What follows belongs to an exercise in optimizing a design on an open flow for small area, a short achievable clock period and few clock cycles; a production flow would make more cautious choices. Where RTL was checked, it was by simulation tests only, not by an equivalence proof against the original. Not every run is shown, and edits may drop behaviour that the tests do not exercise. Only the layout flow was run in runs 2 to 4; the RTL was not checked for function there.

==> design/flow/design.v <==
module PE (
	in_a,
	in_b,
	out_c
);
input	[15:0] in_a;  
input	[15:0] in_b;  
output	[9:0] out_c;
wire    [7:0] psum_l0[3:0];  
wire    [8:0] psum_l1[1:0];
assign psum_l0[0] = in_a[ 3: 0] * in_b[ 3: 0];   
assign psum_l0[1] = in_a[ 7: 4] * in_b[ 7: 4];
assign psum_l0[2] = in_a[11: 8] * in_b[11: 8];
assign psum_l0[3] = in_a[15:12] * in_b[15:12];
assign psum_l1[0] = psum_l0[0] + psum_l0[1];     
assign psum_l1[1] = psum_l0[2] + psum_l0[3];
assign out_c = psum_l1[0] + psum_l1[1];          
endmodule
module Bitblade (
	mode,
	in_a,
	in_b,
    out_c
);
input	mode;
input   [63:0] in_a;
input   [63:0] in_b;
output  [17:0] out_c;
wire    [15:0] pe_in_a[3:0];
wire    [15:0] pe_in_b[3:0];
wire    [ 9:0] pe_out_c[3:0];
wire	[31:0] aw, ax, ay, az;
wire	[31:0] bw, bx, by, bz;
assign aw = {in_a[60+4-1:60], in_a[52+4-1:52], in_a[44+4-1:44], in_a[36+4-1:36]};
assign ax = {in_a[56+4-1:56], in_a[48+4-1:48], in_a[40+4-1:40], in_a[32+4-1:32]};
assign ay = {in_a[28+4-1:28], in_a[20+4-1:20], in_a[12+4-1:12], in_a[ 4+4-1: 4]};
assign az = {in_a[24+4-1:24], in_a[16+4-1:16], in_a[ 8+4-1: 8], in_a[ 0+4-1: 0]};
assign bw = {in_b[60+4-1:60], in_b[52+4-1:52], in_b[44+4-1:44], in_b[36+4-1:36]};
assign bx = {in_b[56+4-1:56], in_b[48+4-1:48], in_b[40+4-1:40], in_b[32+4-1:32]};
assign by = {in_b[28+4-1:28], in_b[20+4-1:20], in_b[12+4-1:12], in_b[ 4+4-1: 4]};
assign bz = {in_b[24+4-1:24], in_b[16+4-1:16], in_b[ 8+4-1: 8], in_b[ 0+4-1: 0]};
assign pe_in_a[0] = (mode) ? aw : ay;
assign pe_in_a[1] = (mode) ? ax : az;
assign pe_in_a[2] = ay;
assign pe_in_a[3] = az;
assign pe_in_b[0] = (mode) ? bw : by;
assign pe_in_b[1] = (mode) ? bx : by;
assign pe_in_b[2] = (mode) ? by : bz;
assign pe_in_b[3] = bz;
PE pe0( .in_a(pe_in_a[0]), .in_b(pe_in_b[0]), .out_c(pe_out_c[0]));
PE pe1( .in_a(pe_in_a[1]), .in_b(pe_in_b[1]), .out_c(pe_out_c[1]));
PE pe2( .in_a(pe_in_a[2]), .in_b(pe_in_b[2]), .out_c(pe_out_c[2]));
PE pe3( .in_a(pe_in_a[3]), .in_b(pe_in_b[3]), .out_c(pe_out_c[3]));
assign out_c = (pe_out_c[0] << (mode ? 0 : 8)) + (pe_out_c[1] << (mode ? 0 : 4)) + (pe_out_c[2] << (mode ? 0 : 4)) + (pe_out_c[3] << (mode ? 0 : 0));
endmodule
module Cfu (
  input               cmd_valid,
  output              cmd_ready,
  input      [9:0]    cmd_payload_function_id,
  input      [31:0]   cmd_payload_inputs_0,
  input      [31:0]   cmd_payload_inputs_1,
  output reg          rsp_valid,
  input               rsp_ready,
  output reg [31:0]   rsp_payload_outputs_0,
  input               reset,
  input               clk
);
wire  [2:0] opcode;
wire  is_setting_mode, is_resetting_acc, is_accumlating, is_loading_upper;
reg         mode;  
reg   [31:0] upper_bitblade_in_a;
reg   [31:0] upper_bitblade_in_b;
wire  [63:0] bitblade_in_a;
wire  [63:0] bitblade_in_b;
wire  [31:0] bitblade_out_c;
assign opcode = cmd_payload_function_id[2:0];
assign is_setting_mode =  (cmd_valid) && (opcode == 0);
assign is_resetting_acc = (cmd_valid) && (opcode == 1);
assign is_loading_upper = (cmd_valid) && (opcode == 2);
assign is_accumlating =   (cmd_valid) && (opcode == 3);
always @(posedge clk) begin
  if (reset)
    mode <= 0;  
  else if (is_setting_mode)
    mode <= cmd_payload_function_id[3];
end
assign cmd_ready = ~rsp_valid;
always @(posedge clk) begin
  if (reset)          rsp_valid <= 1'b0;
  else if (rsp_valid) rsp_valid <= ~rsp_ready;   
  else if (cmd_valid) rsp_valid <= 1'b1;         
end
always @(posedge clk) begin
  if (reset)
    rsp_payload_outputs_0 <= 32'b0;
  else if (is_resetting_acc)
    rsp_payload_outputs_0 <= 32'b0;
  else if (is_accumlating)
    rsp_payload_outputs_0 <= rsp_payload_outputs_0 + bitblade_out_c;
end
always @(posedge clk) begin
  if (reset)                  upper_bitblade_in_a <= 0;
  else if (is_loading_upper)  upper_bitblade_in_a <= cmd_payload_inputs_0;
end
always @(posedge clk) begin
  if (reset)                  upper_bitblade_in_b <= 0;
  else if (is_loading_upper)  upper_bitblade_in_b <= cmd_payload_inputs_1;
end
assign bitblade_in_a = {upper_bitblade_in_a, cmd_payload_inputs_0};
assign bitblade_in_b = {upper_bitblade_in_b, cmd_payload_inputs_1};
Bitblade bitblade(
  .mode(mode),
  .in_a(bitblade_in_a),
  .in_b(bitblade_in_b),
  .out_c(bitblade_out_c)
);
endmodule
==> design/flow/run.sh <==
#!/bin/bash
# synth_recipe.tcl (not shown) runs the flow's synth.tcl, then flattens the netlist and writes it again
# the make line also repeats each setting of config.mk as NAME=value (left out here)
make -C /OpenROAD-flow-scripts/flow DESIGN_CONFIG=/design/flow/config.mk WORK_HOME=/design/flow/orfs CLKGATE_MAP_FILE= SYNTH_SCRIPT=/design/flow/synth_recipe.tcl finish
==> design/flow/config.mk <==
export PLATFORM = sky130hd
export DESIGN_NAME = Cfu
export DESIGN_NICKNAME = Cfu
export VERILOG_FILES = /design/flow/design.v
export SDC_FILE = /design/flow/constraint.sdc
export NUM_CORES = 4
export LEC_CHECK = 0
export CAP_MARGIN = 20
export CORE_MARGIN = 2
export CORE_UTILIZATION = 40
export SLEW_MARGIN = 20
==> design/flow/constraint.sdc <==
create_clock -name core_clock -period 13.5 [get_ports {clk}]
set_input_delay 2.7000 -clock core_clock [delete_from_list [all_inputs] [get_ports {clk}]]
set_output_delay 2.7000 -clock core_clock [all_outputs]
set_load 0.01 [all_outputs]
==> key figures, run 1 <==
Routing
  • M1 WL: 21,940 um
  • Residual DRC count: 0
  • DRT Pass-1 Iters: 5
  • Starting DRT DRC Count: 977
  • Length of routed met2 wiring: 23,130 um
  • Met3 wire length: 2463 um
  • Vias per cell: 5.314
  • Drt wl/cell: 18.51 um

Global routing
  • Total gr overflow: 0
  • Routing usage on met1: 0.3273
  • Vias in the first global route: 14,309
  • Pin count of the biggest net entering global routing: 81

Setup path
  • CP Max Fanout: 8
  • Nature of the critical path endpoint: flip-flop
  • Worst r2r path cells: 38
  • Worst path depth: 38
  • WS Path Type: in2reg
  • Crit path top cell by count: fa_1

STA
  • Max Clock Skew: 0.009933 ns
  • Worst Tran Pin Value: 1.074 ns
  • Max_slew headroom: 0.2838
  • Slew Limit Fails: 0
  • Final-report setup violation count: 0
  • Achievable Freq: 0.07552 GHz
  • Period minus WS final: 13.24 ns

Finish
  • Non-filler cells, final: 2,632
  • Multi-input gate area: 0.01315 mm2
  • Inserted Diodes: 0
  • Share of layout cells above drive strength 1: 0.1699
  • Buffering overhead: 0.1425
  • Final net count: 2,609
  • Fillers: 3,726

Clock tree
  • Clk slew on worst S/H paths: 0.08 ns
  • Clock Path Buffers: 2
  • Num CTS Buffers: 9

Place
  • GP Congestion: 0.9126
  • Buffers on Ports: 105

Outcome
  • Status: complete, no violations

Die
  • Placeable Area: 0.03973 mm2
  • Cell row count: 73
  • Die width: 204.6 um
  • Die Span Y: 204.6 um
  • Tap Count: 525

Synthesis
  • Largest family of logic cells by synthesized area: adder cells
  • Complex-gate fraction of the synthesized area: 0.1661
  • Mapped cell area: 0.01609 mm2
  • Top_reg_cell synth: dfxtp_1
  • Mux contribution to synthesized area: 0.01478
  • Net count after synthesis: 2,338

Run
  • Max-Cap Viols: 0
Testbench counts for the RTL of run 1, summed over its fixed seeds: cycles 4,224.
## run 1: what timing repair did
item                       CTS  global route
pin swaps                    4            80
buffers inserted             0            14
setup endpoints to repair   11            20
resized for setup           26           145
## run 1: per-stage QoR
stage / instance area (um2) / TNS (ns) / worst slack, ns / hold WS [ns]
final: 20130 / 0 / 0.2581 / 0.4840
after CTS: 19500 / 0 / 0.008050 / 0.4828
after global placement: 19140 / -6.815 / -0.5635 / 0.4679
after detailed placement: 19140 / -8.239 / -0.6647 / 0.4704
after floorplan: 16090 / 0 / 0.4334 / 0.4741
after global routing: 20130 / -0.2022 / -0.05335 / 0.5067
## run 1: placed cells by master, fill, tap and decap left out, drive strengths merged, types with 17 or more instances in the layout
| cell type | count |
|---|---|
| buf | 230 |
| o21ai | 38 |
| and2 | 49 |
| nor2b | 78 |
| a32o | 89 |
| inv | 311 |
| clkdlybuf4s50 | 53 |
| ha | 206 |
| dfxtp | 98 |
| a32oi | 40 |
| a21oi | 126 |
| xnor2 | 21 |
| fa | 223 |
| nand2 | 240 |
| mux2i | 17 |
| dlymetal6s2s | 38 |
| nor2 | 41 |
## run 1: final timing paths
check	to	start	slack, ns
max	rsp_payload_outputs_0[20]	cmd_payload_inputs_1[15]	0.26
min	rsp_payload_outputs_0[4]	rsp_payload_outputs_0[4]	0.48
max reg2reg	rsp_payload_outputs_0[24]	mode	1.37
min reg2reg	rsp_payload_outputs_0[4]	rsp_payload_outputs_0[4]	0.48
## run 1: cells in the mapped netlist, drive strengths merged, types with 16 or more instances
cell type,number,area share
clkbuf,65,0.015
nand2,240,0.056
ha,206,0.16
xnor2,21,0.011
mux2i,17,0.011
and2,49,0.019
a32o,89,0.055
o21ai,38,0.012
nor2,41,0.0096
nand3,16,0.0050
fa,223,0.28
a32oi,40,0.022
a21oi,126,0.039
xor2,16,0.0087
inv,310,0.072
nor2b,78,0.030
dfxtp,98,0.12
Run 1, routing congestion:
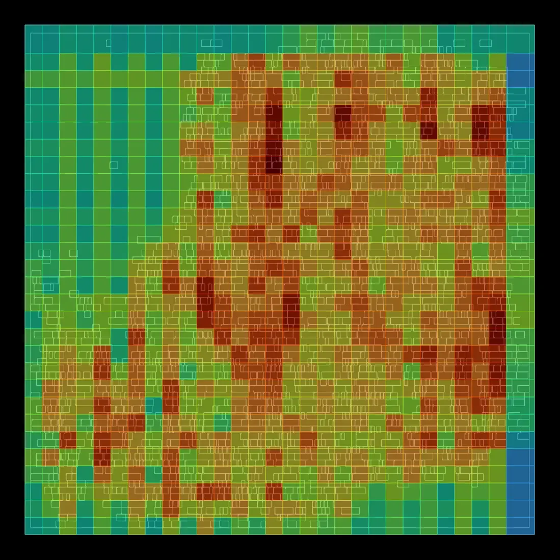
gr usage total: 0.2413
Top Usage Layer GRT: met2
met2 Usage GRT: 0.3967

Run 1, met3 routing:
Drawn at 3 px/um.
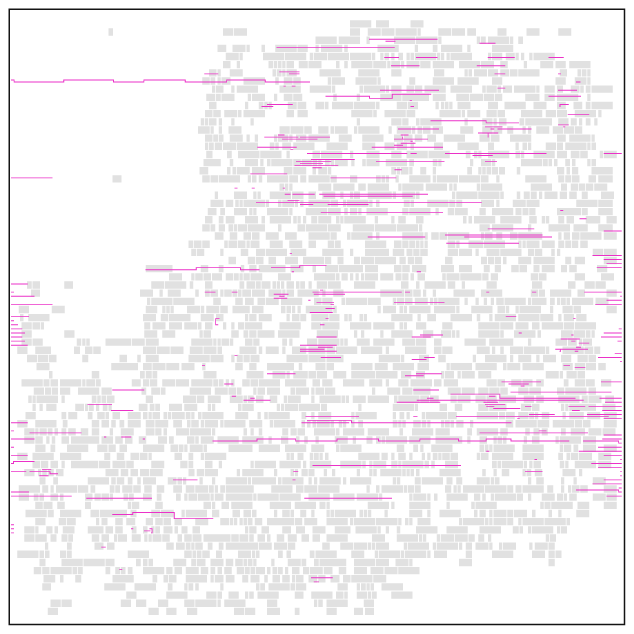
share of all routed wire: 5.1%
longest straight run: 75.0 um
main direction: horizontal
wire length on this layer: 2,460 um
nets with wire on the layer: 198

Run 1, M2 wires:
Drawn at 2 px/um.
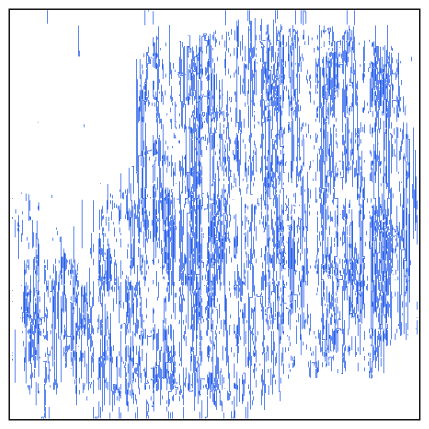
nets with wire on the layer: 2,163
wire length on this layer: 23.1 mm
main direction: vertical

## Run 2: files that changed since run 1, shown whole
==> design/flow/design.v <==
module FA (
  input  a,
  input  b,
  input  ci,
  output s,
  output co
);
assign s  = a ^ b ^ ci;
assign co = (a & b) | (ci & (a ^ b));
endmodule
module Bitblade (
  input         sel8,    
  input         op3,     
  input  [31:0] in_a,
  input  [31:0] in_b,
  input  [31:0] acc,     
  input         ldu,     
  input  [10:0] p_g,     
  input  [31:0] acc_m,   
  output [10:0] psum,    
  output [31:0] rsp
);
wire [31:0] a8 = in_a & {32{sel8}};
wire [31:0] b8 = in_b & {32{sel8}};
wire p1;
assign p1 = ~(in_a[0] & in_b[0]);
wire p2;
assign p2 = ~(in_a[0] & in_b[4] & sel8);
wire p3;
assign p3 = ~(in_a[4] & in_b[0] & sel8);
wire p4;
assign p4 = ~(in_a[0] & in_b[1]);
wire p5;
assign p5 = ~(in_a[0] & in_b[5] & sel8);
wire p6;
assign p6 = ~(in_a[4] & in_b[1] & sel8);
wire p7;
assign p7 = ~(in_a[0] & in_b[2]);
wire p8;
assign p8 = ~(in_a[0] & in_b[6] & sel8);
wire p9;
assign p9 = ~(in_a[4] & in_b[2] & sel8);
wire p10;
assign p10 = ~(in_a[0] & in_b[3]);
wire p11;
assign p11 = ~(in_a[0] & in_b[7] & sel8);
wire p12;
assign p12 = ~(in_a[4] & in_b[3] & sel8);
wire p13;
assign p13 = ~(in_a[1] & in_b[0]);
wire p14;
assign p14 = ~(in_a[1] & in_b[4] & sel8);
wire p15;
assign p15 = ~(in_a[5] & in_b[0] & sel8);
wire p16;
assign p16 = ~(in_a[1] & in_b[1]);
wire p17;
assign p17 = ~(in_a[1] & in_b[5] & sel8);
wire p18;
assign p18 = ~(in_a[5] & in_b[1] & sel8);
wire p19;
assign p19 = ~(in_a[1] & in_b[2]);
wire p20;
assign p20 = ~(in_a[1] & in_b[6] & sel8);
wire p21;
assign p21 = ~(in_a[5] & in_b[2] & sel8);
wire p22;
assign p22 = ~(in_a[1] & in_b[3]);
wire p23;
assign p23 = ~(in_a[1] & in_b[7] & sel8);
wire p24;
assign p24 = ~(in_a[5] & in_b[3] & sel8);
wire p25;
assign p25 = ~(in_a[2] & in_b[0]);
wire p26;
assign p26 = ~(in_a[2] & in_b[4] & sel8);
wire p27;
assign p27 = ~(in_a[6] & in_b[0] & sel8);
wire p28;
assign p28 = ~(in_a[2] & in_b[1]);
wire p29;
assign p29 = ~(in_a[2] & in_b[5] & sel8);
wire p30;
assign p30 = ~(in_a[6] & in_b[1] & sel8);
wire p31;
assign p31 = ~(in_a[2] & in_b[2]);
wire p32;
assign p32 = ~(in_a[2] & in_b[6] & sel8);
wire p33;
assign p33 = ~(in_a[6] & in_b[2] & sel8);
wire p34;
assign p34 = ~(in_a[2] & in_b[3]);
wire p35;
assign p35 = ~(in_a[2] & in_b[7] & sel8);
wire p36;
assign p36 = ~(in_a[6] & in_b[3] & sel8);
wire p37;
assign p37 = ~(in_a[3] & in_b[0]);
wire p38;
assign p38 = ~(in_a[3] & in_b[4] & sel8);
wire p39;
assign p39 = ~(in_a[7] & in_b[0] & sel8);
wire p40;
assign p40 = ~(in_a[3] & in_b[1]);
wire p41;
assign p41 = ~(in_a[3] & in_b[5] & sel8);
wire p42;
assign p42 = ~(in_a[7] & in_b[1] & sel8);
wire p43;
assign p43 = ~(in_a[3] & in_b[2]);
wire p44;
assign p44 = ~(in_a[3] & in_b[6] & sel8);
wire p45;
assign p45 = ~(in_a[7] & in_b[2] & sel8);
wire p46;
assign p46 = ~(in_a[3] & in_b[3]);
wire p47;
assign p47 = ~(in_a[3] & in_b[7] & sel8);
wire p48;
assign p48 = ~(in_a[7] & in_b[3] & sel8);
wire p49;
assign p49 = ~(in_a[8] & in_b[8]);
wire p50;
assign p50 = ~(in_a[8] & in_b[12] & sel8);
wire p51;
assign p51 = ~(in_a[12] & in_b[8] & sel8);
wire p52;
assign p52 = ~(in_a[8] & in_b[9]);
wire p53;
assign p53 = ~(in_a[8] & in_b[13] & sel8);
wire p54;
assign p54 = ~(in_a[12] & in_b[9] & sel8);
wire p55;
assign p55 = ~(in_a[8] & in_b[10]);
wire p56;
assign p56 = ~(in_a[8] & in_b[14] & sel8);
wire p57;
assign p57 = ~(in_a[12] & in_b[10] & sel8);
wire p58;
assign p58 = ~(in_a[8] & in_b[11]);
wire p59;
assign p59 = ~(in_a[8] & in_b[15] & sel8);
wire p60;
assign p60 = ~(in_a[12] & in_b[11] & sel8);
wire p61;
assign p61 = ~(in_a[9] & in_b[8]);
wire p62;
assign p62 = ~(in_a[9] & in_b[12] & sel8);
wire p63;
assign p63 = ~(in_a[13] & in_b[8] & sel8);
wire p64;
assign p64 = ~(in_a[9] & in_b[9]);
wire p65;
assign p65 = ~(in_a[9] & in_b[13] & sel8);
wire p66;
assign p66 = ~(in_a[13] & in_b[9] & sel8);
wire p67;
assign p67 = ~(in_a[9] & in_b[10]);
wire p68;
assign p68 = ~(in_a[9] & in_b[14] & sel8);
wire p69;
assign p69 = ~(in_a[13] & in_b[10] & sel8);
wire p70;
assign p70 = ~(in_a[9] & in_b[11]);
wire p71;
assign p71 = ~(in_a[9] & in_b[15] & sel8);
wire p72;
assign p72 = ~(in_a[13] & in_b[11] & sel8);
wire p73;
assign p73 = ~(in_a[10] & in_b[8]);
wire p74;
assign p74 = ~(in_a[10] & in_b[12] & sel8);
wire p75;
assign p75 = ~(in_a[14] & in_b[8] & sel8);
wire p76;
assign p76 = ~(in_a[10] & in_b[9]);
wire p77;
assign p77 = ~(in_a[10] & in_b[13] & sel8);
wire p78;
assign p78 = ~(in_a[14] & in_b[9] & sel8);
wire p79;
assign p79 = ~(in_a[10] & in_b[10]);
wire p80;
assign p80 = ~(in_a[10] & in_b[14] & sel8);
wire p81;
assign p81 = ~(in_a[14] & in_b[10] & sel8);
wire p82;
assign p82 = ~(in_a[10] & in_b[11]);
wire p83;
assign p83 = ~(in_a[10] & in_b[15] & sel8);
wire p84;
assign p84 = ~(in_a[14] & in_b[11] & sel8);
wire p85;
assign p85 = ~(in_a[11] & in_b[8]);
wire p86;
assign p86 = ~(in_a[11] & in_b[12] & sel8);
wire p87;
assign p87 = ~(in_a[15] & in_b[8] & sel8);
wire p88;
assign p88 = ~(in_a[11] & in_b[9]);
wire p89;
assign p89 = ~(in_a[11] & in_b[13] & sel8);
wire p90;
assign p90 = ~(in_a[15] & in_b[9] & sel8);
wire p91;
assign p91 = ~(in_a[11] & in_b[10]);
wire p92;
assign p92 = ~(in_a[11] & in_b[14] & sel8);
wire p93;
assign p93 = ~(in_a[15] & in_b[10] & sel8);
wire p94;
assign p94 = ~(in_a[11] & in_b[11]);
wire p95;
assign p95 = ~(in_a[11] & in_b[15] & sel8);
wire p96;
assign p96 = ~(in_a[15] & in_b[11] & sel8);
wire p97;
assign p97 = ~(in_a[16] & in_b[16]);
wire p98;
assign p98 = ~(in_a[16] & in_b[20] & sel8);
wire p99;
assign p99 = ~(in_a[20] & in_b[16] & sel8);
wire p100;
assign p100 = ~(in_a[16] & in_b[17]);
wire p101;
assign p101 = ~(in_a[16] & in_b[21] & sel8);
wire p102;
assign p102 = ~(in_a[20] & in_b[17] & sel8);
wire p103;
assign p103 = ~(in_a[16] & in_b[18]);
wire p104;
assign p104 = ~(in_a[16] & in_b[22] & sel8);
wire p105;
assign p105 = ~(in_a[20] & in_b[18] & sel8);
wire p106;
assign p106 = ~(in_a[16] & in_b[19]);
wire p107;
assign p107 = ~(in_a[16] & in_b[23] & sel8);
wire p108;
assign p108 = ~(in_a[20] & in_b[19] & sel8);
wire p109;
assign p109 = ~(in_a[17] & in_b[16]);
wire p110;
assign p110 = ~(in_a[17] & in_b[20] & sel8);
wire p111;
assign p111 = ~(in_a[21] & in_b[16] & sel8);
wire p112;
assign p112 = ~(in_a[17] & in_b[17]);
wire p113;
assign p113 = ~(in_a[17] & in_b[21] & sel8);
wire p114;
assign p114 = ~(in_a[21] & in_b[17] & sel8);
wire p115;
assign p115 = ~(in_a[17] & in_b[18]);
wire p116;
assign p116 = ~(in_a[17] & in_b[22] & sel8);
wire p117;
assign p117 = ~(in_a[21] & in_b[18] & sel8);
wire p118;
assign p118 = ~(in_a[17] & in_b[19]);
wire p119;
assign p119 = ~(in_a[17] & in_b[23] & sel8);
wire p120;
assign p120 = ~(in_a[21] & in_b[19] & sel8);
wire p121;
assign p121 = ~(in_a[18] & in_b[16]);
wire p122;
assign p122 = ~(in_a[18] & in_b[20] & sel8);
wire p123;
assign p123 = ~(in_a[22] & in_b[16] & sel8);
wire p124;
assign p124 = ~(in_a[18] & in_b[17]);
wire p125;
assign p125 = ~(in_a[18] & in_b[21] & sel8);
wire p126;
assign p126 = ~(in_a[22] & in_b[17] & sel8);
wire p127;
assign p127 = ~(in_a[18] & in_b[18]);
wire p128;
assign p128 = ~(in_a[18] & in_b[22] & sel8);
wire p129;
assign p129 = ~(in_a[22] & in_b[18] & sel8);
wire p130;
assign p130 = ~(in_a[18] & in_b[19]);
wire p131;
assign p131 = ~(in_a[18] & in_b[23] & sel8);
wire p132;
assign p132 = ~(in_a[22] & in_b[19] & sel8);
wire p133;
assign p133 = ~(in_a[19] & in_b[16]);
wire p134;
assign p134 = ~(in_a[19] & in_b[20] & sel8);
wire p135;
assign p135 = ~(in_a[23] & in_b[16] & sel8);
wire p136;
assign p136 = ~(in_a[19] & in_b[17]);
wire p137;
assign p137 = ~(in_a[19] & in_b[21] & sel8);
wire p138;
assign p138 = ~(in_a[23] & in_b[17] & sel8);
wire p139;
assign p139 = ~(in_a[19] & in_b[18]);
wire p140;
assign p140 = ~(in_a[19] & in_b[22] & sel8);
wire p141;
assign p141 = ~(in_a[23] & in_b[18] & sel8);
wire p142;
assign p142 = ~(in_a[19] & in_b[19]);
wire p143;
assign p143 = ~(in_a[19] & in_b[23] & sel8);
wire p144;
assign p144 = ~(in_a[23] & in_b[19] & sel8);
wire p145;
assign p145 = ~(in_a[24] & in_b[24]);
wire p146;
assign p146 = ~(in_a[24] & in_b[28] & sel8);
wire p147;
assign p147 = ~(in_a[28] & in_b[24] & sel8);
wire p148;
assign p148 = ~(in_a[24] & in_b[25]);
wire p149;
assign p149 = ~(in_a[24] & in_b[29] & sel8);
wire p150;
assign p150 = ~(in_a[28] & in_b[25] & sel8);
wire p151;
assign p151 = ~(in_a[24] & in_b[26]);
wire p152;
assign p152 = ~(in_a[24] & in_b[30] & sel8);
wire p153;
assign p153 = ~(in_a[28] & in_b[26] & sel8);
wire p154;
assign p154 = ~(in_a[24] & in_b[27]);
wire p155;
assign p155 = ~(in_a[24] & in_b[31] & sel8);
wire p156;
assign p156 = ~(in_a[28] & in_b[27] & sel8);
wire p157;
assign p157 = ~(in_a[25] & in_b[24]);
wire p158;
assign p158 = ~(in_a[25] & in_b[28] & sel8);
wire p159;
assign p159 = ~(in_a[29] & in_b[24] & sel8);
wire p160;
assign p160 = ~(in_a[25] & in_b[25]);
wire p161;
assign p161 = ~(in_a[25] & in_b[29] & sel8);
wire p162;
assign p162 = ~(in_a[29] & in_b[25] & sel8);
wire p163;
assign p163 = ~(in_a[25] & in_b[26]);
wire p164;
assign p164 = ~(in_a[25] & in_b[30] & sel8);
wire p165;
assign p165 = ~(in_a[29] & in_b[26] & sel8);
wire p166;
assign p166 = ~(in_a[25] & in_b[27]);
wire p167;
assign p167 = ~(in_a[25] & in_b[31] & sel8);
wire p168;
assign p168 = ~(in_a[29] & in_b[27] & sel8);
wire p169;
assign p169 = ~(in_a[26] & in_b[24]);
wire p170;
assign p170 = ~(in_a[26] & in_b[28] & sel8);
wire p171;
assign p171 = ~(in_a[30] & in_b[24] & sel8);
wire p172;
assign p172 = ~(in_a[26] & in_b[25]);
wire p173;
assign p173 = ~(in_a[26] & in_b[29] & sel8);
wire p174;
assign p174 = ~(in_a[30] & in_b[25] & sel8);
wire p175;
assign p175 = ~(in_a[26] & in_b[26]);
wire p176;
assign p176 = ~(in_a[26] & in_b[30] & sel8);
wire p177;
assign p177 = ~(in_a[30] & in_b[26] & sel8);
wire p178;
assign p178 = ~(in_a[26] & in_b[27]);
wire p179;
assign p179 = ~(in_a[26] & in_b[31] & sel8);
wire p180;
assign p180 = ~(in_a[30] & in_b[27] & sel8);
wire p181;
assign p181 = ~(in_a[27] & in_b[24]);
wire p182;
assign p182 = ~(in_a[27] & in_b[28] & sel8);
wire p183;
assign p183 = ~(in_a[31] & in_b[24] & sel8);
wire p184;
assign p184 = ~(in_a[27] & in_b[25]);
wire p185;
assign p185 = ~(in_a[27] & in_b[29] & sel8);
wire p186;
assign p186 = ~(in_a[31] & in_b[25] & sel8);
wire p187;
assign p187 = ~(in_a[27] & in_b[26]);
wire p188;
assign p188 = ~(in_a[27] & in_b[30] & sel8);
wire p189;
assign p189 = ~(in_a[31] & in_b[26] & sel8);
wire p190;
assign p190 = ~(in_a[27] & in_b[27]);
wire p191;
assign p191 = ~(in_a[27] & in_b[31] & sel8);
wire p192;
assign p192 = ~(in_a[31] & in_b[27] & sel8);
wire p193;
assign p193 = ~(in_a[4] & in_b[4]);
wire p194;
assign p194 = ~(in_a[4] & in_b[5]);
wire p195;
assign p195 = ~(in_a[4] & in_b[6]);
wire p196;
assign p196 = ~(in_a[4] & in_b[7]);
wire p197;
assign p197 = ~(in_a[5] & in_b[4]);
wire p198;
assign p198 = ~(in_a[5] & in_b[5]);
wire p199;
assign p199 = ~(in_a[5] & in_b[6]);
wire p200;
assign p200 = ~(in_a[5] & in_b[7]);
wire p201;
assign p201 = ~(in_a[6] & in_b[4]);
wire p202;
assign p202 = ~(in_a[6] & in_b[5]);
wire p203;
assign p203 = ~(in_a[6] & in_b[6]);
wire p204;
assign p204 = ~(in_a[6] & in_b[7]);
wire p205;
assign p205 = ~(in_a[7] & in_b[4]);
wire p206;
assign p206 = ~(in_a[7] & in_b[5]);
wire p207;
assign p207 = ~(in_a[7] & in_b[6]);
wire p208;
assign p208 = ~(in_a[7] & in_b[7]);
wire p209;
assign p209 = ~(in_a[12] & in_b[12]);
wire p210;
assign p210 = ~(in_a[12] & in_b[13]);
wire p211;
assign p211 = ~(in_a[12] & in_b[14]);
wire p212;
assign p212 = ~(in_a[12] & in_b[15]);
wire p213;
assign p213 = ~(in_a[13] & in_b[12]);
wire p214;
assign p214 = ~(in_a[13] & in_b[13]);
wire p215;
assign p215 = ~(in_a[13] & in_b[14]);
wire p216;
assign p216 = ~(in_a[13] & in_b[15]);
wire p217;
assign p217 = ~(in_a[14] & in_b[12]);
wire p218;
assign p218 = ~(in_a[14] & in_b[13]);
wire p219;
assign p219 = ~(in_a[14] & in_b[14]);
wire p220;
assign p220 = ~(in_a[14] & in_b[15]);
wire p221;
assign p221 = ~(in_a[15] & in_b[12]);
wire p222;
assign p222 = ~(in_a[15] & in_b[13]);
wire p223;
assign p223 = ~(in_a[15] & in_b[14]);
wire p224;
assign p224 = ~(in_a[15] & in_b[15]);
wire p225;
assign p225 = ~(in_a[20] & in_b[20]);
wire p226;
assign p226 = ~(in_a[20] & in_b[21]);
wire p227;
assign p227 = ~(in_a[20] & in_b[22]);
wire p228;
assign p228 = ~(in_a[20] & in_b[23]);
wire p229;
assign p229 = ~(in_a[21] & in_b[20]);
wire p230;
assign p230 = ~(in_a[21] & in_b[21]);
wire p231;
assign p231 = ~(in_a[21] & in_b[22]);
wire p232;
assign p232 = ~(in_a[21] & in_b[23]);
wire p233;
assign p233 = ~(in_a[22] & in_b[20]);
wire p234;
assign p234 = ~(in_a[22] & in_b[21]);
wire p235;
assign p235 = ~(in_a[22] & in_b[22]);
wire p236;
assign p236 = ~(in_a[22] & in_b[23]);
wire p237;
assign p237 = ~(in_a[23] & in_b[20]);
wire p238;
assign p238 = ~(in_a[23] & in_b[21]);
wire p239;
assign p239 = ~(in_a[23] & in_b[22]);
wire p240;
assign p240 = ~(in_a[23] & in_b[23]);
wire p241;
assign p241 = ~(in_a[28] & in_b[28]);
wire p242;
assign p242 = ~(in_a[28] & in_b[29]);
wire p243;
assign p243 = ~(in_a[28] & in_b[30]);
wire p244;
assign p244 = ~(in_a[28] & in_b[31]);
wire p245;
assign p245 = ~(in_a[29] & in_b[28]);
wire p246;
assign p246 = ~(in_a[29] & in_b[29]);
wire p247;
assign p247 = ~(in_a[29] & in_b[30]);
wire p248;
assign p248 = ~(in_a[29] & in_b[31]);
wire p249;
assign p249 = ~(in_a[30] & in_b[28]);
wire p250;
assign p250 = ~(in_a[30] & in_b[29]);
wire p251;
assign p251 = ~(in_a[30] & in_b[30]);
wire p252;
assign p252 = ~(in_a[30] & in_b[31]);
wire p253;
assign p253 = ~(in_a[31] & in_b[28]);
wire p254;
assign p254 = ~(in_a[31] & in_b[29]);
wire p255;
assign p255 = ~(in_a[31] & in_b[30]);
wire p256;
assign p256 = ~(in_a[31] & in_b[31]);
wire s257;
wire c258;
FA fa258 (.a(p193), .b(p209), .ci(p225), .s(s257), .co(c258));
wire s259;
wire c260;
FA fa260 (.a(p194), .b(p197), .ci(p210), .s(s259), .co(c260));
wire s261;
wire c262;
FA fa262 (.a(p213), .b(p226), .ci(p229), .s(s261), .co(c262));
wire s263;
wire c264;
FA fa264 (.a(p242), .b(p245), .ci(c258), .s(s263), .co(c264));
wire s265;
wire c266;
assign s265 = ~(s259 ^ s261);
assign c266 = s259 | s261;
wire s267;
wire c268;
FA fa268 (.a(p195), .b(p198), .ci(p201), .s(s267), .co(c268));
wire s269;
wire c270;
FA fa270 (.a(p211), .b(p214), .ci(p217), .s(s269), .co(c270));
wire s271;
wire c272;
FA fa272 (.a(p227), .b(p230), .ci(p233), .s(s271), .co(c272));
wire s273;
wire c274;
FA fa274 (.a(p243), .b(p246), .ci(p249), .s(s273), .co(c274));
wire s275;
wire c276;
FA fa276 (.a(c260), .b(c262), .ci(s267), .s(s275), .co(c276));
wire s277;
wire c278;
FA fa278 (.a(s269), .b(s271), .ci(s273), .s(s277), .co(c278));
wire s279;
wire c280;
FA fa280 (.a(c266), .b(c264), .ci(s275), .s(s279), .co(c280));
wire s281;
wire c282;
FA fa282 (.a(p196), .b(p199), .ci(p202), .s(s281), .co(c282));
wire s283;
wire c284;
FA fa284 (.a(p205), .b(p212), .ci(p215), .s(s283), .co(c284));
wire s285;
wire c286;
FA fa286 (.a(p218), .b(p221), .ci(p228), .s(s285), .co(c286));
wire s287;
wire c288;
FA fa288 (.a(p231), .b(p234), .ci(p237), .s(s287), .co(c288));
wire s289;
wire c290;
FA fa290 (.a(p244), .b(p247), .ci(p250), .s(s289), .co(c290));
wire s291;
wire c292;
FA fa292 (.a(p253), .b(c268), .ci(c270), .s(s291), .co(c292));
wire s293;
wire c294;
FA fa294 (.a(c272), .b(c274), .ci(s281), .s(s293), .co(c294));
wire s295;
wire c296;
FA fa296 (.a(s283), .b(s285), .ci(s287), .s(s295), .co(c296));
wire s297;
wire c298;
FA fa298 (.a(s289), .b(c276), .ci(c278), .s(s297), .co(c298));
wire s299;
wire c300;
FA fa300 (.a(s291), .b(s293), .ci(s295), .s(s299), .co(c300));
wire s301;
wire c302;
FA fa302 (.a(c280), .b(s297), .ci(s299), .s(s301), .co(c302));
wire s303;
wire c304;
FA fa304 (.a(p200), .b(p203), .ci(p206), .s(s303), .co(c304));
wire s305;
wire c306;
FA fa306 (.a(p216), .b(p219), .ci(p222), .s(s305), .co(c306));
wire s307;
wire c308;
FA fa308 (.a(p232), .b(p235), .ci(p238), .s(s307), .co(c308));
wire s309;
wire c310;
FA fa310 (.a(p248), .b(p251), .ci(p254), .s(s309), .co(c310));
wire s311;
wire c312;
FA fa312 (.a(c282), .b(c284), .ci(c286), .s(s311), .co(c312));
wire s313;
wire c314;
FA fa314 (.a(c288), .b(c290), .ci(s303), .s(s313), .co(c314));
wire s315;
wire c316;
FA fa316 (.a(s305), .b(s307), .ci(s309), .s(s315), .co(c316));
wire s317;
wire c318;
FA fa318 (.a(c292), .b(c294), .ci(c296), .s(s317), .co(c318));
wire s319;
wire c320;
FA fa320 (.a(s311), .b(s313), .ci(s315), .s(s319), .co(c320));
wire s321;
wire c322;
FA fa322 (.a(c298), .b(s317), .ci(c300), .s(s321), .co(c322));
wire s323;
wire c324;
FA fa324 (.a(s319), .b(c302), .ci(s321), .s(s323), .co(c324));
wire s325;
wire c326;
FA fa326 (.a(p204), .b(p207), .ci(p220), .s(s325), .co(c326));
wire s327;
wire c328;
FA fa328 (.a(p223), .b(p236), .ci(p239), .s(s327), .co(c328));
wire s329;
wire c330;
FA fa330 (.a(p252), .b(p255), .ci(c304), .s(s329), .co(c330));
wire s331;
wire c332;
FA fa332 (.a(c306), .b(c308), .ci(c310), .s(s331), .co(c332));
wire s333;
wire c334;
FA fa334 (.a(s325), .b(s327), .ci(c312), .s(s333), .co(c334));
wire s335;
wire c336;
FA fa336 (.a(c314), .b(s329), .ci(c316), .s(s335), .co(c336));
wire s337;
wire c338;
FA fa338 (.a(s331), .b(s333), .ci(c318), .s(s337), .co(c338));
wire s339;
wire c340;
FA fa340 (.a(s335), .b(c320), .ci(s337), .s(s339), .co(c340));
wire s341;
wire c342;
FA fa342 (.a(c322), .b(s339), .ci(c324), .s(s341), .co(c342));
wire s343;
wire c344;
FA fa344 (.a(p208), .b(p224), .ci(p240), .s(s343), .co(c344));
wire s345;
wire c346;
FA fa346 (.a(p256), .b(c326), .ci(c328), .s(s345), .co(c346));
wire s347;
wire c348;
FA fa348 (.a(s343), .b(c330), .ci(c332), .s(s347), .co(c348));
wire s349;
wire c350;
FA fa350 (.a(s345), .b(c334), .ci(c336), .s(s349), .co(c350));
wire s351;
wire c352;
FA fa352 (.a(s347), .b(c338), .ci(s349), .s(s351), .co(c352));
wire s353;
wire c354;
assign s353 = ~(c340 ^ s351);
assign c354 = c340 | s351;
wire s355;
wire c356;
FA fa356 (.a(c344), .b(c346), .ci(c348), .s(s355), .co(c356));
wire s357;
wire c358;
FA fa358 (.a(c350), .b(s355), .ci(c352), .s(s357), .co(c358));
wire h359;
assign h359 = p241 | ~sel8;
wire h360;
assign h360 = p241 | sel8;
wire h361;
assign h361 = s257 | ~sel8;
wire h362;
assign h362 = s257 | sel8;
wire h363;
assign h363 = s265 | ~sel8;
wire h364;
assign h364 = s265 | sel8;
wire h365;
assign h365 = s263 | ~sel8;
wire h366;
assign h366 = s263 | sel8;
wire h367;
assign h367 = s277 | ~sel8;
wire h368;
assign h368 = s277 | sel8;
wire h369;
assign h369 = s279 | ~sel8;
wire h370;
assign h370 = s279 | sel8;
wire h371;
assign h371 = s301 | ~sel8;
wire h372;
assign h372 = s301 | sel8;
wire h373;
assign h373 = s323 | ~sel8;
wire h374;
assign h374 = s323 | sel8;
wire h375;
assign h375 = s341 | ~sel8;
wire h376;
assign h376 = s341 | sel8;
wire h377;
assign h377 = s353 | ~sel8;
wire h378;
assign h378 = s353 | sel8;
wire h379;
assign h379 = c342 | ~sel8;
wire h380;
assign h380 = c342 | sel8;
wire h381;
assign h381 = c354 | ~sel8;
wire h382;
assign h382 = c354 | sel8;
wire h383;
assign h383 = s357 | ~sel8;
wire h384;
assign h384 = s357 | sel8;
wire h385;
assign h385 = c356 | ~sel8;
wire h386;
assign h386 = c356 | sel8;
wire h387;
assign h387 = c358 | ~sel8;
wire h388;
assign h388 = c358 | sel8;
wire ag389;
assign ag389 = ~(acc[0] & ~ldu);
wire ag390;
assign ag390 = ~(acc[1] & ~ldu);
wire ag391;
assign ag391 = ~(acc[2] & ~ldu);
wire ag392;
assign ag392 = ~(acc[3] & ~ldu);
wire ag393;
assign ag393 = ~(acc[4] & ~ldu);
wire ag394;
assign ag394 = ~(acc[5] & ~ldu);
wire ag395;
assign ag395 = ~(acc[6] & ~ldu);
wire ag396;
assign ag396 = ~(acc[7] & ~ldu);
wire ag397;
assign ag397 = ~(acc[8] & ~ldu);
wire ag398;
assign ag398 = ~(acc[9] & ~ldu);
wire ag399;
assign ag399 = ~(acc[10] & ~ldu);
wire s400;
wire c401;
FA fa401 (.a(p1), .b(p49), .ci(p97), .s(s400), .co(c401));
wire s402;
wire c403;
FA fa403 (.a(p145), .b(h360), .ci(ag389), .s(s402), .co(c403));
wire s404;
wire c405;
FA fa405 (.a(~p_g[0]), .b(s400), .ci(h362), .s(s404), .co(c405));
wire s406;
wire c407;
FA fa407 (.a(p4), .b(p13), .ci(p52), .s(s406), .co(c407));
wire s408;
wire c409;
FA fa409 (.a(p61), .b(p100), .ci(p109), .s(s408), .co(c409));
wire s410;
wire c411;
FA fa411 (.a(p148), .b(p157), .ci(ag390), .s(s410), .co(c411));
wire s412;
wire c413;
FA fa413 (.a(~p_g[1]), .b(c401), .ci(s406), .s(s412), .co(c413));
wire s414;
wire c415;
FA fa415 (.a(s408), .b(c403), .ci(s410), .s(s414), .co(c415));
wire s416;
wire c417;
FA fa417 (.a(h364), .b(s412), .ci(h366), .s(s416), .co(c417));
wire s418;
wire c419;
assign s418 = ~(c405 ^ s414);
assign c419 = c405 | s414;
wire s420;
wire c421;
FA fa421 (.a(p7), .b(p16), .ci(p25), .s(s420), .co(c421));
wire s422;
wire c423;
FA fa423 (.a(p55), .b(p64), .ci(p73), .s(s422), .co(c423));
wire s424;
wire c425;
FA fa425 (.a(p103), .b(p112), .ci(p121), .s(s424), .co(c425));
wire s426;
wire c427;
FA fa427 (.a(p151), .b(p160), .ci(p169), .s(s426), .co(c427));
wire s428;
wire c429;
FA fa429 (.a(ag391), .b(~p_g[2]), .ci(c407), .s(s428), .co(c429));
wire s430;
wire c431;
FA fa431 (.a(c409), .b(s420), .ci(s422), .s(s430), .co(c431));
wire s432;
wire c433;
FA fa433 (.a(s424), .b(s426), .ci(c411), .s(s432), .co(c433));
wire s434;
wire c435;
FA fa435 (.a(c413), .b(s428), .ci(s430), .s(s434), .co(c435));
wire s436;
wire c437;
FA fa437 (.a(c415), .b(s432), .ci(h368), .s(s436), .co(c437));
wire s438;
wire c439;
FA fa439 (.a(c419), .b(c417), .ci(s434), .s(s438), .co(c439));
wire s440;
wire c441;
assign s440 = ~(h370 ^ s436);
assign c441 = h370 | s436;
wire s442;
wire c443;
FA fa443 (.a(p10), .b(p19), .ci(p28), .s(s442), .co(c443));
wire s444;
wire c445;
FA fa445 (.a(p37), .b(p58), .ci(p67), .s(s444), .co(c445));
wire s446;
wire c447;
FA fa447 (.a(p76), .b(p85), .ci(p106), .s(s446), .co(c447));
wire s448;
wire c449;
FA fa449 (.a(p115), .b(p124), .ci(p133), .s(s448), .co(c449));
wire s450;
wire c451;
FA fa451 (.a(p154), .b(p163), .ci(p172), .s(s450), .co(c451));
wire s452;
wire c453;
FA fa453 (.a(p181), .b(ag392), .ci(~p_g[3]), .s(s452), .co(c453));
wire s454;
wire c455;
FA fa455 (.a(c421), .b(c423), .ci(c425), .s(s454), .co(c455));
wire s456;
wire c457;
FA fa457 (.a(c427), .b(s442), .ci(s444), .s(s456), .co(c457));
wire s458;
wire c459;
FA fa459 (.a(s446), .b(s448), .ci(s450), .s(s458), .co(c459));
wire s460;
wire c461;
FA fa461 (.a(s452), .b(c429), .ci(c431), .s(s460), .co(c461));
wire s462;
wire c463;
FA fa463 (.a(s454), .b(c433), .ci(s456), .s(s462), .co(c463));
wire s464;
wire c465;
FA fa465 (.a(s458), .b(c435), .ci(s460), .s(s464), .co(c465));
wire s466;
wire c467;
FA fa467 (.a(s462), .b(c437), .ci(c441), .s(s466), .co(c467));
wire s468;
wire c469;
FA fa469 (.a(c439), .b(s464), .ci(h372), .s(s468), .co(c469));
wire s470;
wire c471;
FA fa471 (.a(p22), .b(p31), .ci(p40), .s(s470), .co(c471));
wire s472;
wire c473;
FA fa473 (.a(p70), .b(p79), .ci(p88), .s(s472), .co(c473));
wire s474;
wire c475;
FA fa475 (.a(p118), .b(p127), .ci(p136), .s(s474), .co(c475));
wire s476;
wire c477;
FA fa477 (.a(p166), .b(p175), .ci(p184), .s(s476), .co(c477));
wire s478;
wire c479;
FA fa479 (.a(p2), .b(p3), .ci(p50), .s(s478), .co(c479));
wire s480;
wire c481;
FA fa481 (.a(p51), .b(p98), .ci(p99), .s(s480), .co(c481));
wire s482;
wire c483;
FA fa483 (.a(p146), .b(p147), .ci(ag393), .s(s482), .co(c483));
wire s484;
wire c485;
FA fa485 (.a(~p_g[4]), .b(c443), .ci(c445), .s(s484), .co(c485));
wire s486;
wire c487;
FA fa487 (.a(c447), .b(c449), .ci(c451), .s(s486), .co(c487));
wire s488;
wire c489;
FA fa489 (.a(s470), .b(s472), .ci(s474), .s(s488), .co(c489));
wire s490;
wire c491;
FA fa491 (.a(s476), .b(s478), .ci(s480), .s(s490), .co(c491));
wire s492;
wire c493;
FA fa493 (.a(c453), .b(s482), .ci(c455), .s(s492), .co(c493));
wire s494;
wire c495;
FA fa495 (.a(c457), .b(c459), .ci(s484), .s(s494), .co(c495));
wire s496;
wire c497;
FA fa497 (.a(s486), .b(s488), .ci(s490), .s(s496), .co(c497));
wire s498;
wire c499;
FA fa499 (.a(c461), .b(s492), .ci(c463), .s(s498), .co(c499));
wire s500;
wire c501;
FA fa501 (.a(s494), .b(s496), .ci(c465), .s(s500), .co(c501));
wire s502;
wire c503;
FA fa503 (.a(s498), .b(c467), .ci(s500), .s(s502), .co(c503));
wire s504;
wire c505;
assign s504 = ~(c469 ^ h374);
assign c505 = c469 | h374;
wire s506;
wire c507;
FA fa507 (.a(p34), .b(p43), .ci(p82), .s(s506), .co(c507));
wire s508;
wire c509;
FA fa509 (.a(p91), .b(p130), .ci(p139), .s(s508), .co(c509));
wire s510;
wire c511;
FA fa511 (.a(p178), .b(p187), .ci(p5), .s(s510), .co(c511));
wire s512;
wire c513;
FA fa513 (.a(p6), .b(p14), .ci(p15), .s(s512), .co(c513));
wire s514;
wire c515;
FA fa515 (.a(p53), .b(p54), .ci(p62), .s(s514), .co(c515));
wire s516;
wire c517;
FA fa517 (.a(p63), .b(p101), .ci(p102), .s(s516), .co(c517));
wire s518;
wire c519;
FA fa519 (.a(p110), .b(p111), .ci(p149), .s(s518), .co(c519));
wire s520;
wire c521;
FA fa521 (.a(p150), .b(p158), .ci(p159), .s(s520), .co(c521));
wire s522;
wire c523;
FA fa523 (.a(ag394), .b(~p_g[5]), .ci(c471), .s(s522), .co(c523));
wire s524;
wire c525;
FA fa525 (.a(c473), .b(c475), .ci(c477), .s(s524), .co(c525));
wire s526;
wire c527;
FA fa527 (.a(c479), .b(c481), .ci(s506), .s(s526), .co(c527));
wire s528;
wire c529;
FA fa529 (.a(s508), .b(s510), .ci(s512), .s(s528), .co(c529));
wire s530;
wire c531;
FA fa531 (.a(s514), .b(s516), .ci(s518), .s(s530), .co(c531));
wire s532;
wire c533;
FA fa533 (.a(s520), .b(c483), .ci(c485), .s(s532), .co(c533));
wire s534;
wire c535;
FA fa535 (.a(c487), .b(s522), .ci(c489), .s(s534), .co(c535));
wire s536;
wire c537;
FA fa537 (.a(s524), .b(c491), .ci(s526), .s(s536), .co(c537));
wire s538;
wire c539;
FA fa539 (.a(s528), .b(s530), .ci(c493), .s(s538), .co(c539));
wire s540;
wire c541;
FA fa541 (.a(s532), .b(c495), .ci(s534), .s(s540), .co(c541));
wire s542;
wire c543;
FA fa543 (.a(c497), .b(s536), .ci(s538), .s(s542), .co(c543));
wire s544;
wire c545;
FA fa545 (.a(c499), .b(s540), .ci(s542), .s(s544), .co(c545));
wire s546;
wire c547;
FA fa547 (.a(c501), .b(s544), .ci(c503), .s(s546), .co(c547));
wire s548;
wire c549;
assign s548 = ~(c505 ^ h376);
assign c549 = c505 | h376;
wire s550;
wire c551;
FA fa551 (.a(p46), .b(p94), .ci(p142), .s(s550), .co(c551));
wire s552;
wire c553;
FA fa553 (.a(p190), .b(p8), .ci(p9), .s(s552), .co(c553));
wire s554;
wire c555;
FA fa555 (.a(p17), .b(p18), .ci(p26), .s(s554), .co(c555));
wire s556;
wire c557;
FA fa557 (.a(p27), .b(p56), .ci(p57), .s(s556), .co(c557));
wire s558;
wire c559;
FA fa559 (.a(p65), .b(p66), .ci(p74), .s(s558), .co(c559));
wire s560;
wire c561;
FA fa561 (.a(p75), .b(p104), .ci(p105), .s(s560), .co(c561));
wire s562;
wire c563;
FA fa563 (.a(p113), .b(p114), .ci(p122), .s(s562), .co(c563));
wire s564;
wire c565;
FA fa565 (.a(p123), .b(p152), .ci(p153), .s(s564), .co(c565));
wire s566;
wire c567;
FA fa567 (.a(p161), .b(p162), .ci(p170), .s(s566), .co(c567));
wire s568;
wire c569;
FA fa569 (.a(p171), .b(ag395), .ci(~p_g[6]), .s(s568), .co(c569));
wire s570;
wire c571;
FA fa571 (.a(c507), .b(c509), .ci(c511), .s(s570), .co(c571));
wire s572;
wire c573;
FA fa573 (.a(c513), .b(c515), .ci(c517), .s(s572), .co(c573));
wire s574;
wire c575;
FA fa575 (.a(c519), .b(c521), .ci(s550), .s(s574), .co(c575));
wire s576;
wire c577;
FA fa577 (.a(s552), .b(s554), .ci(s556), .s(s576), .co(c577));
wire s578;
wire c579;
FA fa579 (.a(s558), .b(s560), .ci(s562), .s(s578), .co(c579));
wire s580;
wire c581;
FA fa581 (.a(s564), .b(s566), .ci(s568), .s(s580), .co(c581));
wire s582;
wire c583;
FA fa583 (.a(c523), .b(c525), .ci(c527), .s(s582), .co(c583));
wire s584;
wire c585;
FA fa585 (.a(c529), .b(s570), .ci(c531), .s(s584), .co(c585));
wire s586;
wire c587;
FA fa587 (.a(s572), .b(s574), .ci(s576), .s(s586), .co(c587));
wire s588;
wire c589;
FA fa589 (.a(s578), .b(s580), .ci(c533), .s(s588), .co(c589));
wire s590;
wire c591;
FA fa591 (.a(c535), .b(s582), .ci(c537), .s(s590), .co(c591));
wire s592;
wire c593;
FA fa593 (.a(s584), .b(s586), .ci(c539), .s(s592), .co(c593));
wire s594;
wire c595;
FA fa595 (.a(s588), .b(c541), .ci(s590), .s(s594), .co(c595));
wire s596;
wire c597;
FA fa597 (.a(s592), .b(c543), .ci(s594), .s(s596), .co(c597));
wire s598;
wire c599;
FA fa599 (.a(c545), .b(h378), .ci(s596), .s(s598), .co(c599));
wire s600;
wire c601;
FA fa601 (.a(h380), .b(c547), .ci(c549), .s(s600), .co(c601));
wire s602;
wire c603;
FA fa603 (.a(p11), .b(p12), .ci(p20), .s(s602), .co(c603));
wire s604;
wire c605;
FA fa605 (.a(p21), .b(p29), .ci(p30), .s(s604), .co(c605));
wire s606;
wire c607;
FA fa607 (.a(p38), .b(p39), .ci(p59), .s(s606), .co(c607));
wire s608;
wire c609;
FA fa609 (.a(p60), .b(p68), .ci(p69), .s(s608), .co(c609));
wire s610;
wire c611;
FA fa611 (.a(p77), .b(p78), .ci(p86), .s(s610), .co(c611));
wire s612;
wire c613;
FA fa613 (.a(p87), .b(p107), .ci(p108), .s(s612), .co(c613));
wire s614;
wire c615;
FA fa615 (.a(p116), .b(p117), .ci(p125), .s(s614), .co(c615));
wire s616;
wire c617;
FA fa617 (.a(p126), .b(p134), .ci(p135), .s(s616), .co(c617));
wire s618;
wire c619;
FA fa619 (.a(p155), .b(p156), .ci(p164), .s(s618), .co(c619));
wire s620;
wire c621;
FA fa621 (.a(p165), .b(p173), .ci(p174), .s(s620), .co(c621));
wire s622;
wire c623;
FA fa623 (.a(p182), .b(p183), .ci(ag396), .s(s622), .co(c623));
wire s624;
wire c625;
FA fa625 (.a(~p_g[7]), .b(c551), .ci(c553), .s(s624), .co(c625));
wire s626;
wire c627;
FA fa627 (.a(c555), .b(c557), .ci(c559), .s(s626), .co(c627));
wire s628;
wire c629;
FA fa629 (.a(c561), .b(c563), .ci(c565), .s(s628), .co(c629));
wire s630;
wire c631;
FA fa631 (.a(c567), .b(s602), .ci(s604), .s(s630), .co(c631));
wire s632;
wire c633;
FA fa633 (.a(s606), .b(s608), .ci(s610), .s(s632), .co(c633));
wire s634;
wire c635;
FA fa635 (.a(s612), .b(s614), .ci(s616), .s(s634), .co(c635));
wire s636;
wire c637;
FA fa637 (.a(s618), .b(s620), .ci(c569), .s(s636), .co(c637));
wire s638;
wire c639;
FA fa639 (.a(s622), .b(c571), .ci(c573), .s(s638), .co(c639));
wire s640;
wire c641;
FA fa641 (.a(c575), .b(s624), .ci(c577), .s(s640), .co(c641));
wire s642;
wire c643;
FA fa643 (.a(c579), .b(s626), .ci(s628), .s(s642), .co(c643));
wire s644;
wire c645;
FA fa645 (.a(s630), .b(s632), .ci(s634), .s(s644), .co(c645));
wire s646;
wire c647;
FA fa647 (.a(c581), .b(s636), .ci(c583), .s(s646), .co(c647));
wire s648;
wire c649;
FA fa649 (.a(c585), .b(s638), .ci(c587), .s(s648), .co(c649));
wire s650;
wire c651;
FA fa651 (.a(s640), .b(s642), .ci(s644), .s(s650), .co(c651));
wire s652;
wire c653;
FA fa653 (.a(c589), .b(s646), .ci(c591), .s(s652), .co(c653));
wire s654;
wire c655;
FA fa655 (.a(s648), .b(c593), .ci(s650), .s(s654), .co(c655));
wire s656;
wire c657;
FA fa657 (.a(c595), .b(s652), .ci(s654), .s(s656), .co(c657));
wire s658;
wire c659;
FA fa659 (.a(h382), .b(c597), .ci(h384), .s(s658), .co(c659));
wire s660;
wire c661;
FA fa661 (.a(s656), .b(c599), .ci(s658), .s(s660), .co(c661));
wire s662;
wire c663;
FA fa663 (.a(p23), .b(p24), .ci(p32), .s(s662), .co(c663));
wire s664;
wire c665;
FA fa665 (.a(p33), .b(p41), .ci(p42), .s(s664), .co(c665));
wire s666;
wire c667;
FA fa667 (.a(p71), .b(p72), .ci(p80), .s(s666), .co(c667));
wire s668;
wire c669;
FA fa669 (.a(p81), .b(p89), .ci(p90), .s(s668), .co(c669));
wire s670;
wire c671;
FA fa671 (.a(p119), .b(p120), .ci(p128), .s(s670), .co(c671));
wire s672;
wire c673;
FA fa673 (.a(p129), .b(p137), .ci(p138), .s(s672), .co(c673));
wire s674;
wire c675;
FA fa675 (.a(p167), .b(p168), .ci(p176), .s(s674), .co(c675));
wire s676;
wire c677;
FA fa677 (.a(p177), .b(p185), .ci(p186), .s(s676), .co(c677));
wire s678;
wire c679;
FA fa679 (.a(h359), .b(ag397), .ci(~p_g[8]), .s(s678), .co(c679));
wire s680;
wire c681;
FA fa681 (.a(c603), .b(c605), .ci(c607), .s(s680), .co(c681));
wire s682;
wire c683;
FA fa683 (.a(c609), .b(c611), .ci(c613), .s(s682), .co(c683));
wire s684;
wire c685;
FA fa685 (.a(c615), .b(c617), .ci(c619), .s(s684), .co(c685));
wire s686;
wire c687;
FA fa687 (.a(c621), .b(s662), .ci(s664), .s(s686), .co(c687));
wire s688;
wire c689;
FA fa689 (.a(s666), .b(s668), .ci(s670), .s(s688), .co(c689));
wire s690;
wire c691;
FA fa691 (.a(s672), .b(s674), .ci(s676), .s(s690), .co(c691));
wire s692;
wire c693;
FA fa693 (.a(c623), .b(h361), .ci(s678), .s(s692), .co(c693));
wire s694;
wire c695;
FA fa695 (.a(c625), .b(c627), .ci(c629), .s(s694), .co(c695));
wire s696;
wire c697;
FA fa697 (.a(c631), .b(c633), .ci(c635), .s(s696), .co(c697));
wire s698;
wire c699;
FA fa699 (.a(s680), .b(s682), .ci(s684), .s(s698), .co(c699));
wire s700;
wire c701;
FA fa701 (.a(c637), .b(s686), .ci(s688), .s(s700), .co(c701));
wire s702;
wire c703;
FA fa703 (.a(s690), .b(s692), .ci(c639), .s(s702), .co(c703));
wire s704;
wire c705;
FA fa705 (.a(c641), .b(c643), .ci(s694), .s(s704), .co(c705));
wire s706;
wire c707;
FA fa707 (.a(c645), .b(s696), .ci(s698), .s(s706), .co(c707));
wire s708;
wire c709;
FA fa709 (.a(s700), .b(c647), .ci(h386), .s(s708), .co(c709));
wire s710;
wire c711;
FA fa711 (.a(s702), .b(c649), .ci(s704), .s(s710), .co(c711));
wire s712;
wire c713;
FA fa713 (.a(c651), .b(s706), .ci(c653), .s(s712), .co(c713));
wire s714;
wire c715;
FA fa715 (.a(s708), .b(s710), .ci(c655), .s(s714), .co(c715));
wire s716;
wire c717;
FA fa717 (.a(s712), .b(h388), .ci(c657), .s(s716), .co(c717));
wire s718;
wire c719;
FA fa719 (.a(s714), .b(c659), .ci(s716), .s(s718), .co(c719));
wire s720;
wire c721;
FA fa721 (.a(p35), .b(p36), .ci(p44), .s(s720), .co(c721));
wire s722;
wire c723;
FA fa723 (.a(p45), .b(p83), .ci(p84), .s(s722), .co(c723));
wire s724;
wire c725;
FA fa725 (.a(p92), .b(p93), .ci(p131), .s(s724), .co(c725));
wire s726;
wire c727;
FA fa727 (.a(p132), .b(p140), .ci(p141), .s(s726), .co(c727));
wire s728;
wire c729;
FA fa729 (.a(p179), .b(p180), .ci(p188), .s(s728), .co(c729));
wire s730;
wire c731;
FA fa731 (.a(p189), .b(ag398), .ci(~p_g[9]), .s(s730), .co(c731));
wire s732;
wire c733;
FA fa733 (.a(c663), .b(c665), .ci(c667), .s(s732), .co(c733));
wire s734;
wire c735;
FA fa735 (.a(c669), .b(c671), .ci(c673), .s(s734), .co(c735));
wire s736;
wire c737;
FA fa737 (.a(c675), .b(c677), .ci(s720), .s(s736), .co(c737));
wire s738;
wire c739;
FA fa739 (.a(s722), .b(s724), .ci(s726), .s(s738), .co(c739));
wire s740;
wire c741;
FA fa741 (.a(s728), .b(c679), .ci(s730), .s(s740), .co(c741));
wire s742;
wire c743;
FA fa743 (.a(c681), .b(c683), .ci(c685), .s(s742), .co(c743));
wire s744;
wire c745;
FA fa745 (.a(h363), .b(c687), .ci(c689), .s(s744), .co(c745));
wire s746;
wire c747;
FA fa747 (.a(c691), .b(s732), .ci(s734), .s(s746), .co(c747));
wire s748;
wire c749;
FA fa749 (.a(h365), .b(s736), .ci(s738), .s(s748), .co(c749));
wire s750;
wire c751;
FA fa751 (.a(c693), .b(s740), .ci(c695), .s(s750), .co(c751));
wire s752;
wire c753;
FA fa753 (.a(c697), .b(c699), .ci(s742), .s(s752), .co(c753));
wire s754;
wire c755;
FA fa755 (.a(c701), .b(s744), .ci(s746), .s(s754), .co(c755));
wire s756;
wire c757;
FA fa757 (.a(s748), .b(c703), .ci(s750), .s(s756), .co(c757));
wire s758;
wire c759;
FA fa759 (.a(c705), .b(c707), .ci(s752), .s(s758), .co(c759));
wire s760;
wire c761;
FA fa761 (.a(s754), .b(c709), .ci(s756), .s(s760), .co(c761));
wire s762;
wire c763;
FA fa763 (.a(c711), .b(s758), .ci(c713), .s(s762), .co(c763));
wire s764;
wire c765;
FA fa765 (.a(s760), .b(c715), .ci(s762), .s(s764), .co(c765));
wire s766;
wire c767;
assign s766 = ~(c717 ^ s764);
assign c767 = c717 | s764;
wire s768;
wire c769;
FA fa769 (.a(p47), .b(p48), .ci(p95), .s(s768), .co(c769));
wire s770;
wire c771;
FA fa771 (.a(p96), .b(p143), .ci(p144), .s(s770), .co(c771));
wire s772;
wire c773;
FA fa773 (.a(p191), .b(p192), .ci(ag399), .s(s772), .co(c773));
wire s774;
wire c775;
FA fa775 (.a(~p_g[10]), .b(c721), .ci(c723), .s(s774), .co(c775));
wire s776;
wire c777;
FA fa777 (.a(c725), .b(c727), .ci(c729), .s(s776), .co(c777));
wire s778;
wire c779;
FA fa779 (.a(s768), .b(s770), .ci(c731), .s(s778), .co(c779));
wire s780;
wire c781;
FA fa781 (.a(s772), .b(c733), .ci(c735), .s(s780), .co(c781));
wire s782;
wire c783;
FA fa783 (.a(c737), .b(c739), .ci(s774), .s(s782), .co(c783));
wire s784;
wire c785;
FA fa785 (.a(s776), .b(c741), .ci(s778), .s(s784), .co(c785));
wire s786;
wire c787;
FA fa787 (.a(h367), .b(c743), .ci(c745), .s(s786), .co(c787));
wire s788;
wire c789;
FA fa789 (.a(c747), .b(s780), .ci(c749), .s(s788), .co(c789));
wire s790;
wire c791;
FA fa791 (.a(s782), .b(h369), .ci(s784), .s(s790), .co(c791));
wire s792;
wire c793;
FA fa793 (.a(c751), .b(c753), .ci(s786), .s(s792), .co(c793));
wire s794;
wire c795;
FA fa795 (.a(c755), .b(s788), .ci(s790), .s(s794), .co(c795));
wire s796;
wire c797;
FA fa797 (.a(c757), .b(c759), .ci(s792), .s(s796), .co(c797));
wire s798;
wire c799;
FA fa799 (.a(s794), .b(c761), .ci(s796), .s(s798), .co(c799));
wire s800;
wire c801;
FA fa801 (.a(c763), .b(s798), .ci(c765), .s(s800), .co(c801));
wire s802;
wire c803;
FA fa803 (.a(~acc[11]), .b(c769), .ci(c771), .s(s802), .co(c803));
wire s804;
wire c805;
FA fa805 (.a(c773), .b(c775), .ci(c777), .s(s804), .co(c805));
wire s806;
wire c807;
FA fa807 (.a(s802), .b(c779), .ci(c781), .s(s806), .co(c807));
wire s808;
wire c809;
FA fa809 (.a(c783), .b(s804), .ci(c785), .s(s808), .co(c809));
wire s810;
wire c811;
FA fa811 (.a(c787), .b(s806), .ci(c789), .s(s810), .co(c811));
wire s812;
wire c813;
FA fa813 (.a(c791), .b(s808), .ci(h371), .s(s812), .co(c813));
wire s814;
wire c815;
FA fa815 (.a(c793), .b(s810), .ci(c795), .s(s814), .co(c815));
wire s816;
wire c817;
FA fa817 (.a(s812), .b(c797), .ci(s814), .s(s816), .co(c817));
wire s818;
wire c819;
assign s818 = ~(c799 ^ s816);
assign c819 = c799 | s816;
wire s820;
wire c821;
FA fa821 (.a(~acc[12]), .b(c803), .ci(c805), .s(s820), .co(c821));
wire s822;
wire c823;
FA fa823 (.a(c807), .b(s820), .ci(c809), .s(s822), .co(c823));
wire s824;
wire c825;
FA fa825 (.a(c811), .b(s822), .ci(c813), .s(s824), .co(c825));
wire s826;
wire c827;
FA fa827 (.a(h373), .b(c815), .ci(s824), .s(s826), .co(c827));
wire s828;
wire c829;
assign s828 = ~(c817 ^ s826);
assign c829 = c817 | s826;
wire s830;
wire c831;
FA fa831 (.a(~acc[13]), .b(c821), .ci(c823), .s(s830), .co(c831));
wire s832;
wire c833;
FA fa833 (.a(s830), .b(c825), .ci(h375), .s(s832), .co(c833));
wire s834;
wire c835;
assign s834 = ~(c827 ^ s832);
assign c835 = c827 | s832;
wire s836;
wire c837;
FA fa837 (.a(~acc[14]), .b(c831), .ci(h377), .s(s836), .co(c837));
wire s838;
wire c839;
FA fa839 (.a(h379), .b(s836), .ci(c833), .s(s838), .co(c839));
wire s840;
wire c841;
FA fa841 (.a(~acc[15]), .b(h381), .ci(h383), .s(s840), .co(c841));
wire s842;
wire c843;
assign s842 = ~(c837 ^ s840);
assign c843 = c837 | s840;
wire s844;
wire c845;
FA fa845 (.a(~acc[16]), .b(h385), .ci(h387), .s(s844), .co(c845));
wire s846;
wire c847;
assign s846 = ~(c841 ^ s844);
assign c847 = c841 | s844;
wire s848;
wire c849;
assign s848 = ~(~acc[17] ^ c845);
assign c849 = ~acc[17] | c845;
wire g850;
assign g850 = ~(s402 | s404);
wire q851;
assign q851 = s402 ^ s404;
wire g852;
assign g852 = ~(s418 | s416);
wire q853;
assign q853 = s418 ^ s416;
wire g854;
assign g854 = ~(s440 | s438);
wire q855;
assign q855 = s440 ^ s438;
wire g856;
assign g856 = ~(s466 | s468);
wire q857;
assign q857 = s466 ^ s468;
wire g858;
assign g858 = ~(s502 | s504);
wire q859;
assign q859 = s502 ^ s504;
wire g860;
assign g860 = ~(s546 | s548);
wire q861;
assign q861 = s546 ^ s548;
wire g862;
assign g862 = ~(s598 | s600);
wire q863;
assign q863 = s598 ^ s600;
wire g864;
assign g864 = ~(c601 | s660);
wire q865;
assign q865 = c601 ^ s660;
wire g866;
assign g866 = ~(c661 | s718);
wire q867;
assign q867 = c661 ^ s718;
wire g868;
assign g868 = ~(c719 | s766);
wire q869;
assign q869 = c719 ^ s766;
wire g870;
assign g870 = ~(c767 | s800);
wire q871;
assign q871 = c767 ^ s800;
wire g872;
assign g872 = ~(s818 | c801);
wire q873;
assign q873 = s818 ^ c801;
wire g874;
assign g874 = ~(c819 | s828);
wire q875;
assign q875 = c819 ^ s828;
wire g876;
assign g876 = ~(c829 | s834);
wire q877;
assign q877 = c829 ^ s834;
wire g878;
assign g878 = ~(c835 | s838);
wire q879;
assign q879 = c835 ^ s838;
wire g880;
assign g880 = ~(s842 | c839);
wire q881;
assign q881 = s842 ^ c839;
wire g882;
assign g882 = ~(s846 | c843);
wire q883;
assign q883 = s846 ^ c843;
wire g884;
assign g884 = ~(s848 | c847);
wire q885;
assign q885 = s848 ^ c847;
wire g886;
assign g886 = ~(~acc[18] | c849);
wire q887;
assign q887 = ~acc[18] ^ c849;
wire q888;
assign q888 = ~(~acc[19]);
wire q889;
assign q889 = ~(~acc[20]);
wire q890;
assign q890 = ~(~acc[21]);
wire q891;
assign q891 = ~(~acc[22]);
wire q892;
assign q892 = ~(~acc[23]);
wire q893;
assign q893 = ~(~acc[24]);
wire q894;
assign q894 = ~(~acc[25]);
wire q895;
assign q895 = ~(~acc[26]);
wire q896;
assign q896 = ~(~acc[27]);
wire q897;
assign q897 = ~(~acc[28]);
wire q898;
assign q898 = ~(~acc[29]);
wire q899;
assign q899 = ~(~acc[30]);
wire q900;
assign q900 = ~(~acc[31]);
wire [31:0] r0 = {~(~acc[31]), ~(~acc[30]), ~(~acc[29]), ~(~acc[28]), ~(~acc[27]), ~(~acc[26]), ~(~acc[25]), ~(~acc[24]), ~(~acc[23]), ~(~acc[22]), ~(~acc[21]), ~(~acc[20]), ~(~acc[19]), ~(~acc[18]), ~(s848), ~(s846), ~(s842), ~(c835), ~(c829), ~(c819), ~(s818), ~(c767), ~(c719), ~(c661), ~(c601), ~(s598), ~(s546), ~(s502), ~(s466), ~(s440), ~(s418), ~(s402)};
wire [31:0] r1 = {~(1'b1), ~(1'b1), ~(1'b1), ~(1'b1), ~(1'b1), ~(1'b1), ~(1'b1), ~(1'b1), ~(1'b1), ~(1'b1), ~(1'b1), ~(1'b1), ~(1'b1), ~(c849), ~(c847), ~(c843), ~(c839), ~(s838), ~(s834), ~(s828), ~(c801), ~(s800), ~(s766), ~(s718), ~(s660), ~(s600), ~(s548), ~(s504), ~(s468), ~(s438), ~(s416), ~(s404)};
wire [31:0] sum = r0 + r1;
wire [31:0] rspv = op3 ? sum : acc_m;
assign psum = sum[10:0];
assign rsp = rspv;
endmodule
module Cfu (
  input               cmd_valid,
  output              cmd_ready,
  input      [9:0]    cmd_payload_function_id,
  input      [31:0]   cmd_payload_inputs_0,
  input      [31:0]   cmd_payload_inputs_1,
  output              rsp_valid,
  input               rsp_ready,
  output     [31:0]   rsp_payload_outputs_0,
  input               reset,
  input               clk
);
wire [2:0] opcode = cmd_payload_function_id[2:0];
wire ld_upper = opcode[1] & ~opcode[0];
reg         mode;
reg  [31:0] acc;
reg  [10:0] ups;       
reg         pending;   
reg         nib;       
wire hold = cmd_valid && opcode == 3'd2 && !mode && !nib;
wire go   = cmd_valid && !hold;
wire op0  = go && opcode == 3'd0;
wire op1  = go && opcode == 3'd1;
wire op2  = go && opcode == 3'd2;
wire op3  = go && opcode == 3'd3;
wire [10:0] psum;
Bitblade bitblade (
  .sel8(~mode & ~nib),
  .op3(op3),
  .in_a(cmd_payload_inputs_0),
  .in_b(cmd_payload_inputs_1),
  .acc(acc),
  .ldu(ld_upper),
  .p_g(ups & {11{mode & ~ld_upper}}),
  .acc_m(acc & {32{~op1}}),
  .psum(psum),
  .rsp(rsp_payload_outputs_0)
);
assign cmd_ready = !hold;
assign rsp_valid = go | pending;
always @(posedge clk) begin
  if (reset) begin
    mode    <= 1'b0;
    acc     <= 32'd0;
    ups     <= 11'd0;
    pending <= 1'b0;
    nib     <= 1'b0;
  end else begin
    if (op0) mode <= cmd_payload_function_id[3];
    acc <= rsp_payload_outputs_0;
    if (op2) ups <= psum;
    pending <= rsp_valid & ~rsp_ready;
    nib <= hold;
  end
end
endmodule
==> design/flow/config.mk <==
export PLATFORM = sky130hd
export DESIGN_NAME = Cfu
export DESIGN_NICKNAME = Cfu
export VERILOG_FILES = /design/flow/design.v
export SDC_FILE = /design/flow/constraint.sdc
export NUM_CORES = 4
export LEC_CHECK = 0
export CAP_MARGIN = 20
export CORE_MARGIN = 2
export CORE_UTILIZATION = 40
export SETUP_SLACK_MARGIN = 1.5
export SLEW_MARGIN = 20
export SYNTH_HIERARCHICAL = 1
export SYNTH_MINIMUM_KEEP_SIZE = 0
==> key figures, run 2 <==
Routing
  • Starting DRT DRC Count: 671
  • Post-route ant nets: 0
  • DRT Pass-1 Iters: 5
  • Residual DRC count: 0
  • Drt wl/cell: 20.23 um
  • Vias per cell: 5.523

Synthesis
  • Register area share after synthesis: 0.08217
  • Avg Synthesized Cell Area: 9.402 um2
  • Post-synth EDFFs: 0
  • Post-synth top area share: 0.4716
  • Asr flop ratio synth: 0
  • Net count after synthesis: 1,566
  • Ranking of synthesized cells by area: fa_1, dfxtp_1, nand3_1, nand2_1, nor2b_1
  • Post-synth top area cell: fa_1
  • Synth Register Bits: 46
  • Post-synth top cells: fa_1, nand2_1, nand3_1
  • YS warnings: 7
  • Mapped cell area: 0.01121 mm2
  • Top_reg_cell synth: dfxtp_1
  • Most common cell in the synthesized netlist: fa_1
  • Synth cell types: 75
  • Gate Count Post-Synth: 1,192

Run
  • Max-Cap Viols: 0

Die
  • Cell row count: 61
  • Die width: 171.4 um
  • Initial Util: 0.4045
  • Placeable Area: 0.02771 mm2
  • DIE AREA: 0.02937 mm2
  • I/O pin count: 112
  • Die Span Y: 171.4 um

Clock tree
  • Clk slew on worst S/H paths: 0.06 ns
  • Clk sink count: 46
  • CTS tree: yes
  • Clock root buffer: clkbuf_16
  • # hold bufs at CTS: 0
  • Clock Path Buffers: 2
  • Clk latency of the worst-skew pair: 0.30 ns
  • CTS H-Tree Depth: 2
  • Num CTS Buffers: 5

STA
  • RSZ-0062 raised after global routing: false
  • Max Clock Skew: 0.01636 ns
  • Period utilization: 0.8710
  • Slew Limit Fails: 0
  • Worst Tran Pin Value: 0.9942 ns
  • Period minus WS final: 11.76 ns
  • Final-report setup violation count: 0
  • Achievable Freq: 0.08505 GHz
  • Setup TNS: 0 ns
  • Hold slack: 0.4582 ns
  • Final hold vios: 0
  • PnR worst setup slack: 1.742 ns
  • Max_slew headroom: 0.3372

Finish
  • Register area: 920.9 um2
  • Non-filler cells, final: 1,596
  • Share of layout cells above drive strength 1: 0.1544
  • Finished Cell Area: 0.01263 mm2
  • Inserted Diodes: 0
  • Area Growth Syn to Fin: 12.72%
  • Final core utilization: 0.4559
  • Top flop regs: acc x32, ups x11
  • Multi-input gate area: 0.009863 mm2
  • Fillers: 2,698
  • Leading cell type in the layout, fill and taps excluded: fa_1
  • Final net count: 1,591
  • Most flops, register: acc
  • Max FFs per register: 32
  • Most frequent cells in the layout: fa_1, nand2_1, nand3_1

Place
  • Setup WS pre-CTS: 0.6154 ns
  • Buffers on Ports: 105
  • Area after DPL: 0.01233 mm2
  • GP Congestion: 0.9049
  • DP HPWL: 26,480 um
  • Dpl cells: 1,573

Global routing
  • Pin count of the biggest net entering global routing: 108
  • Total gr overflow: 0
  • Initial antenna violation count: 0
  • Vias in the first global route: 9,222
  • Gr usage total: 0.2309
  • First-pass GRT wire length: 51,270 um

Setup path
  • Req. time, crit path: 10.80 ns
  • CP Max Fanout: 8
  • WS Path Type: in2out
  • R2R Setup Slk: 5.88 ns
  • Crit start category: input port
  • Nature of the critical path endpoint: primary output
  • CP arrival: 9.06 ns

Outcome
  • Status: complete, no violations

Worst hold path
  • Hold/Removal Path Class: reg2reg
## run 2: Yosys stat by module (local to each module, per instance)
module,copies in the design,cell area [um2]
Cfu,1,1826
Bitblade,1,4116
FA,263,20.02
## run 2: routing by layer
| layer | global-route usage | vias to the layer above | share of wire |
|---|---|---|---|
| li1 | - | 3905 | - |
| met1 | 0.3134 | 4533 | 0.42 |
| met2 | 0.3850 | 331 | 0.48 |
| met3 | 0.03912 | 46 | 0.066 |
| met4 | 0.05969 | 0 | 0.029 |
| met5 | 0 | - | 0 |
## run 2: critical path: stages
cell             delay [ns]
buf_2                  0.23
nand3_1                0.15
fa_1                   0.65
fa_1                   0.45
fa_1                   0.43
fa_1                   0.46
fa_1                   0.49
fa_1                   0.54
fa_1                   0.43
fa_1                   0.51
inv_1                  0.06
ha_4                   0.31
nand4_1                0.11
o211a_1                0.17
nor4_1                 0.23
a21bo_2                0.30
buf_4                  0.15
a2111o_1               0.35
nand3_1                0.10
clkdlybuf4s15_2        0.23
## run 2: path summary, 6_finish.rpt
| kind | cells past startpoint | to | from |
|---|---|---|---|
| worst max register to register | 21 | acc[26] | mode |
| worst min-delay path | 1 | pending | pending |
| worst min register to register | 1 | pending | pending |
| worst max-delay path | 20 | rsp_payload_outputs_0[26] | cmd_payload_inputs_0[12] |
## run 2: cells by family after synthesis
| kind of cell | count (synthesis) | share of synthesized area |
|---|---|---|
| simple gates | 532 | 0.2438 |
| mux | 26 | 0.02467 |
| xor+xnor | 11 | 0.008596 |
| fa+ha+maj | 296 | 0.5073 |
| compound gates | 98 | 0.06888 |
| buf+inv | 183 | 0.06453 |
| flops | 46 | 0.08217 |
## run 2: cell type report
class	count	share of cell area
multi-input combinational	963	0.7808
clock buffer	6	0.01099
sequential	46	0.07290
timing repair buffer	126	0.07082
inverter	75	0.02229
clock inverter	2	0.004754
tap	378	0.03744
## run 2: timing repair
action	4_1_cts	5_1_grt
endpoints found under the setup margin	25	23
resized for setup	212	146
pin swaps	10	14
setup buffers	8	7
Run 2, M2 wires:
Drawn at 3 px/um.
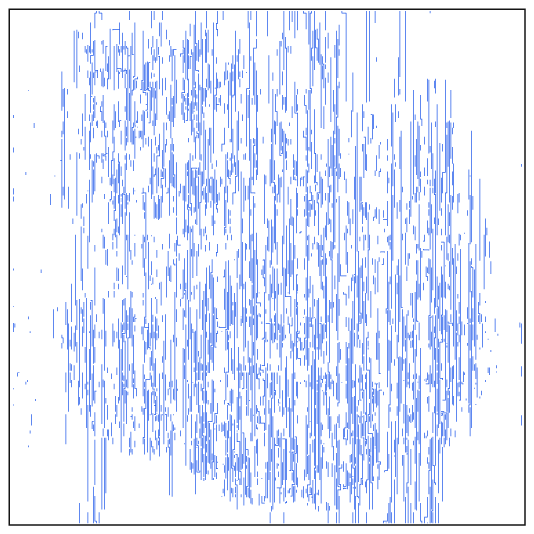
Via Count: 8,815
met2 Usage GRT: 0.3850
WL final: 32,290 um

Run 2, met3 routing:
Drawn at 4 px/um.
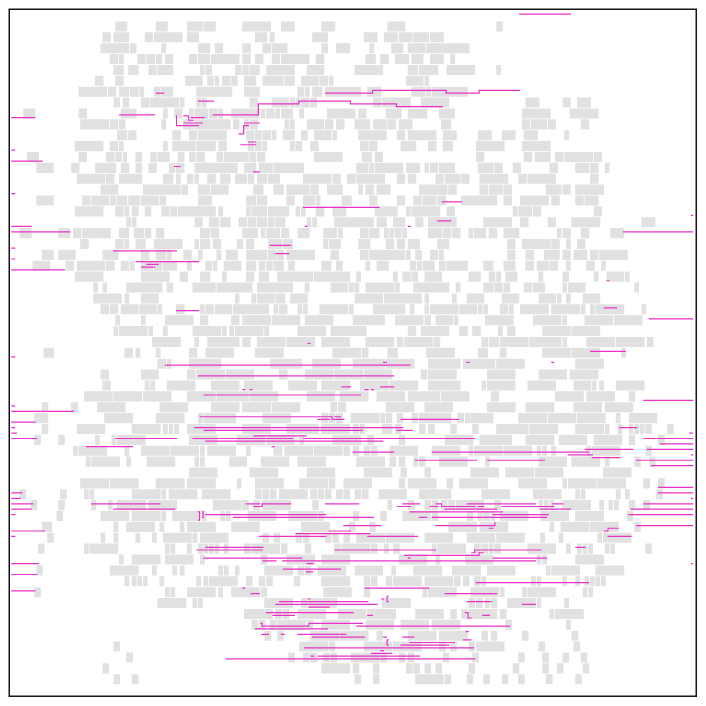
met3 Resource Use GR: 0.03912

==> run 3, diff against run 2 <==
==> design/flow/flow/run.sh (new file) <==
#!/bin/bash
# Standard layout, with the port buffers made from sky130_fd_sc_hd__buf_2 cells instead of
# the delay cells the flow picks by default.  make's output goes to
# standard.log; each tool's own log is under orfs/logs/.
set -euo pipefail
export BUFFER_PORTS_ARGS="-buffer_cell sky130_fd_sc_hd__buf_2"
bash standard.sh > standard.log 2>&1
==> design/flow/standard.sh (new file) <==
#!/bin/bash
# synth_recipe.tcl (not shown) runs the flow's synth.tcl, then flattens the netlist and writes it again
# the make line also repeats each setting of config.mk as NAME=value (left out here)
make -C /OpenROAD-flow-scripts/flow DESIGN_CONFIG=/design/flow/config.mk WORK_HOME=/design/flow/orfs CLKGATE_MAP_FILE= SYNTH_SCRIPT=/design/flow/synth_recipe.tcl "${@:-finish}"
--- a/design/flow/config.mk
+++ b/design/flow/config.mk
@@ -9,5 +9,5 @@
 export CORE_MARGIN = 2
 export CORE_UTILIZATION = 40
-export SETUP_SLACK_MARGIN = 1.5
+export SETUP_SLACK_MARGIN = 2.5
 export SLEW_MARGIN = 20
 export SYNTH_HIERARCHICAL = 1
removed: design/flow/run.sh
==> key figures, run 3 <==
Global routing
  • Initial antenna violation count: 0
  • Met3 Resource Use GR: 0.02738
  • Top Usage Layer GRT: met2
  • Met2 Usage GRT: 0.4036
  • Pin count of the biggest net entering global routing: 124
  • Gr usage total: 0.2426

Synthesis
  • Asr flop ratio synth: 0
  • Synth Register Bits: 46
  • Post-synth top area share: 0.4716
  • Net count after synthesis: 1,566
  • Avg Synthesized Cell Area: 9.402 um2
  • Ranking of synthesized cells by area: fa_1, dfxtp_1, nand3_1, nand2_1, nor2b_1
  • Post-synth top cells: fa_1, nand2_1, nand3_1
  • Most common cell in the synthesized netlist: fa_1
  • Post-synth EDFFs: 0
  • Gate Count Post-Synth: 1,192

Finish
  • Final net count: 1,623
  • Share of layout cells above drive strength 1: 0.3520
  • Top flop regs: acc x32, ups x11
  • Final core utilization: 0.5111
  • Area Growth Syn to Fin: 26.36%
  • Leading cell type in the layout, fill and taps excluded: nand2_1
  • Inserted Diodes: 0

Setup path
  • RR Startpoint: mode
  • CP arrival: 8.59 ns
  • Buffer and inverter count on the worst path: 4
  • Crit path from: cmd_payload_inputs_0[2]
  • Delay-heaviest family, CP: adder cells
  • WS Path Type: in2out
  • Slowest CP cell: fa_2
  • CP Max Fanout: 8
  • Worst path max stage delay: 0.58 ns

STA
  • Period minus WS final: 11.29 ns
  • Slew Limit Fails: 0
  • RSZ-0062 raised after global routing: true
  • Worst Tran Pin Value: 1.026 ns
  • Max_slew headroom: 0.3161
  • Hold slack: 0.4575 ns
  • Final-report setup violation count: 0
  • Final hold vios: 0
  • Setup TNS: 0 ns

Routing
  • Starting DRT DRC Count: 711
  • WL final: 33,680 um
  • Residual DRC count: 0
  • Vias per cell: 5.525
  • Via Count: 8,995

Die
  • Die width: 171.4 um
  • Placeable Area: 0.02771 mm2
  • DIE AREA: 0.02937 mm2
  • Cell row count: 61

Clock tree
  • CTS H-Tree Depth: 2
  • Clk slew on worst S/H paths: 0.07 ns
  • CTS tree: yes
  • Clock Path Buffers: 2
  • Clk sink count: 46

Run
  • Max-Cap Viols: 0

Worst hold path
  • Hold/Removal Path Class: reg2reg
  • Hold path startpoint: pending

Place
  • DP HPWL: 26,650 um
  • GP Congestion: 0.9390

Outcome
  • Status: complete, no violations
==> run 3: worst paths after layout <==
path                                                   to  slack (ns)  cells after the start
worst max-delay path            rsp_payload_outputs_0[19]        2.21                     18
worst min-delay path                              pending        0.46                      1
worst max register to register                    acc[18]        5.94                     24
worst min register to register                    pending        0.46                      1
==> run 3: timing repair <==
| item | CTS | global route |
|---|---|---|
| resized for setup | 382 | 64 |
| hold buffers | 0 | 0 |
| pin swaps | 92 | 52 |
| setup buffers | 31 | 19 |
| cloned | 0 | 0 |
| endpoints found under the setup margin | 26 | 25 |
==> run 3: modules after synthesis (local to each module, per instance) <==
module,flops+latches,area (um2),cells,times used
Bitblade,0,4116,747,1
Cfu,46,1826,182,1
FA,0,20.02,1,263
==> run 3: logic make-up (layout without fill, tap and decap cells) <==
family / count (synthesis) / in the layout / synth area share
buffers and inverters: 183 / 241 / 0.06453
flip-flops: 46 / 46 / 0.08217
XOR/XNOR: 11 / 11 / 0.008596
multiplexers: 26 / 26 / 0.02467
AND/OR/NAND/NOR: 532 / 532 / 0.2438
adder cells (fa/ha/maj): 296 / 296 / 0.5073
AO/OA/AOI/OAI: 98 / 98 / 0.06888
==> run 3: area by class of cell <==
| cell class | instances | area, um2 |
|---|---|---|
| tap | 378 | 473.0 |
| timing repair buffer | 158 | 1642 |
| clock buffer | 6 | 138.9 |
| inverter | 75 | 284.0 |
| clock inverter | 2 | 12.51 |
| multi-input combinational | 963 | 10690 |
| fill | 2541 | 13540 |
| sequential | 46 | 920.9 |
==> run 3: through the flow <==
stage / std cells / setup slack [ns] / cell area, um2
6_report: 1628 / 2.213 / 14160
5_1_grt: 1628 / 2.063 / 14160
4_1_cts: 1609 / 2.209 / 13720
3_5_place_dp: 1570 / 1.503 / 11910
3_3_place_gp: 1570 / 1.534 / 11910
2_1_floorplan: 1192 / 2.471 / 11450
==> run 3: per-layer routing <==
layer | wire length, um | up-vias
met5 | 0 | -
met1 | 14140 | 4614
met4 | 959 | 0
met3 | 2251 | 56
li1 | - | 3975
met2 | 16330 | 350
Run 3, met3 routing:
Drawn at 4 px/um.
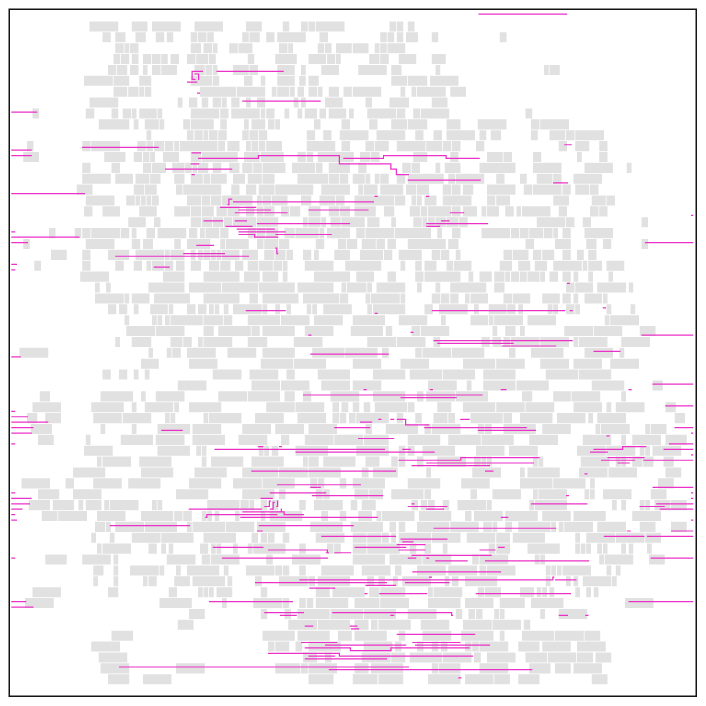
longest straight run: 72.2 um
nets with wire on the layer: 158
wire length on this layer: 2,250 um
main direction: horizontal
share of all routed wire: 6.7%

Run 3, M2 wires:
Drawn at 3 px/um.
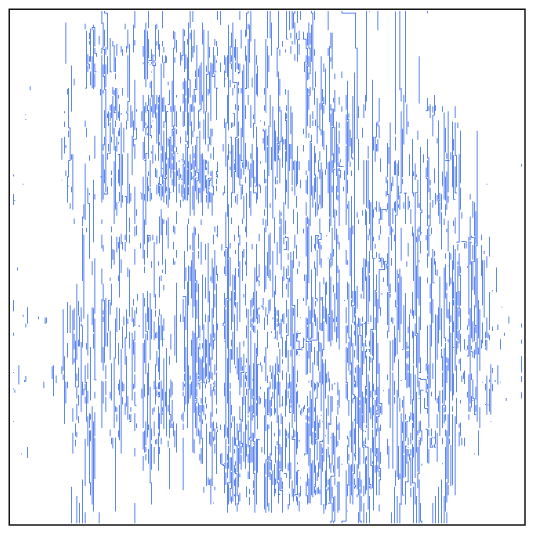
longest straight run: 77.5 um
main direction: vertical
nets with wire on the layer: 1,456
wire length on this layer: 16,300 um
share of all routed wire: 48%

==> run 4, diff against run 3 <==
--- a/design/flow/config.mk
+++ b/design/flow/config.mk
@@ -9,5 +9,5 @@
 export CORE_MARGIN = 2
 export CORE_UTILIZATION = 40
-export SETUP_SLACK_MARGIN = 2.5
+export SETUP_SLACK_MARGIN = 1.5
 export SLEW_MARGIN = 20
 export SYNTH_HIERARCHICAL = 1
==> key figures, run 4 <==
Setup path
  • Buffer and inverter count on the worst path: 4
  • R2R Setup Slk: 5.95 ns
  • Req. time, crit path: 10.80 ns
  • Nature of the critical path endpoint: primary output
  • RR Startpoint: mode
  • Worst path max stage delay: 0.58 ns
  • WS Path Type: in2out
  • Critical-path cell list: buf_2, nand2_1, fa_1, fa_1, fa_1, fa_1, nand2b_1, fa_1, fa_1, fa_1, fa_1, inv_1, ha_2, nand2_1, or3_4, a2111oi_4, buf_4, nor3_4, nor3b_2, a211oi_2, buf_2
  • Crit path top cell by count: fa_1
  • CP Max Fanout: 8
  • Delay-heaviest family, CP: adder cells
  • CP arrival: 9.06 ns
  • Crit start category: input port
  • R2R Path End: acc[29]
  • Worst r2r path cells: 21
  • Slowest CP cell: fa_1

STA
  • PnR worst setup slack: 1.740 ns
  • Final-report setup violation count: 0
  • Worst Tran Pin Value: 0.9967 ns
  • Final hold vios: 0
  • Achievable Freq: 0.08503 GHz
  • Period utilization: 0.8711
  • Setup TNS: 0 ns
  • Max Clock Skew: 0.008694 ns
  • Hold slack: 0.4588 ns
  • Max_slew headroom: 0.3356
  • RSZ-0062 raised after global routing: true
  • Period minus WS final: 11.76 ns
  • Slew Limit Fails: 0

Synthesis
  • Gate Count Post-Synth: 1,192
  • Post-synth EDFFs: 0
  • Post-synth top area share: 0.4716
  • Synth cell types: 75
  • Asr flop ratio synth: 0
  • Most common cell in the synthesized netlist: fa_1
  • Ranking of synthesized cells by area: fa_1, dfxtp_1, nand3_1, nand2_1, nor2b_1
  • Synth Register Bits: 46
  • Register area share after synthesis: 0.08217
  • Post-synth top cells: fa_1, nand2_1, nand3_1
  • Mapped cell area: 0.01121 mm2
  • Avg Synthesized Cell Area: 9.402 um2
  • Post-synth top area cell: fa_1
  • Net count after synthesis: 1,566
  • YS warnings: 7

Finish
  • Area Growth Syn to Fin: 8.161%
  • Multi-input gate area: 0.009704 mm2
  • Final net count: 1,574
  • Max FFs per register: 32
  • Inserted Diodes: 0
  • Finished Cell Area: 0.01212 mm2
  • Register area: 920.9 um2
  • Fillers: 2,697
  • Share of layout cells above drive strength 1: 0.1515
  • Final core utilization: 0.4375
  • Most flops, register: acc
  • Most frequent cells in the layout: fa_1, nand2_1, nand3_1
  • Non-filler cells, final: 1,579
  • Leading cell type in the layout, fill and taps excluded: fa_1
  • Top flop regs: acc x32, ups x11

Die
  • Cell row count: 61
  • Initial Util: 0.4045
  • I/O pin count: 112
  • DIE AREA: 0.02937 mm2
  • Placeable Area: 0.02771 mm2
  • Die width: 171.4 um
  • Die Span Y: 171.4 um

Routing
  • Starting DRT DRC Count: 767
  • DRT Pass-1 Iters: 5
  • Vias per cell: 5.519
  • Post-route ant nets: 0
  • Drt wl/cell: 20.33 um

Place
  • GP Congestion: 0.8881
  • DP HPWL: 26,440 um
  • Buffers on Ports: 105
  • Area after DPL: 0.01179 mm2
  • Dpl cells: 1,568

Global routing
  • Total gr overflow: 0
  • Pin count of the biggest net entering global routing: 162
  • Vias in the first global route: 9,072
  • Initial antenna violation count: 0
  • First-pass GRT wire length: 51,410 um
  • Gr usage total: 0.2325

Clock tree
  • Num CTS Buffers: 5
  • Clock root buffer: clkbuf_16
  • CTS tree: yes
  • CTS H-Tree Depth: 2
  • Clk sink count: 46
  • Clk slew on worst S/H paths: 0.06 ns
  • Clock Path Buffers: 2
  • Clk latency of the worst-skew pair: 0.30 ns

Worst hold path
  • Hold Path Depth: 1
  • Hold/Removal Path Class: reg2reg
  • Hold path startpoint: pending
  • Min-Delay Endpoint: pending

Run
  • Max-Cap Viols: 0

Outcome
  • Status: complete, no violations
-- run 4: cell counts after synthesis --
No cell type changed its count.
-- run 4: worst max-delay path by stage --
stage / start / endpoint / slack, ns / cells after the start
final: cmd_payload_inputs_1[4] / rsp_payload_outputs_0[23] / 1.74 / 21
after global routing: cmd_payload_inputs_1[4] / rsp_payload_outputs_0[23] / 1.50 / 21
after CTS: cmd_payload_function_id[0] / rsp_payload_outputs_0[28] / 1.55 / 21
after detailed placement: cmd_payload_function_id[0] / rsp_payload_outputs_0[19] / 1.27 / 21
after global placement: cmd_payload_function_id[0] / rsp_payload_outputs_0[19] / 1.35 / 21
after floorplan: cmd_payload_inputs_0[9] / rsp_payload_outputs_0[28] / 2.17 / 19
-- run 4: kinds of logic (layout without fill, tap and decap cells) --
| family | after synthesis | in the layout | share of synthesized area |
|---|---|---|---|
| fa+ha+maj | 296 | 296 | 0.5073 |
| compound gates | 98 | 98 | 0.06888 |
| xor+xnor | 11 | 11 | 0.008596 |
| mux | 26 | 26 | 0.02467 |
| simple gates | 532 | 532 | 0.2438 |
| buf+inv | 183 | 192 | 0.06453 |
| flops | 46 | 46 | 0.08217 |
-- run 4: modules after synthesis, one instance, submodules excluded --
| module | copies in the design | cell area, um2 | cells inside | flops+latches |
|---|---|---|---|---|
| FA | 263 | 20.02 | 1 | 0 |
| Cfu | 1 | 1826 | 182 | 46 |
| Bitblade | 1 | 4116 | 747 | 0 |
-- run 4: layout make-up --
class | count | area share
flip-flops and latches | 46 | 0.07597
clock buffers | 5 | 0.01032
multi-input cells | 963 | 0.8006
inverters | 75 | 0.02353
well taps | 378 | 0.03902
clock inverters | 3 | 0.003303
repair buffers | 109 | 0.04728
-- run 4: timing repair --
item                                    4_1_cts  5_1_grt
cloned                                        0        0
endpoints found under the setup margin        9       17
endpoints found under the hold margin         0        0
pin swaps                                     0        3
resized for setup                             2       28
setup buffers                                 0        3
-- run 4: per-layer routing --
metal	GRT usage	up-vias	wire, um
met3	0.04280	49	2607
li1	-	3878	-
met2	0.3932	333	15770
met4	0.04422	0	720
met1	0.3149	4454	13000
met5	0	-	0
Run 4, met3 routing:
Drawn at 4 px/um.
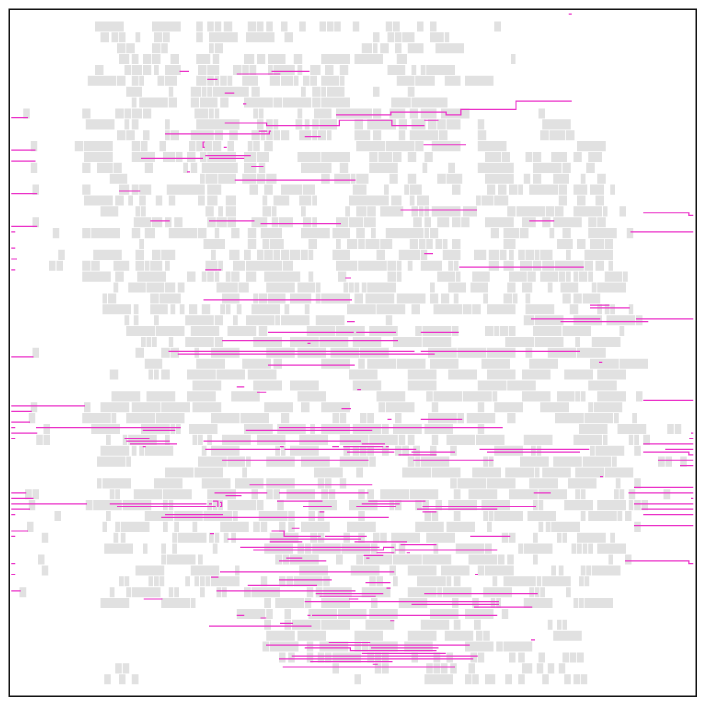
WL final: 32,100 um
Via Count: 8,714

Run 4, routed metal, one color a layer:
Drawn at 3 px/um.
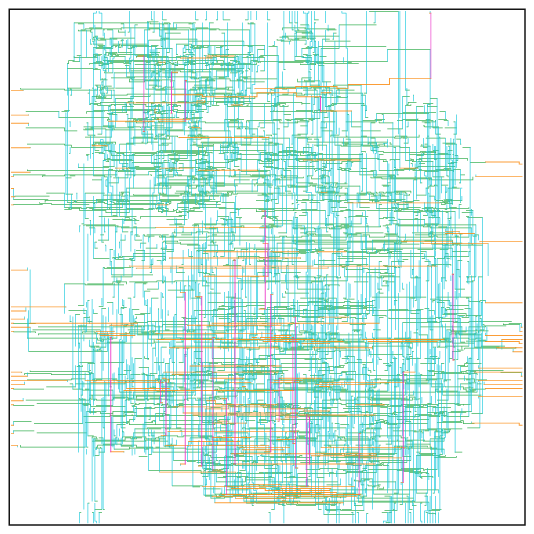
| color | layer | wire length |
|---|---|---|
| green | metal 1 | 13,000 um |
| cyan | metal 2 | 15,800 um |
| orange | metal 3 | 2,610 um |
| magenta | metal 4 | 721 um |

==> run 5, diff against run 4 <==
--- a/design/flow/design.v
+++ b/design/flow/design.v
@@ -9,4 +9,25 @@
 assign co = (a & b) | (ci & (a ^ b));
 endmodule
+module INV (input a, output y);
+assign y = ~a;
+endmodule
+module NAND2 (input a, input b, output y);
+assign y = ~(a & b);
+endmodule
+module NOR2 (input a, input b, output y);
+assign y = ~(a | b);
+endmodule
+module XOR2 (input a, input b, output y);
+assign y = a ^ b;
+endmodule
+module XNOR2 (input a, input b, output y);
+assign y = ~(a ^ b);
+endmodule
+module A21OI (input a, input b, input c, output y);
+assign y = ~(a & b | c);
+endmodule
+module O21AI (input a, input b, input c, output y);
+assign y = ~((a | b) & c);
+endmodule
 module Bitblade (
   input         sel8,    
@@ -1560,8 +1581,398 @@
 wire q900;
 assign q900 = ~(~acc[31]);
-wire [31:0] r0 = {~(~acc[31]), ~(~acc[30]), ~(~acc[29]), ~(~acc[28]), ~(~acc[27]), ~(~acc[26]), ~(~acc[25]), ~(~acc[24]), ~(~acc[23]), ~(~acc[22]), ~(~acc[21]), ~(~acc[20]), ~(~acc[19]), ~(~acc[18]), ~(s848), ~(s846), ~(s842), ~(c835), ~(c829), ~(c819), ~(s818), ~(c767), ~(c719), ~(c661), ~(c601), ~(s598), ~(s546), ~(s502), ~(s466), ~(s440), ~(s418), ~(s402)};
-wire [31:0] r1 = {~(1'b1), ~(1'b1), ~(1'b1), ~(1'b1), ~(1'b1), ~(1'b1), ~(1'b1), ~(1'b1), ~(1'b1), ~(1'b1), ~(1'b1), ~(1'b1), ~(1'b1), ~(c849), ~(c847), ~(c843), ~(c839), ~(s838), ~(s834), ~(s828), ~(c801), ~(s800), ~(s766), ~(s718), ~(s660), ~(s600), ~(s548), ~(s504), ~(s468), ~(s438), ~(s416), ~(s404)};
-wire [31:0] sum = r0 + r1;
-wire [31:0] rspv = op3 ? sum : acc_m;
+wire k901;
+NOR2 u901 (.a(s402), .b(s404), .y(k901));
+wire k902;
+NAND2 u902 (.a(s402), .b(s404), .y(k902));
+wire k903;
+XOR2 u903 (.a(s402), .b(s404), .y(k903));
+wire k904;
+NOR2 u904 (.a(s418), .b(s416), .y(k904));
+wire k905;
+NAND2 u905 (.a(s418), .b(s416), .y(k905));
+wire k906;
+XOR2 u906 (.a(s418), .b(s416), .y(k906));
+wire k907;
+NOR2 u907 (.a(s440), .b(s438), .y(k907));
+wire k908;
+NAND2 u908 (.a(s440), .b(s438), .y(k908));
+wire k909;
+XOR2 u909 (.a(s440), .b(s438), .y(k909));
+wire k910;
+NOR2 u910 (.a(s466), .b(s468), .y(k910));
+wire k911;
+NAND2 u911 (.a(s466), .b(s468), .y(k911));
+wire k912;
+XOR2 u912 (.a(s466), .b(s468), .y(k912));
+wire k913;
+NOR2 u913 (.a(s502), .b(s504), .y(k913));
+wire k914;
+NAND2 u914 (.a(s502), .b(s504), .y(k914));
+wire k915;
+XOR2 u915 (.a(s502), .b(s504), .y(k915));
+wire k916;
+NOR2 u916 (.a(s546), .b(s548), .y(k916));
+wire k917;
+NAND2 u917 (.a(s546), .b(s548), .y(k917));
+wire k918;
+XOR2 u918 (.a(s546), .b(s548), .y(k918));
+wire k919;
+NOR2 u919 (.a(s598), .b(s600), .y(k919));
+wire k920;
+NAND2 u920 (.a(s598), .b(s600), .y(k920));
+wire k921;
+XOR2 u921 (.a(s598), .b(s600), .y(k921));
+wire k922;
+NOR2 u922 (.a(c601), .b(s660), .y(k922));
+wire k923;
+NAND2 u923 (.a(c601), .b(s660), .y(k923));
+wire k924;
+XOR2 u924 (.a(c601), .b(s660), .y(k924));
+wire k925;
+NOR2 u925 (.a(c661), .b(s718), .y(k925));
+wire k926;
+NAND2 u926 (.a(c661), .b(s718), .y(k926));
+wire k927;
+XOR2 u927 (.a(c661), .b(s718), .y(k927));
+wire k928;
+NOR2 u928 (.a(c719), .b(s766), .y(k928));
+wire k929;
+NAND2 u929 (.a(c719), .b(s766), .y(k929));
+wire k930;
+XOR2 u930 (.a(c719), .b(s766), .y(k930));
+wire k931;
+NOR2 u931 (.a(c767), .b(s800), .y(k931));
+wire k932;
+NAND2 u932 (.a(c767), .b(s800), .y(k932));
+wire k933;
+XOR2 u933 (.a(c767), .b(s800), .y(k933));
+wire k934;
+NOR2 u934 (.a(s818), .b(c801), .y(k934));
+wire k935;
+NAND2 u935 (.a(s818), .b(c801), .y(k935));
+wire k936;
+XOR2 u936 (.a(s818), .b(c801), .y(k936));
+wire k937;
+NOR2 u937 (.a(c819), .b(s828), .y(k937));
+wire k938;
+NAND2 u938 (.a(c819), .b(s828), .y(k938));
+wire k939;
+XOR2 u939 (.a(c819), .b(s828), .y(k939));
+wire k940;
+NOR2 u940 (.a(c829), .b(s834), .y(k940));
+wire k941;
+NAND2 u941 (.a(c829), .b(s834), .y(k941));
+wire k942;
+XOR2 u942 (.a(c829), .b(s834), .y(k942));
+wire k943;
+NOR2 u943 (.a(c835), .b(s838), .y(k943));
+wire k944;
+NAND2 u944 (.a(c835), .b(s838), .y(k944));
+wire k945;
+XOR2 u945 (.a(c835), .b(s838), .y(k945));
+wire k946;
+NOR2 u946 (.a(s842), .b(c839), .y(k946));
+wire k947;
+NAND2 u947 (.a(s842), .b(c839), .y(k947));
+wire k948;
+XOR2 u948 (.a(s842), .b(c839), .y(k948));
+wire k949;
+NOR2 u949 (.a(s846), .b(c843), .y(k949));
+wire k950;
+NAND2 u950 (.a(s846), .b(c843), .y(k950));
+wire k951;
+XOR2 u951 (.a(s846), .b(c843), .y(k951));
+wire k952;
+NOR2 u952 (.a(s848), .b(c847), .y(k952));
+wire k953;
+NAND2 u953 (.a(s848), .b(c847), .y(k953));
+wire k954;
+XOR2 u954 (.a(s848), .b(c847), .y(k954));
+wire k955;
+NOR2 u955 (.a(~acc[18]), .b(c849), .y(k955));
+wire k956;
+NAND2 u956 (.a(~acc[18]), .b(c849), .y(k956));
+wire k957;
+XOR2 u957 (.a(~acc[18]), .b(c849), .y(k957));
+wire k958;
+A21OI u958 (.a(k905), .b(k901), .c(k904), .y(k958));
+wire k959;
+A21OI u959 (.a(k908), .b(k904), .c(k907), .y(k959));
+wire k960;
+NAND2 u960 (.a(k908), .b(k905), .y(k960));
+wire k961;
+A21OI u961 (.a(k911), .b(k907), .c(k910), .y(k961));
+wire k962;
+NAND2 u962 (.a(k911), .b(k908), .y(k962));
+wire k963;
+A21OI u963 (.a(k914), .b(k910), .c(k913), .y(k963));
+wire k964;
+NAND2 u964 (.a(k914), .b(k911), .y(k964));
+wire k965;
+A21OI u965 (.a(k917), .b(k913), .c(k916), .y(k965));
+wire k966;
+NAND2 u966 (.a(k917), .b(k914), .y(k966));
+wire k967;
+A21OI u967 (.a(k920), .b(k916), .c(k919), .y(k967));
+wire k968;
+NAND2 u968 (.a(k920), .b(k917), .y(k968));
+wire k969;
+A21OI u969 (.a(k923), .b(k919), .c(k922), .y(k969));
+wire k970;
+NAND2 u970 (.a(k923), .b(k920), .y(k970));
+wire k971;
+A21OI u971 (.a(k926), .b(k922), .c(k925), .y(k971));
+wire k972;
+NAND2 u972 (.a(k926), .b(k923), .y(k972));
+wire k973;
+A21OI u973 (.a(k929), .b(k925), .c(k928), .y(k973));
+wire k974;
+NAND2 u974 (.a(k929), .b(k926), .y(k974));
+wire k975;
+A21OI u975 (.a(k932), .b(k928), .c(k931), .y(k975));
+wire k976;
+NAND2 u976 (.a(k932), .b(k929), .y(k976));
+wire k977;
+A21OI u977 (.a(k935), .b(k931), .c(k934), .y(k977));
+wire k978;
+NAND2 u978 (.a(k935), .b(k932), .y(k978));
+wire k979;
+A21OI u979 (.a(k938), .b(k934), .c(k937), .y(k979));
+wire k980;
+NAND2 u980 (.a(k938), .b(k935), .y(k980));
+wire k981;
+A21OI u981 (.a(k941), .b(k937), .c(k940), .y(k981));
+wire k982;
+NAND2 u982 (.a(k941), .b(k938), .y(k982));
+wire k983;
+A21OI u983 (.a(k944), .b(k940), .c(k943), .y(k983));
+wire k984;
+NAND2 u984 (.a(k944), .b(k941), .y(k984));
+wire k985;
+A21OI u985 (.a(k947), .b(k943), .c(k946), .y(k985));
+wire k986;
+NAND2 u986 (.a(k947), .b(k944), .y(k986));
+wire k987;
+A21OI u987 (.a(k950), .b(k946), .c(k949), .y(k987));
+wire k988;
+NAND2 u988 (.a(k950), .b(k947), .y(k988));
+wire k989;
+A21OI u989 (.a(k953), .b(k949), .c(k952), .y(k989));
+wire k990;
+NAND2 u990 (.a(k953), .b(k950), .y(k990));
+wire k991;
+A21OI u991 (.a(k956), .b(k952), .c(k955), .y(k991));
+wire k992;
+NAND2 u992 (.a(k956), .b(k953), .y(k992));
+wire k993;
+INV u993 (.a(k901), .y(k993));
+wire k994;
+INV u994 (.a(k902), .y(k994));
+wire k995;
+O21AI u995 (.a(k960), .b(k993), .c(k959), .y(k995));
+wire k996;
+O21AI u996 (.a(k962), .b(k958), .c(k961), .y(k996));
+wire k997;
+O21AI u997 (.a(k964), .b(k959), .c(k963), .y(k997));
+wire k998;
+NOR2 u998 (.a(k964), .b(k960), .y(k998));
+wire k999;
+O21AI u999 (.a(k966), .b(k961), .c(k965), .y(k999));
+wire k1000;
+NOR2 u1000 (.a(k966), .b(k962), .y(k1000));
+wire k1001;
+O21AI u1001 (.a(k968), .b(k963), .c(k967), .y(k1001));
+wire k1002;
+NOR2 u1002 (.a(k968), .b(k964), .y(k1002));
+wire k1003;
+O21AI u1003 (.a(k970), .b(k965), .c(k969), .y(k1003));
+wire k1004;
+NOR2 u1004 (.a(k970), .b(k966), .y(k1004));
+wire k1005;
+O21AI u1005 (.a(k972), .b(k967), .c(k971), .y(k1005));
+wire k1006;
+NOR2 u1006 (.a(k972), .b(k968), .y(k1006));
+wire k1007;
+O21AI u1007 (.a(k974), .b(k969), .c(k973), .y(k1007));
+wire k1008;
+NOR2 u1008 (.a(k974), .b(k970), .y(k1008));
+wire k1009;
+O21AI u1009 (.a(k976), .b(k971), .c(k975), .y(k1009));
+wire k1010;
+NOR2 u1010 (.a(k976), .b(k972), .y(k1010));
+wire k1011;
+O21AI u1011 (.a(k978), .b(k973), .c(k977), .y(k1011));
+wire k1012;
+NOR2 u1012 (.a(k978), .b(k974), .y(k1012));
+wire k1013;
+O21AI u1013 (.a(k980), .b(k975), .c(k979), .y(k1013));
+wire k1014;
+NOR2 u1014 (.a(k980), .b(k976), .y(k1014));
+wire k1015;
+O21AI u1015 (.a(k982), .b(k977), .c(k981), .y(k1015));
+wire k1016;
+NOR2 u1016 (.a(k982), .b(k978), .y(k1016));
+wire k1017;
+O21AI u1017 (.a(k984), .b(k979), .c(k983), .y(k1017));
+wire k1018;
+NOR2 u1018 (.a(k984), .b(k980), .y(k1018));
+wire k1019;
+O21AI u1019 (.a(k986), .b(k981), .c(k985), .y(k1019));
+wire k1020;
+NOR2 u1020 (.a(k986), .b(k982), .y(k1020));
+wire k1021;
+O21AI u1021 (.a(k988), .b(k983), .c(k987), .y(k1021));
+wire k1022;
+NOR2 u1022 (.a(k988), .b(k984), .y(k1022));
+wire k1023;
+O21AI u1023 (.a(k990), .b(k985), .c(k989), .y(k1023));
+wire k1024;
+NOR2 u1024 (.a(k990), .b(k986), .y(k1024));
+wire k1025;
+O21AI u1025 (.a(k992), .b(k987), .c(k991), .y(k1025));
+wire k1026;
+NOR2 u1026 (.a(k992), .b(k988), .y(k1026));
+wire k1027;
+A21OI u1027 (.a(k998), .b(k901), .c(k997), .y(k1027));
+wire k1028;
+INV u1028 (.a(k958), .y(k1028));
+wire k1029;
+A21OI u1029 (.a(k1000), .b(k1028), .c(k999), .y(k1029));
+wire k1030;
+A21OI u1030 (.a(k1002), .b(k995), .c(k1001), .y(k1030));
+wire k1031;
+A21OI u1031 (.a(k1004), .b(k996), .c(k1003), .y(k1031));
+wire k1032;
+A21OI u1032 (.a(k1006), .b(k997), .c(k1005), .y(k1032));
+wire k1033;
+NAND2 u1033 (.a(k1006), .b(k998), .y(k1033));
+wire k1034;
+A21OI u1034 (.a(k1008), .b(k999), .c(k1007), .y(k1034));
+wire k1035;
+NAND2 u1035 (.a(k1008), .b(k1000), .y(k1035));
+wire k1036;
+A21OI u1036 (.a(k1010), .b(k1001), .c(k1009), .y(k1036));
+wire k1037;
+NAND2 u1037 (.a(k1010), .b(k1002), .y(k1037));
+wire k1038;
+A21OI u1038 (.a(k1012), .b(k1003), .c(k1011), .y(k1038));
+wire k1039;
+NAND2 u1039 (.a(k1012), .b(k1004), .y(k1039));
+wire k1040;
+A21OI u1040 (.a(k1014), .b(k1005), .c(k1013), .y(k1040));
+wire k1041;
+NAND2 u1041 (.a(k1014), .b(k1006), .y(k1041));
+wire k1042;
+A21OI u1042 (.a(k1016), .b(k1007), .c(k1015), .y(k1042));
+wire k1043;
+NAND2 u1043 (.a(k1016), .b(k1008), .y(k1043));
+wire k1044;
+A21OI u1044 (.a(k1018), .b(k1009), .c(k1017), .y(k1044));
+wire k1045;
+NAND2 u1045 (.a(k1018), .b(k1010), .y(k1045));
+wire k1046;
+A21OI u1046 (.a(k1020), .b(k1011), .c(k1019), .y(k1046));
+wire k1047;
+NAND2 u1047 (.a(k1020), .b(k1012), .y(k1047));
+wire k1048;
+A21OI u1048 (.a(k1022), .b(k1013), .c(k1021), .y(k1048));
+wire k1049;
+NAND2 u1049 (.a(k1022), .b(k1014), .y(k1049));
+wire k1050;
+A21OI u1050 (.a(k1024), .b(k1015), .c(k1023), .y(k1050));
+wire k1051;
+NAND2 u1051 (.a(k1024), .b(k1016), .y(k1051));
+wire k1052;
+A21OI u1052 (.a(k1026), .b(k1017), .c(k1025), .y(k1052));
+wire k1053;
+NAND2 u1053 (.a(k1026), .b(k1018), .y(k1053));
+wire k1054;
+INV u1054 (.a(k901), .y(k1054));
+wire k1055;
+INV u1055 (.a(k902), .y(k1055));
+wire k1056;
+O21AI u1056 (.a(k1033), .b(k1054), .c(k1032), .y(k1056));
+wire k1057;
+O21AI u1057 (.a(k1035), .b(k958), .c(k1034), .y(k1057));
+wire k1058;
+INV u1058 (.a(k995), .y(k1058));
+wire k1059;
+O21AI u1059 (.a(k1037), .b(k1058), .c(k1036), .y(k1059));
+wire k1060;
+INV u1060 (.a(k996), .y(k1060));
+wire k1061;
+O21AI u1061 (.a(k1039), .b(k1060), .c(k1038), .y(k1061));
+wire k1062;
+O21AI u1062 (.a(k1041), .b(k1027), .c(k1040), .y(k1062));
+wire k1063;
+O21AI u1063 (.a(k1043), .b(k1029), .c(k1042), .y(k1063));
+wire k1064;
+O21AI u1064 (.a(k1045), .b(k1030), .c(k1044), .y(k1064));
+wire k1065;
+O21AI u1065 (.a(k1047), .b(k1031), .c(k1046), .y(k1065));
+wire k1066;
+O21AI u1066 (.a(k1049), .b(k1032), .c(k1048), .y(k1066));
+wire k1067;
+NOR2 u1067 (.a(k1049), .b(k1033), .y(k1067));
+wire k1068;
+O21AI u1068 (.a(k1051), .b(k1034), .c(k1050), .y(k1068));
+wire k1069;
+NOR2 u1069 (.a(k1051), .b(k1035), .y(k1069));
+wire k1070;
+O21AI u1070 (.a(k1053), .b(k1036), .c(k1052), .y(k1070));
+wire k1071;
+NOR2 u1071 (.a(k1053), .b(k1037), .y(k1071));
+wire k1072;
+A21OI u1072 (.a(k1067), .b(k901), .c(k1066), .y(k1072));
+wire k1073;
+INV u1073 (.a(k958), .y(k1073));
+wire k1074;
+A21OI u1074 (.a(k1069), .b(k1073), .c(k1068), .y(k1074));
+wire k1075;
+A21OI u1075 (.a(k1071), .b(k995), .c(k1070), .y(k1075));
+wire S1076;
+assign S1076 = k903;
+wire k1077;
+XOR2 u1077 (.a(k906), .b(k901), .y(k1077));
+wire k1078;
+XNOR2 u1078 (.a(k909), .b(k958), .y(k1078));
+wire k1079;
+XOR2 u1079 (.a(k912), .b(k995), .y(k1079));
+wire k1080;
+XOR2 u1080 (.a(k915), .b(k996), .y(k1080));
+wire k1081;
+XNOR2 u1081 (.a(k918), .b(k1027), .y(k1081));
+wire k1082;
+XNOR2 u1082 (.a(k921), .b(k1029), .y(k1082));
+wire k1083;
+XNOR2 u1083 (.a(k924), .b(k1030), .y(k1083));
+wire k1084;
+XNOR2 u1084 (.a(k927), .b(k1031), .y(k1084));
+wire k1085;
+XOR2 u1085 (.a(k930), .b(k1056), .y(k1085));
+wire k1086;
+XOR2 u1086 (.a(k933), .b(k1057), .y(k1086));
+wire k1087;
+XOR2 u1087 (.a(k936), .b(k1059), .y(k1087));
+wire k1088;
+XOR2 u1088 (.a(k939), .b(k1061), .y(k1088));
+wire k1089;
+XOR2 u1089 (.a(k942), .b(k1062), .y(k1089));
+wire k1090;
+XOR2 u1090 (.a(k945), .b(k1063), .y(k1090));
+wire k1091;
+XOR2 u1091 (.a(k948), .b(k1064), .y(k1091));
+wire k1092;
+XOR2 u1092 (.a(k951), .b(k1065), .y(k1092));
+wire k1093;
+XNOR2 u1093 (.a(k954), .b(k1072), .y(k1093));
+wire k1094;
+XNOR2 u1094 (.a(k957), .b(k1074), .y(k1094));
+wire ck1095;
+assign ck1095 = ~k1075;
+wire [18:0] lo = {k1094, k1093, k1092, k1091, k1090, k1089, k1088, k1087, k1086, k1085, k1084, k1083, k1082, k1081, k1080, k1079, k1078, k1077, S1076};
+wire [12:0] inc = acc[31:19] + 1'b1;
+wire [31:0] sum = {ck1095 ? inc : acc[31:19], lo};
+wire [31:0] rspv = {(op3 & ck1095) ? inc : acc_m[31:19], op3 ? lo : acc_m[18:0]};
 assign psum = sum[10:0];
 assign rsp = rspv;
--- a/design/flow/config.mk
+++ b/design/flow/config.mk
@@ -9,5 +9,5 @@
 export CORE_MARGIN = 2
 export CORE_UTILIZATION = 40
-export SETUP_SLACK_MARGIN = 1.5
+export SETUP_SLACK_MARGIN = 1.0
 export SLEW_MARGIN = 20
 export SYNTH_HIERARCHICAL = 1
==> key figures, run 5 <==
Outcome
  • Status: complete, no violations

Setup path
  • Nature of the critical path endpoint: primary output
  • Crit path from: cmd_payload_function_id[0]
  • Buffer and inverter count on the worst path: 4
  • Slowest CP cell: fa_1
  • Delay-heaviest family, CP: adder cells
  • Worst r2r path cells: 22
  • Req. time, crit path: 10.80 ns
  • R2R Setup Slk: 5.61 ns
  • CP Max Fanout: 17
  • Crit path top cell by count: fa_1
  • Worst path max stage delay: 0.51 ns
  • CP arrival: 9.04 ns
  • Crit start category: input port
  • Worst path depth: 23
  • WS Path Type: in2out

Place
  • GP Congestion: 0.9310
  • DP HPWL: 26,150 um
  • Buffers on Ports: 105
  • Setup WS pre-CTS: 1.796 ns

Synthesis
  • Post-synth top area cell: fa_1
  • Top_reg_cell synth: dfxtp_1
  • Mapped cell area: 0.01093 mm2
  • Post-synth top area share: 0.4816
  • Gate Count Post-Synth: 1,183
  • Most common cell in the synthesized netlist: fa_1
  • Synth cell types: 40
  • Post-synth EDFFs: 0
  • YS warnings: 7
  • Ranking of synthesized cells by area: fa_1, dfxtp_1, nand2_1, nand3_1, nor2b_1
  • Synth Register Bits: 46
  • Asr flop ratio synth: 0
  • Register area share after synthesis: 0.08423

Global routing
  • Vias in the first global route: 8,835
  • First-pass GRT wire length: 49,790 um
  • Initial antenna violation count: 0
  • Total gr overflow: 0
  • Pin count of the biggest net entering global routing: 64

Clock tree
  • CTS tree: yes
  • Clock Path Buffers: 2
  • # hold bufs at CTS: 0
  • CTS H-Tree Depth: 2
  • Num CTS Buffers: 5

Die
  • Placeable Area: 0.02688 mm2
  • Die Span Y: 169.3 um
  • I/O pin count: 112

STA
  • PnR worst setup slack: 1.764 ns
  • Max Clock Skew: 0.007641 ns
  • Final hold vios: 0
  • RSZ-0062 raised after global routing: false
  • Setup TNS: 0 ns
  • Final-report setup violation count: 0

Routing
  • Starting DRT DRC Count: 499
  • Drt wl/cell: 20.02 um
  • DRT Pass-1 Iters: 5
  • Post-route ant nets: 0
  • Vias per cell: 5.409

Finish
  • Area Growth Syn to Fin: 5.928%
  • Inserted Diodes: 0
  • Final net count: 1,542
  • Most flops, register: acc
  • Share of layout cells above drive strength 1: 0.1557
  • Finished Cell Area: 0.01158 mm2
  • Most frequent cells in the layout: fa_1, nand2_1, nand3_1
  • Top flop regs: acc x32, ups x11
  • Final core utilization: 0.4309
  • Leading cell type in the layout, fill and taps excluded: fa_1

Worst hold path
  • Hold Path Depth: 1
  • Hold/Removal Path Class: reg2reg
Testbench counts for the RTL of run 5, summed over its fixed seeds: cycles 2,112.
## run 5: cell types whose count changed after synthesis, moves of 8 or more
| cell | previous run | this run |
|---|---|---|
| nand2_1 | 168 | 186 |
| and3_1 | 21 | 11 |
| buf_4 | 3 | 11 |
| ha_1 | 32 | 14 |
| a21o_1 | 8 | 0 |
| a21oi_1 | 22 | 0 |
| xor2_1 | 4 | 31 |
| nand3_1 | 148 | 131 |
| o21ai_1 | 5 | 28 |
| nor2_1 | 23 | 51 |
| a21oi_2 | 2 | 36 |
## run 5: cell type report
type                       instances  share of cell area
multi-input combinational        956              0.8007
sequential                        46             0.07952
timing repair buffer             108             0.04732
tap                              341             0.03684
inverter                          70             0.02269
clock buffer                       5             0.01080
clock inverter                     3            0.002161
## run 5: through the flow
stage          hold WS, ns  std cells
2_1_floorplan       0.4329       1183
3_3_place_gp        0.4388       1521
3_5_place_dp        0.4501       1521
5_1_grt             0.4989       1529
6_report            0.4600       1529
4_1_cts             0.4656       1529
## run 5: kinds of logic after synthesis
kind of cell | synth area share
and+or+nand+nor | 0.2335
AOI/OAI and AO/OA | 0.05402
adders and majority gates | 0.4976
buffers and inverters | 0.06809
muxes | 0.03056
xor gates and xnor gates | 0.03204
DFF | 0.08423
## run 5: how the worst max path moves through the flow
| stage | end |
|---|---|
| 6_report | rsp_payload_outputs_0[31] |
| 5_1_grt | rsp_payload_outputs_0[21] |
| 4_1_cts | rsp_payload_outputs_0[29] |
| 3_5_place_dp | rsp_payload_outputs_0[29] |
| 3_3_place_gp | rsp_payload_outputs_0[31] |
| 2_1_floorplan | rsp_payload_outputs_0[30] |
## run 5: Yosys stat by module, one instance, submodules excluded, excerpt
module,flops+latches,cells
A21OI,0,1
NAND2,0,1
NOR2,0,1
Cfu,46,182
FA,0,1
XNOR2,0,1
## run 5: worst reg2reg max path, delay by kind of cell, from the launching register on
family	cells	cell delay (ns)
compound gates	2	0.28
fa+ha+maj	8	3.97
buf+inv	2	0.88
flops	1	0.48
simple gates	10	2.23
## run 5: layer usage
metal / wire length (um) / vias to the layer above / track usage
met5: 0 / - / 0
met4: 677 / 0 / 0.04571
met3: 2368 / 40 / 0.04221
met2: 14440 / 321 / 0.3711
met1: 13120 / 4202 / 0.3210
li1: - / 3707 / -
Run 5, routed metal, one color a layer:
Drawn at 3 px/um.
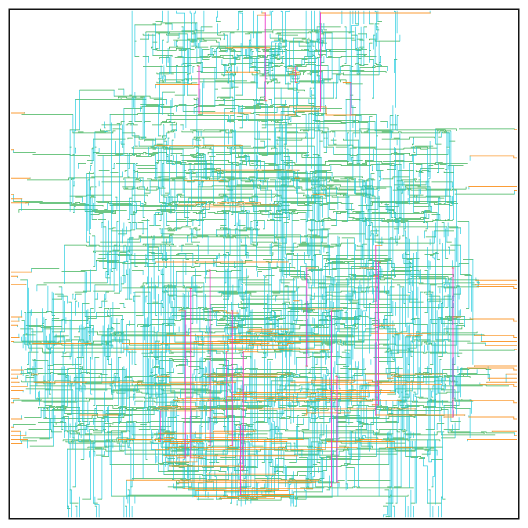
WL final: 30,600 um
Via Count: 8,270

Run 5, met3 routing:
Drawn at 4 px/um.
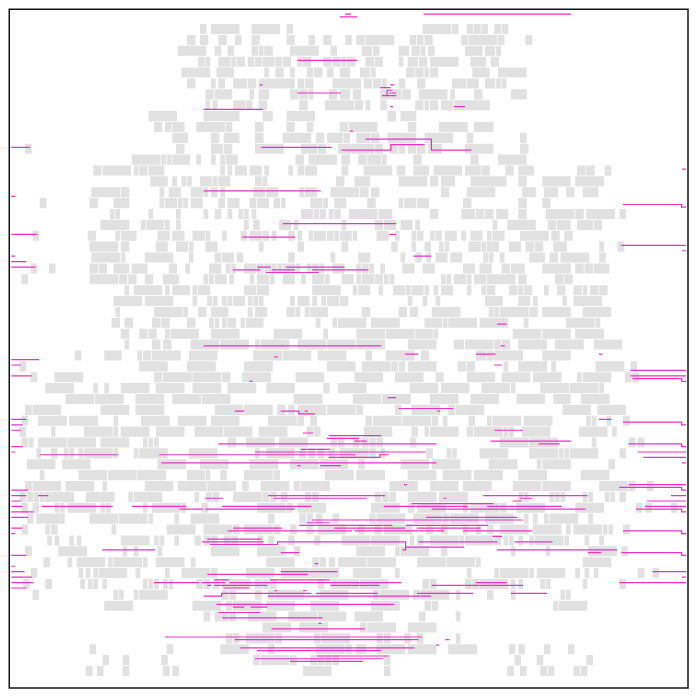
main direction: horizontal
nets with wire on the layer: 145
share of all routed wire: 7.7%
wire length on this layer: 2,370 um
longest straight run: 68.5 um

==> run 6, diff against run 5 <==
--- a/design/flow/config.mk
+++ b/design/flow/config.mk
@@ -9,5 +9,5 @@
 export CORE_MARGIN = 2
 export CORE_UTILIZATION = 40
-export SETUP_SLACK_MARGIN = 1.0
+export SETUP_SLACK_MARGIN = 1.5
 export SLEW_MARGIN = 20
 export SYNTH_HIERARCHICAL = 1
==> key figures, run 6 <==
Die
  • I/O pin count: 112
  • Die width: 169.3 um
  • Initial Util: 0.4068
  • Placeable Area: 0.02688 mm2
  • DIE AREA: 0.02867 mm2

Setup path
  • Req. time, crit path: 10.80 ns
  • WS Path Type: in2out
  • Crit path top cell by count: fa_1
  • CP arrival: 8.82 ns
  • Slowest CP cell: fa_1
  • Worst path max stage delay: 0.51 ns
  • CP Max Fanout: 17
  • Critical-path cell list: buf_2, nand2b_2, inv_1, nand2b_1, fa_1, fa_1, fa_1, fa_1, fa_1, fa_1, fa_1, fa_1, nand2_1, nand2_1, nor2_1, nand2_1, nor2_1, a21oi_2, nor2b_1, buf_4, nor2_1, a31oi_1, buf_2
  • Nature of the critical path endpoint: primary output

Synthesis
  • Post-synth top cells: fa_1, nand2_1, nand3_1
  • Ranking of synthesized cells by area: fa_1, dfxtp_1, nand2_1, nand3_1, nor2b_1
  • Most common cell in the synthesized netlist: fa_1
  • YS warnings: 7
  • Register area share after synthesis: 0.08423
  • Mapped cell area: 0.01093 mm2
  • Top_reg_cell synth: dfxtp_1
  • Asr flop ratio synth: 0
  • Gate Count Post-Synth: 1,183
  • Post-synth top area cell: fa_1
  • Synth Register Bits: 46

STA
  • Period minus WS final: 11.52 ns
  • Final hold vios: 0
  • Worst Tran Pin Value: 1.007 ns
  • Slew Limit Fails: 0
  • Final-report setup violation count: 0
  • Max Clock Skew: 0.008353 ns
  • Achievable Freq: 0.08684 GHz
  • Hold slack: 0.4598 ns

Finish
  • Most frequent cells in the layout: fa_1, nand2_1, nand3_1
  • Finished Cell Area: 0.01158 mm2
  • Fillers: 2,708
  • Leading cell type in the layout, fill and taps excluded: fa_1
  • Most flops, register: acc
  • Multi-input gate area: 0.009275 mm2
  • Area Growth Syn to Fin: 5.951%
  • Max FFs per register: 32
  • Register area: 920.9 um2
  • Share of layout cells above drive strength 1: 0.1566
  • Final net count: 1,542
  • Final core utilization: 0.4310
  • Top flop regs: acc x32, ups x11

Place
  • Area after DPL: 0.01143 mm2
  • DP HPWL: 26,150 um
  • GP Congestion: 0.9310

Routing
  • DRT Pass-1 Iters: 8
  • Vias per cell: 5.373
  • Post-route ant nets: 0

Clock tree
  • Clk sink count: 46
  • CTS tree: yes
  • Clock root buffer: clkbuf_16
  • # hold bufs at CTS: 0
  • Clock Path Buffers: 2
  • Num CTS Buffers: 5

Global routing
  • Pin count of the biggest net entering global routing: 64
  • Total gr overflow: 0
  • Vias in the first global route: 8,835
  • Initial antenna violation count: 0
  • First-pass GRT wire length: 49,790 um

Worst hold path
  • Hold/Removal Path Class: reg2reg

Run
  • Max-Cap Viols: 0

Outcome
  • Status: complete, no violations
==> run 6: cell counts after synthesis <==
Identical to the previous run, type by type.
==> run 6: path summary, 6_finish.rpt <==
check                             start                   endpoint  slack (ns)  cells after the start
max          cmd_payload_function_id[0]  rsp_payload_outputs_0[31]        1.98                     23
max reg2reg                        mode                    acc[29]        5.62                     22
min reg2reg                     pending                    pending        0.46                      1
min                             pending                    pending        0.46                      1
==> run 6: timing repair <==
item,4_1_cts,5_1_grt
buffers inserted,0,0
endpoints found under the setup margin,0,12
gates resized for setup,0,1
==> run 6: modules after synthesis, one instance, submodules excluded <==
module / cells / area, um2
NOR2: 1 / 3.754
XOR2: 1 / 8.758
Bitblade: 548 / 2729
XNOR2: 1 / 8.758
O21AI: 1 / 5.005
A21OI: 1 / 8.758
INV: 1 / 3.754
Cfu: 182 / 1826
FA: 1 / 20.02
NAND2: 1 / 3.754
==> run 6: logic make-up (layout without fill, tap and decap cells) <==
group,count (synthesis),count (layout),share of synthesized area
simple gates,522,522,0.2335
fa+ha+maj,277,277,0.4976
buf+inv,181,186,0.06809
compound gates,86,86,0.05402
flops,46,46,0.08423
xor+xnor,40,40,0.03204
mux,31,31,0.03056
==> run 6: metrics by stage <==
stage               cells  setup WS, ns
global route         1529         1.582
global placement     1521         1.822
detailed placement   1521         1.796
floorplan            1183         2.264
CTS                  1529         1.801
finish               1529         1.985
==> run 6: area by class of cell <==
type                    count  area share
multi-input cells         956      0.8007
clock buffers               5     0.01080
well taps                 341     0.03683
inverters                  70     0.02268
clock inverters             3    0.002160
flip-flops and latches     46     0.07950
repair buffers            108     0.04731
==> run 6: layer usage <==
layer / GRT usage / vias up / wire (um)
li1: - / 3710 / -
met1: 0.3210 / 4174 / 13040
met2: 0.3711 / 293 / 14440
met4: 0.04571 / 0 / 676
met5: 0 / - / 0
met3: 0.04221 / 38 / 2421
==> run 6: critical path, delay by kind of cell <==
family                   cells  cell delay (ns)
adder cells (fa/ha/maj)      8             3.57
AND/OR/NAND/NOR              9             1.45
buffers and inverters        4             0.80
AO/OA/AOI/OAI                2             0.27
Run 6, routed metal, one color a layer:
Drawn at 3 px/um.
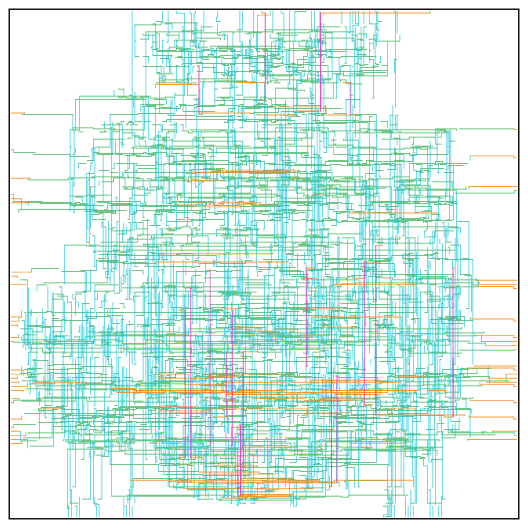
WL final: 30,570 um
drt wl/cell: 20.00 um
Via Count: 8,215
gr usage total: 0.2280

Run 6, met3 routing:
Drawn at 4 px/um.
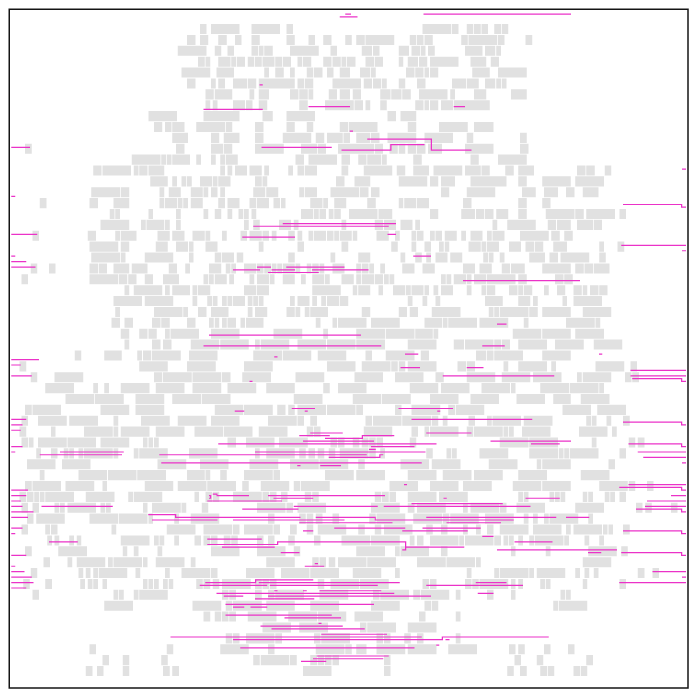
longest straight run: 64.9 um
wire length on this layer: 2,420 um
nets with wire on the layer: 139
share of all routed wire: 7.9%
main direction: horizontal

## re-timing with driven ports
The flow's constraints put no driver on any port. The routed layouts listed below were extracted and timed again, unchanged, in two steps.
Step 1 (the two cells are an assumption about what drives the block):
set clk [get_ports {clk}]
set_driving_cell -lib_cell sky130_fd_sc_hd__clkbuf_16 $clk
set_driving_cell -lib_cell sky130_fd_sc_hd__buf_2 [delete_from_list [all_inputs] $clk]
Step 2 moves the port delays by t, midway between the first and last clock arrival at a register: inputs arrive t later, outputs are due t later. That takes back most of the time a late clock gives input paths.
a / b / c = ideal ports / drivers / drivers and shift; a / b = the first two.
| run | t (ns) | setup slack, ns | worst setup path after step 2 | latest minus earliest clock arrival (ns) | slew at the worst register clock pin (ns) |
|---|---|---|---|---|---|
| run 1 | 0.449 | 0.258 / 0.284 / -0.165 | input to register | 0.013 / 0.012 | 0.09 / 0.09 |
| run 2 | 0.329 | 1.742 / 1.722 / 1.722 | input to output | 0.016 / 0.016 | 0.08 / 0.08 |
| run 3 | 0.330 | 2.213 / 2.156 / 2.156 | input to output | 0.007 / 0.008 | 0.07 / 0.07 |
| run 4 | 0.331 | 1.740 / 1.715 / 1.715 | input to output | 0.009 / 0.009 | 0.07 / 0.07 |
| run 5 | 0.330 | 1.764 / 1.743 / 1.743 | input to output | 0.008 / 0.008 | 0.07 / 0.07 |
| run 6 | 0.330 | 1.985 / 1.966 / 1.966 | input to output | 0.008 / 0.009 | 0.07 / 0.07 |
Met with ideal ports but missed after step 2: setup timing in run 1. The setup slack of run 1, which loses most, moves by +0.026 ns with the drivers and by -0.423 ns with both steps.
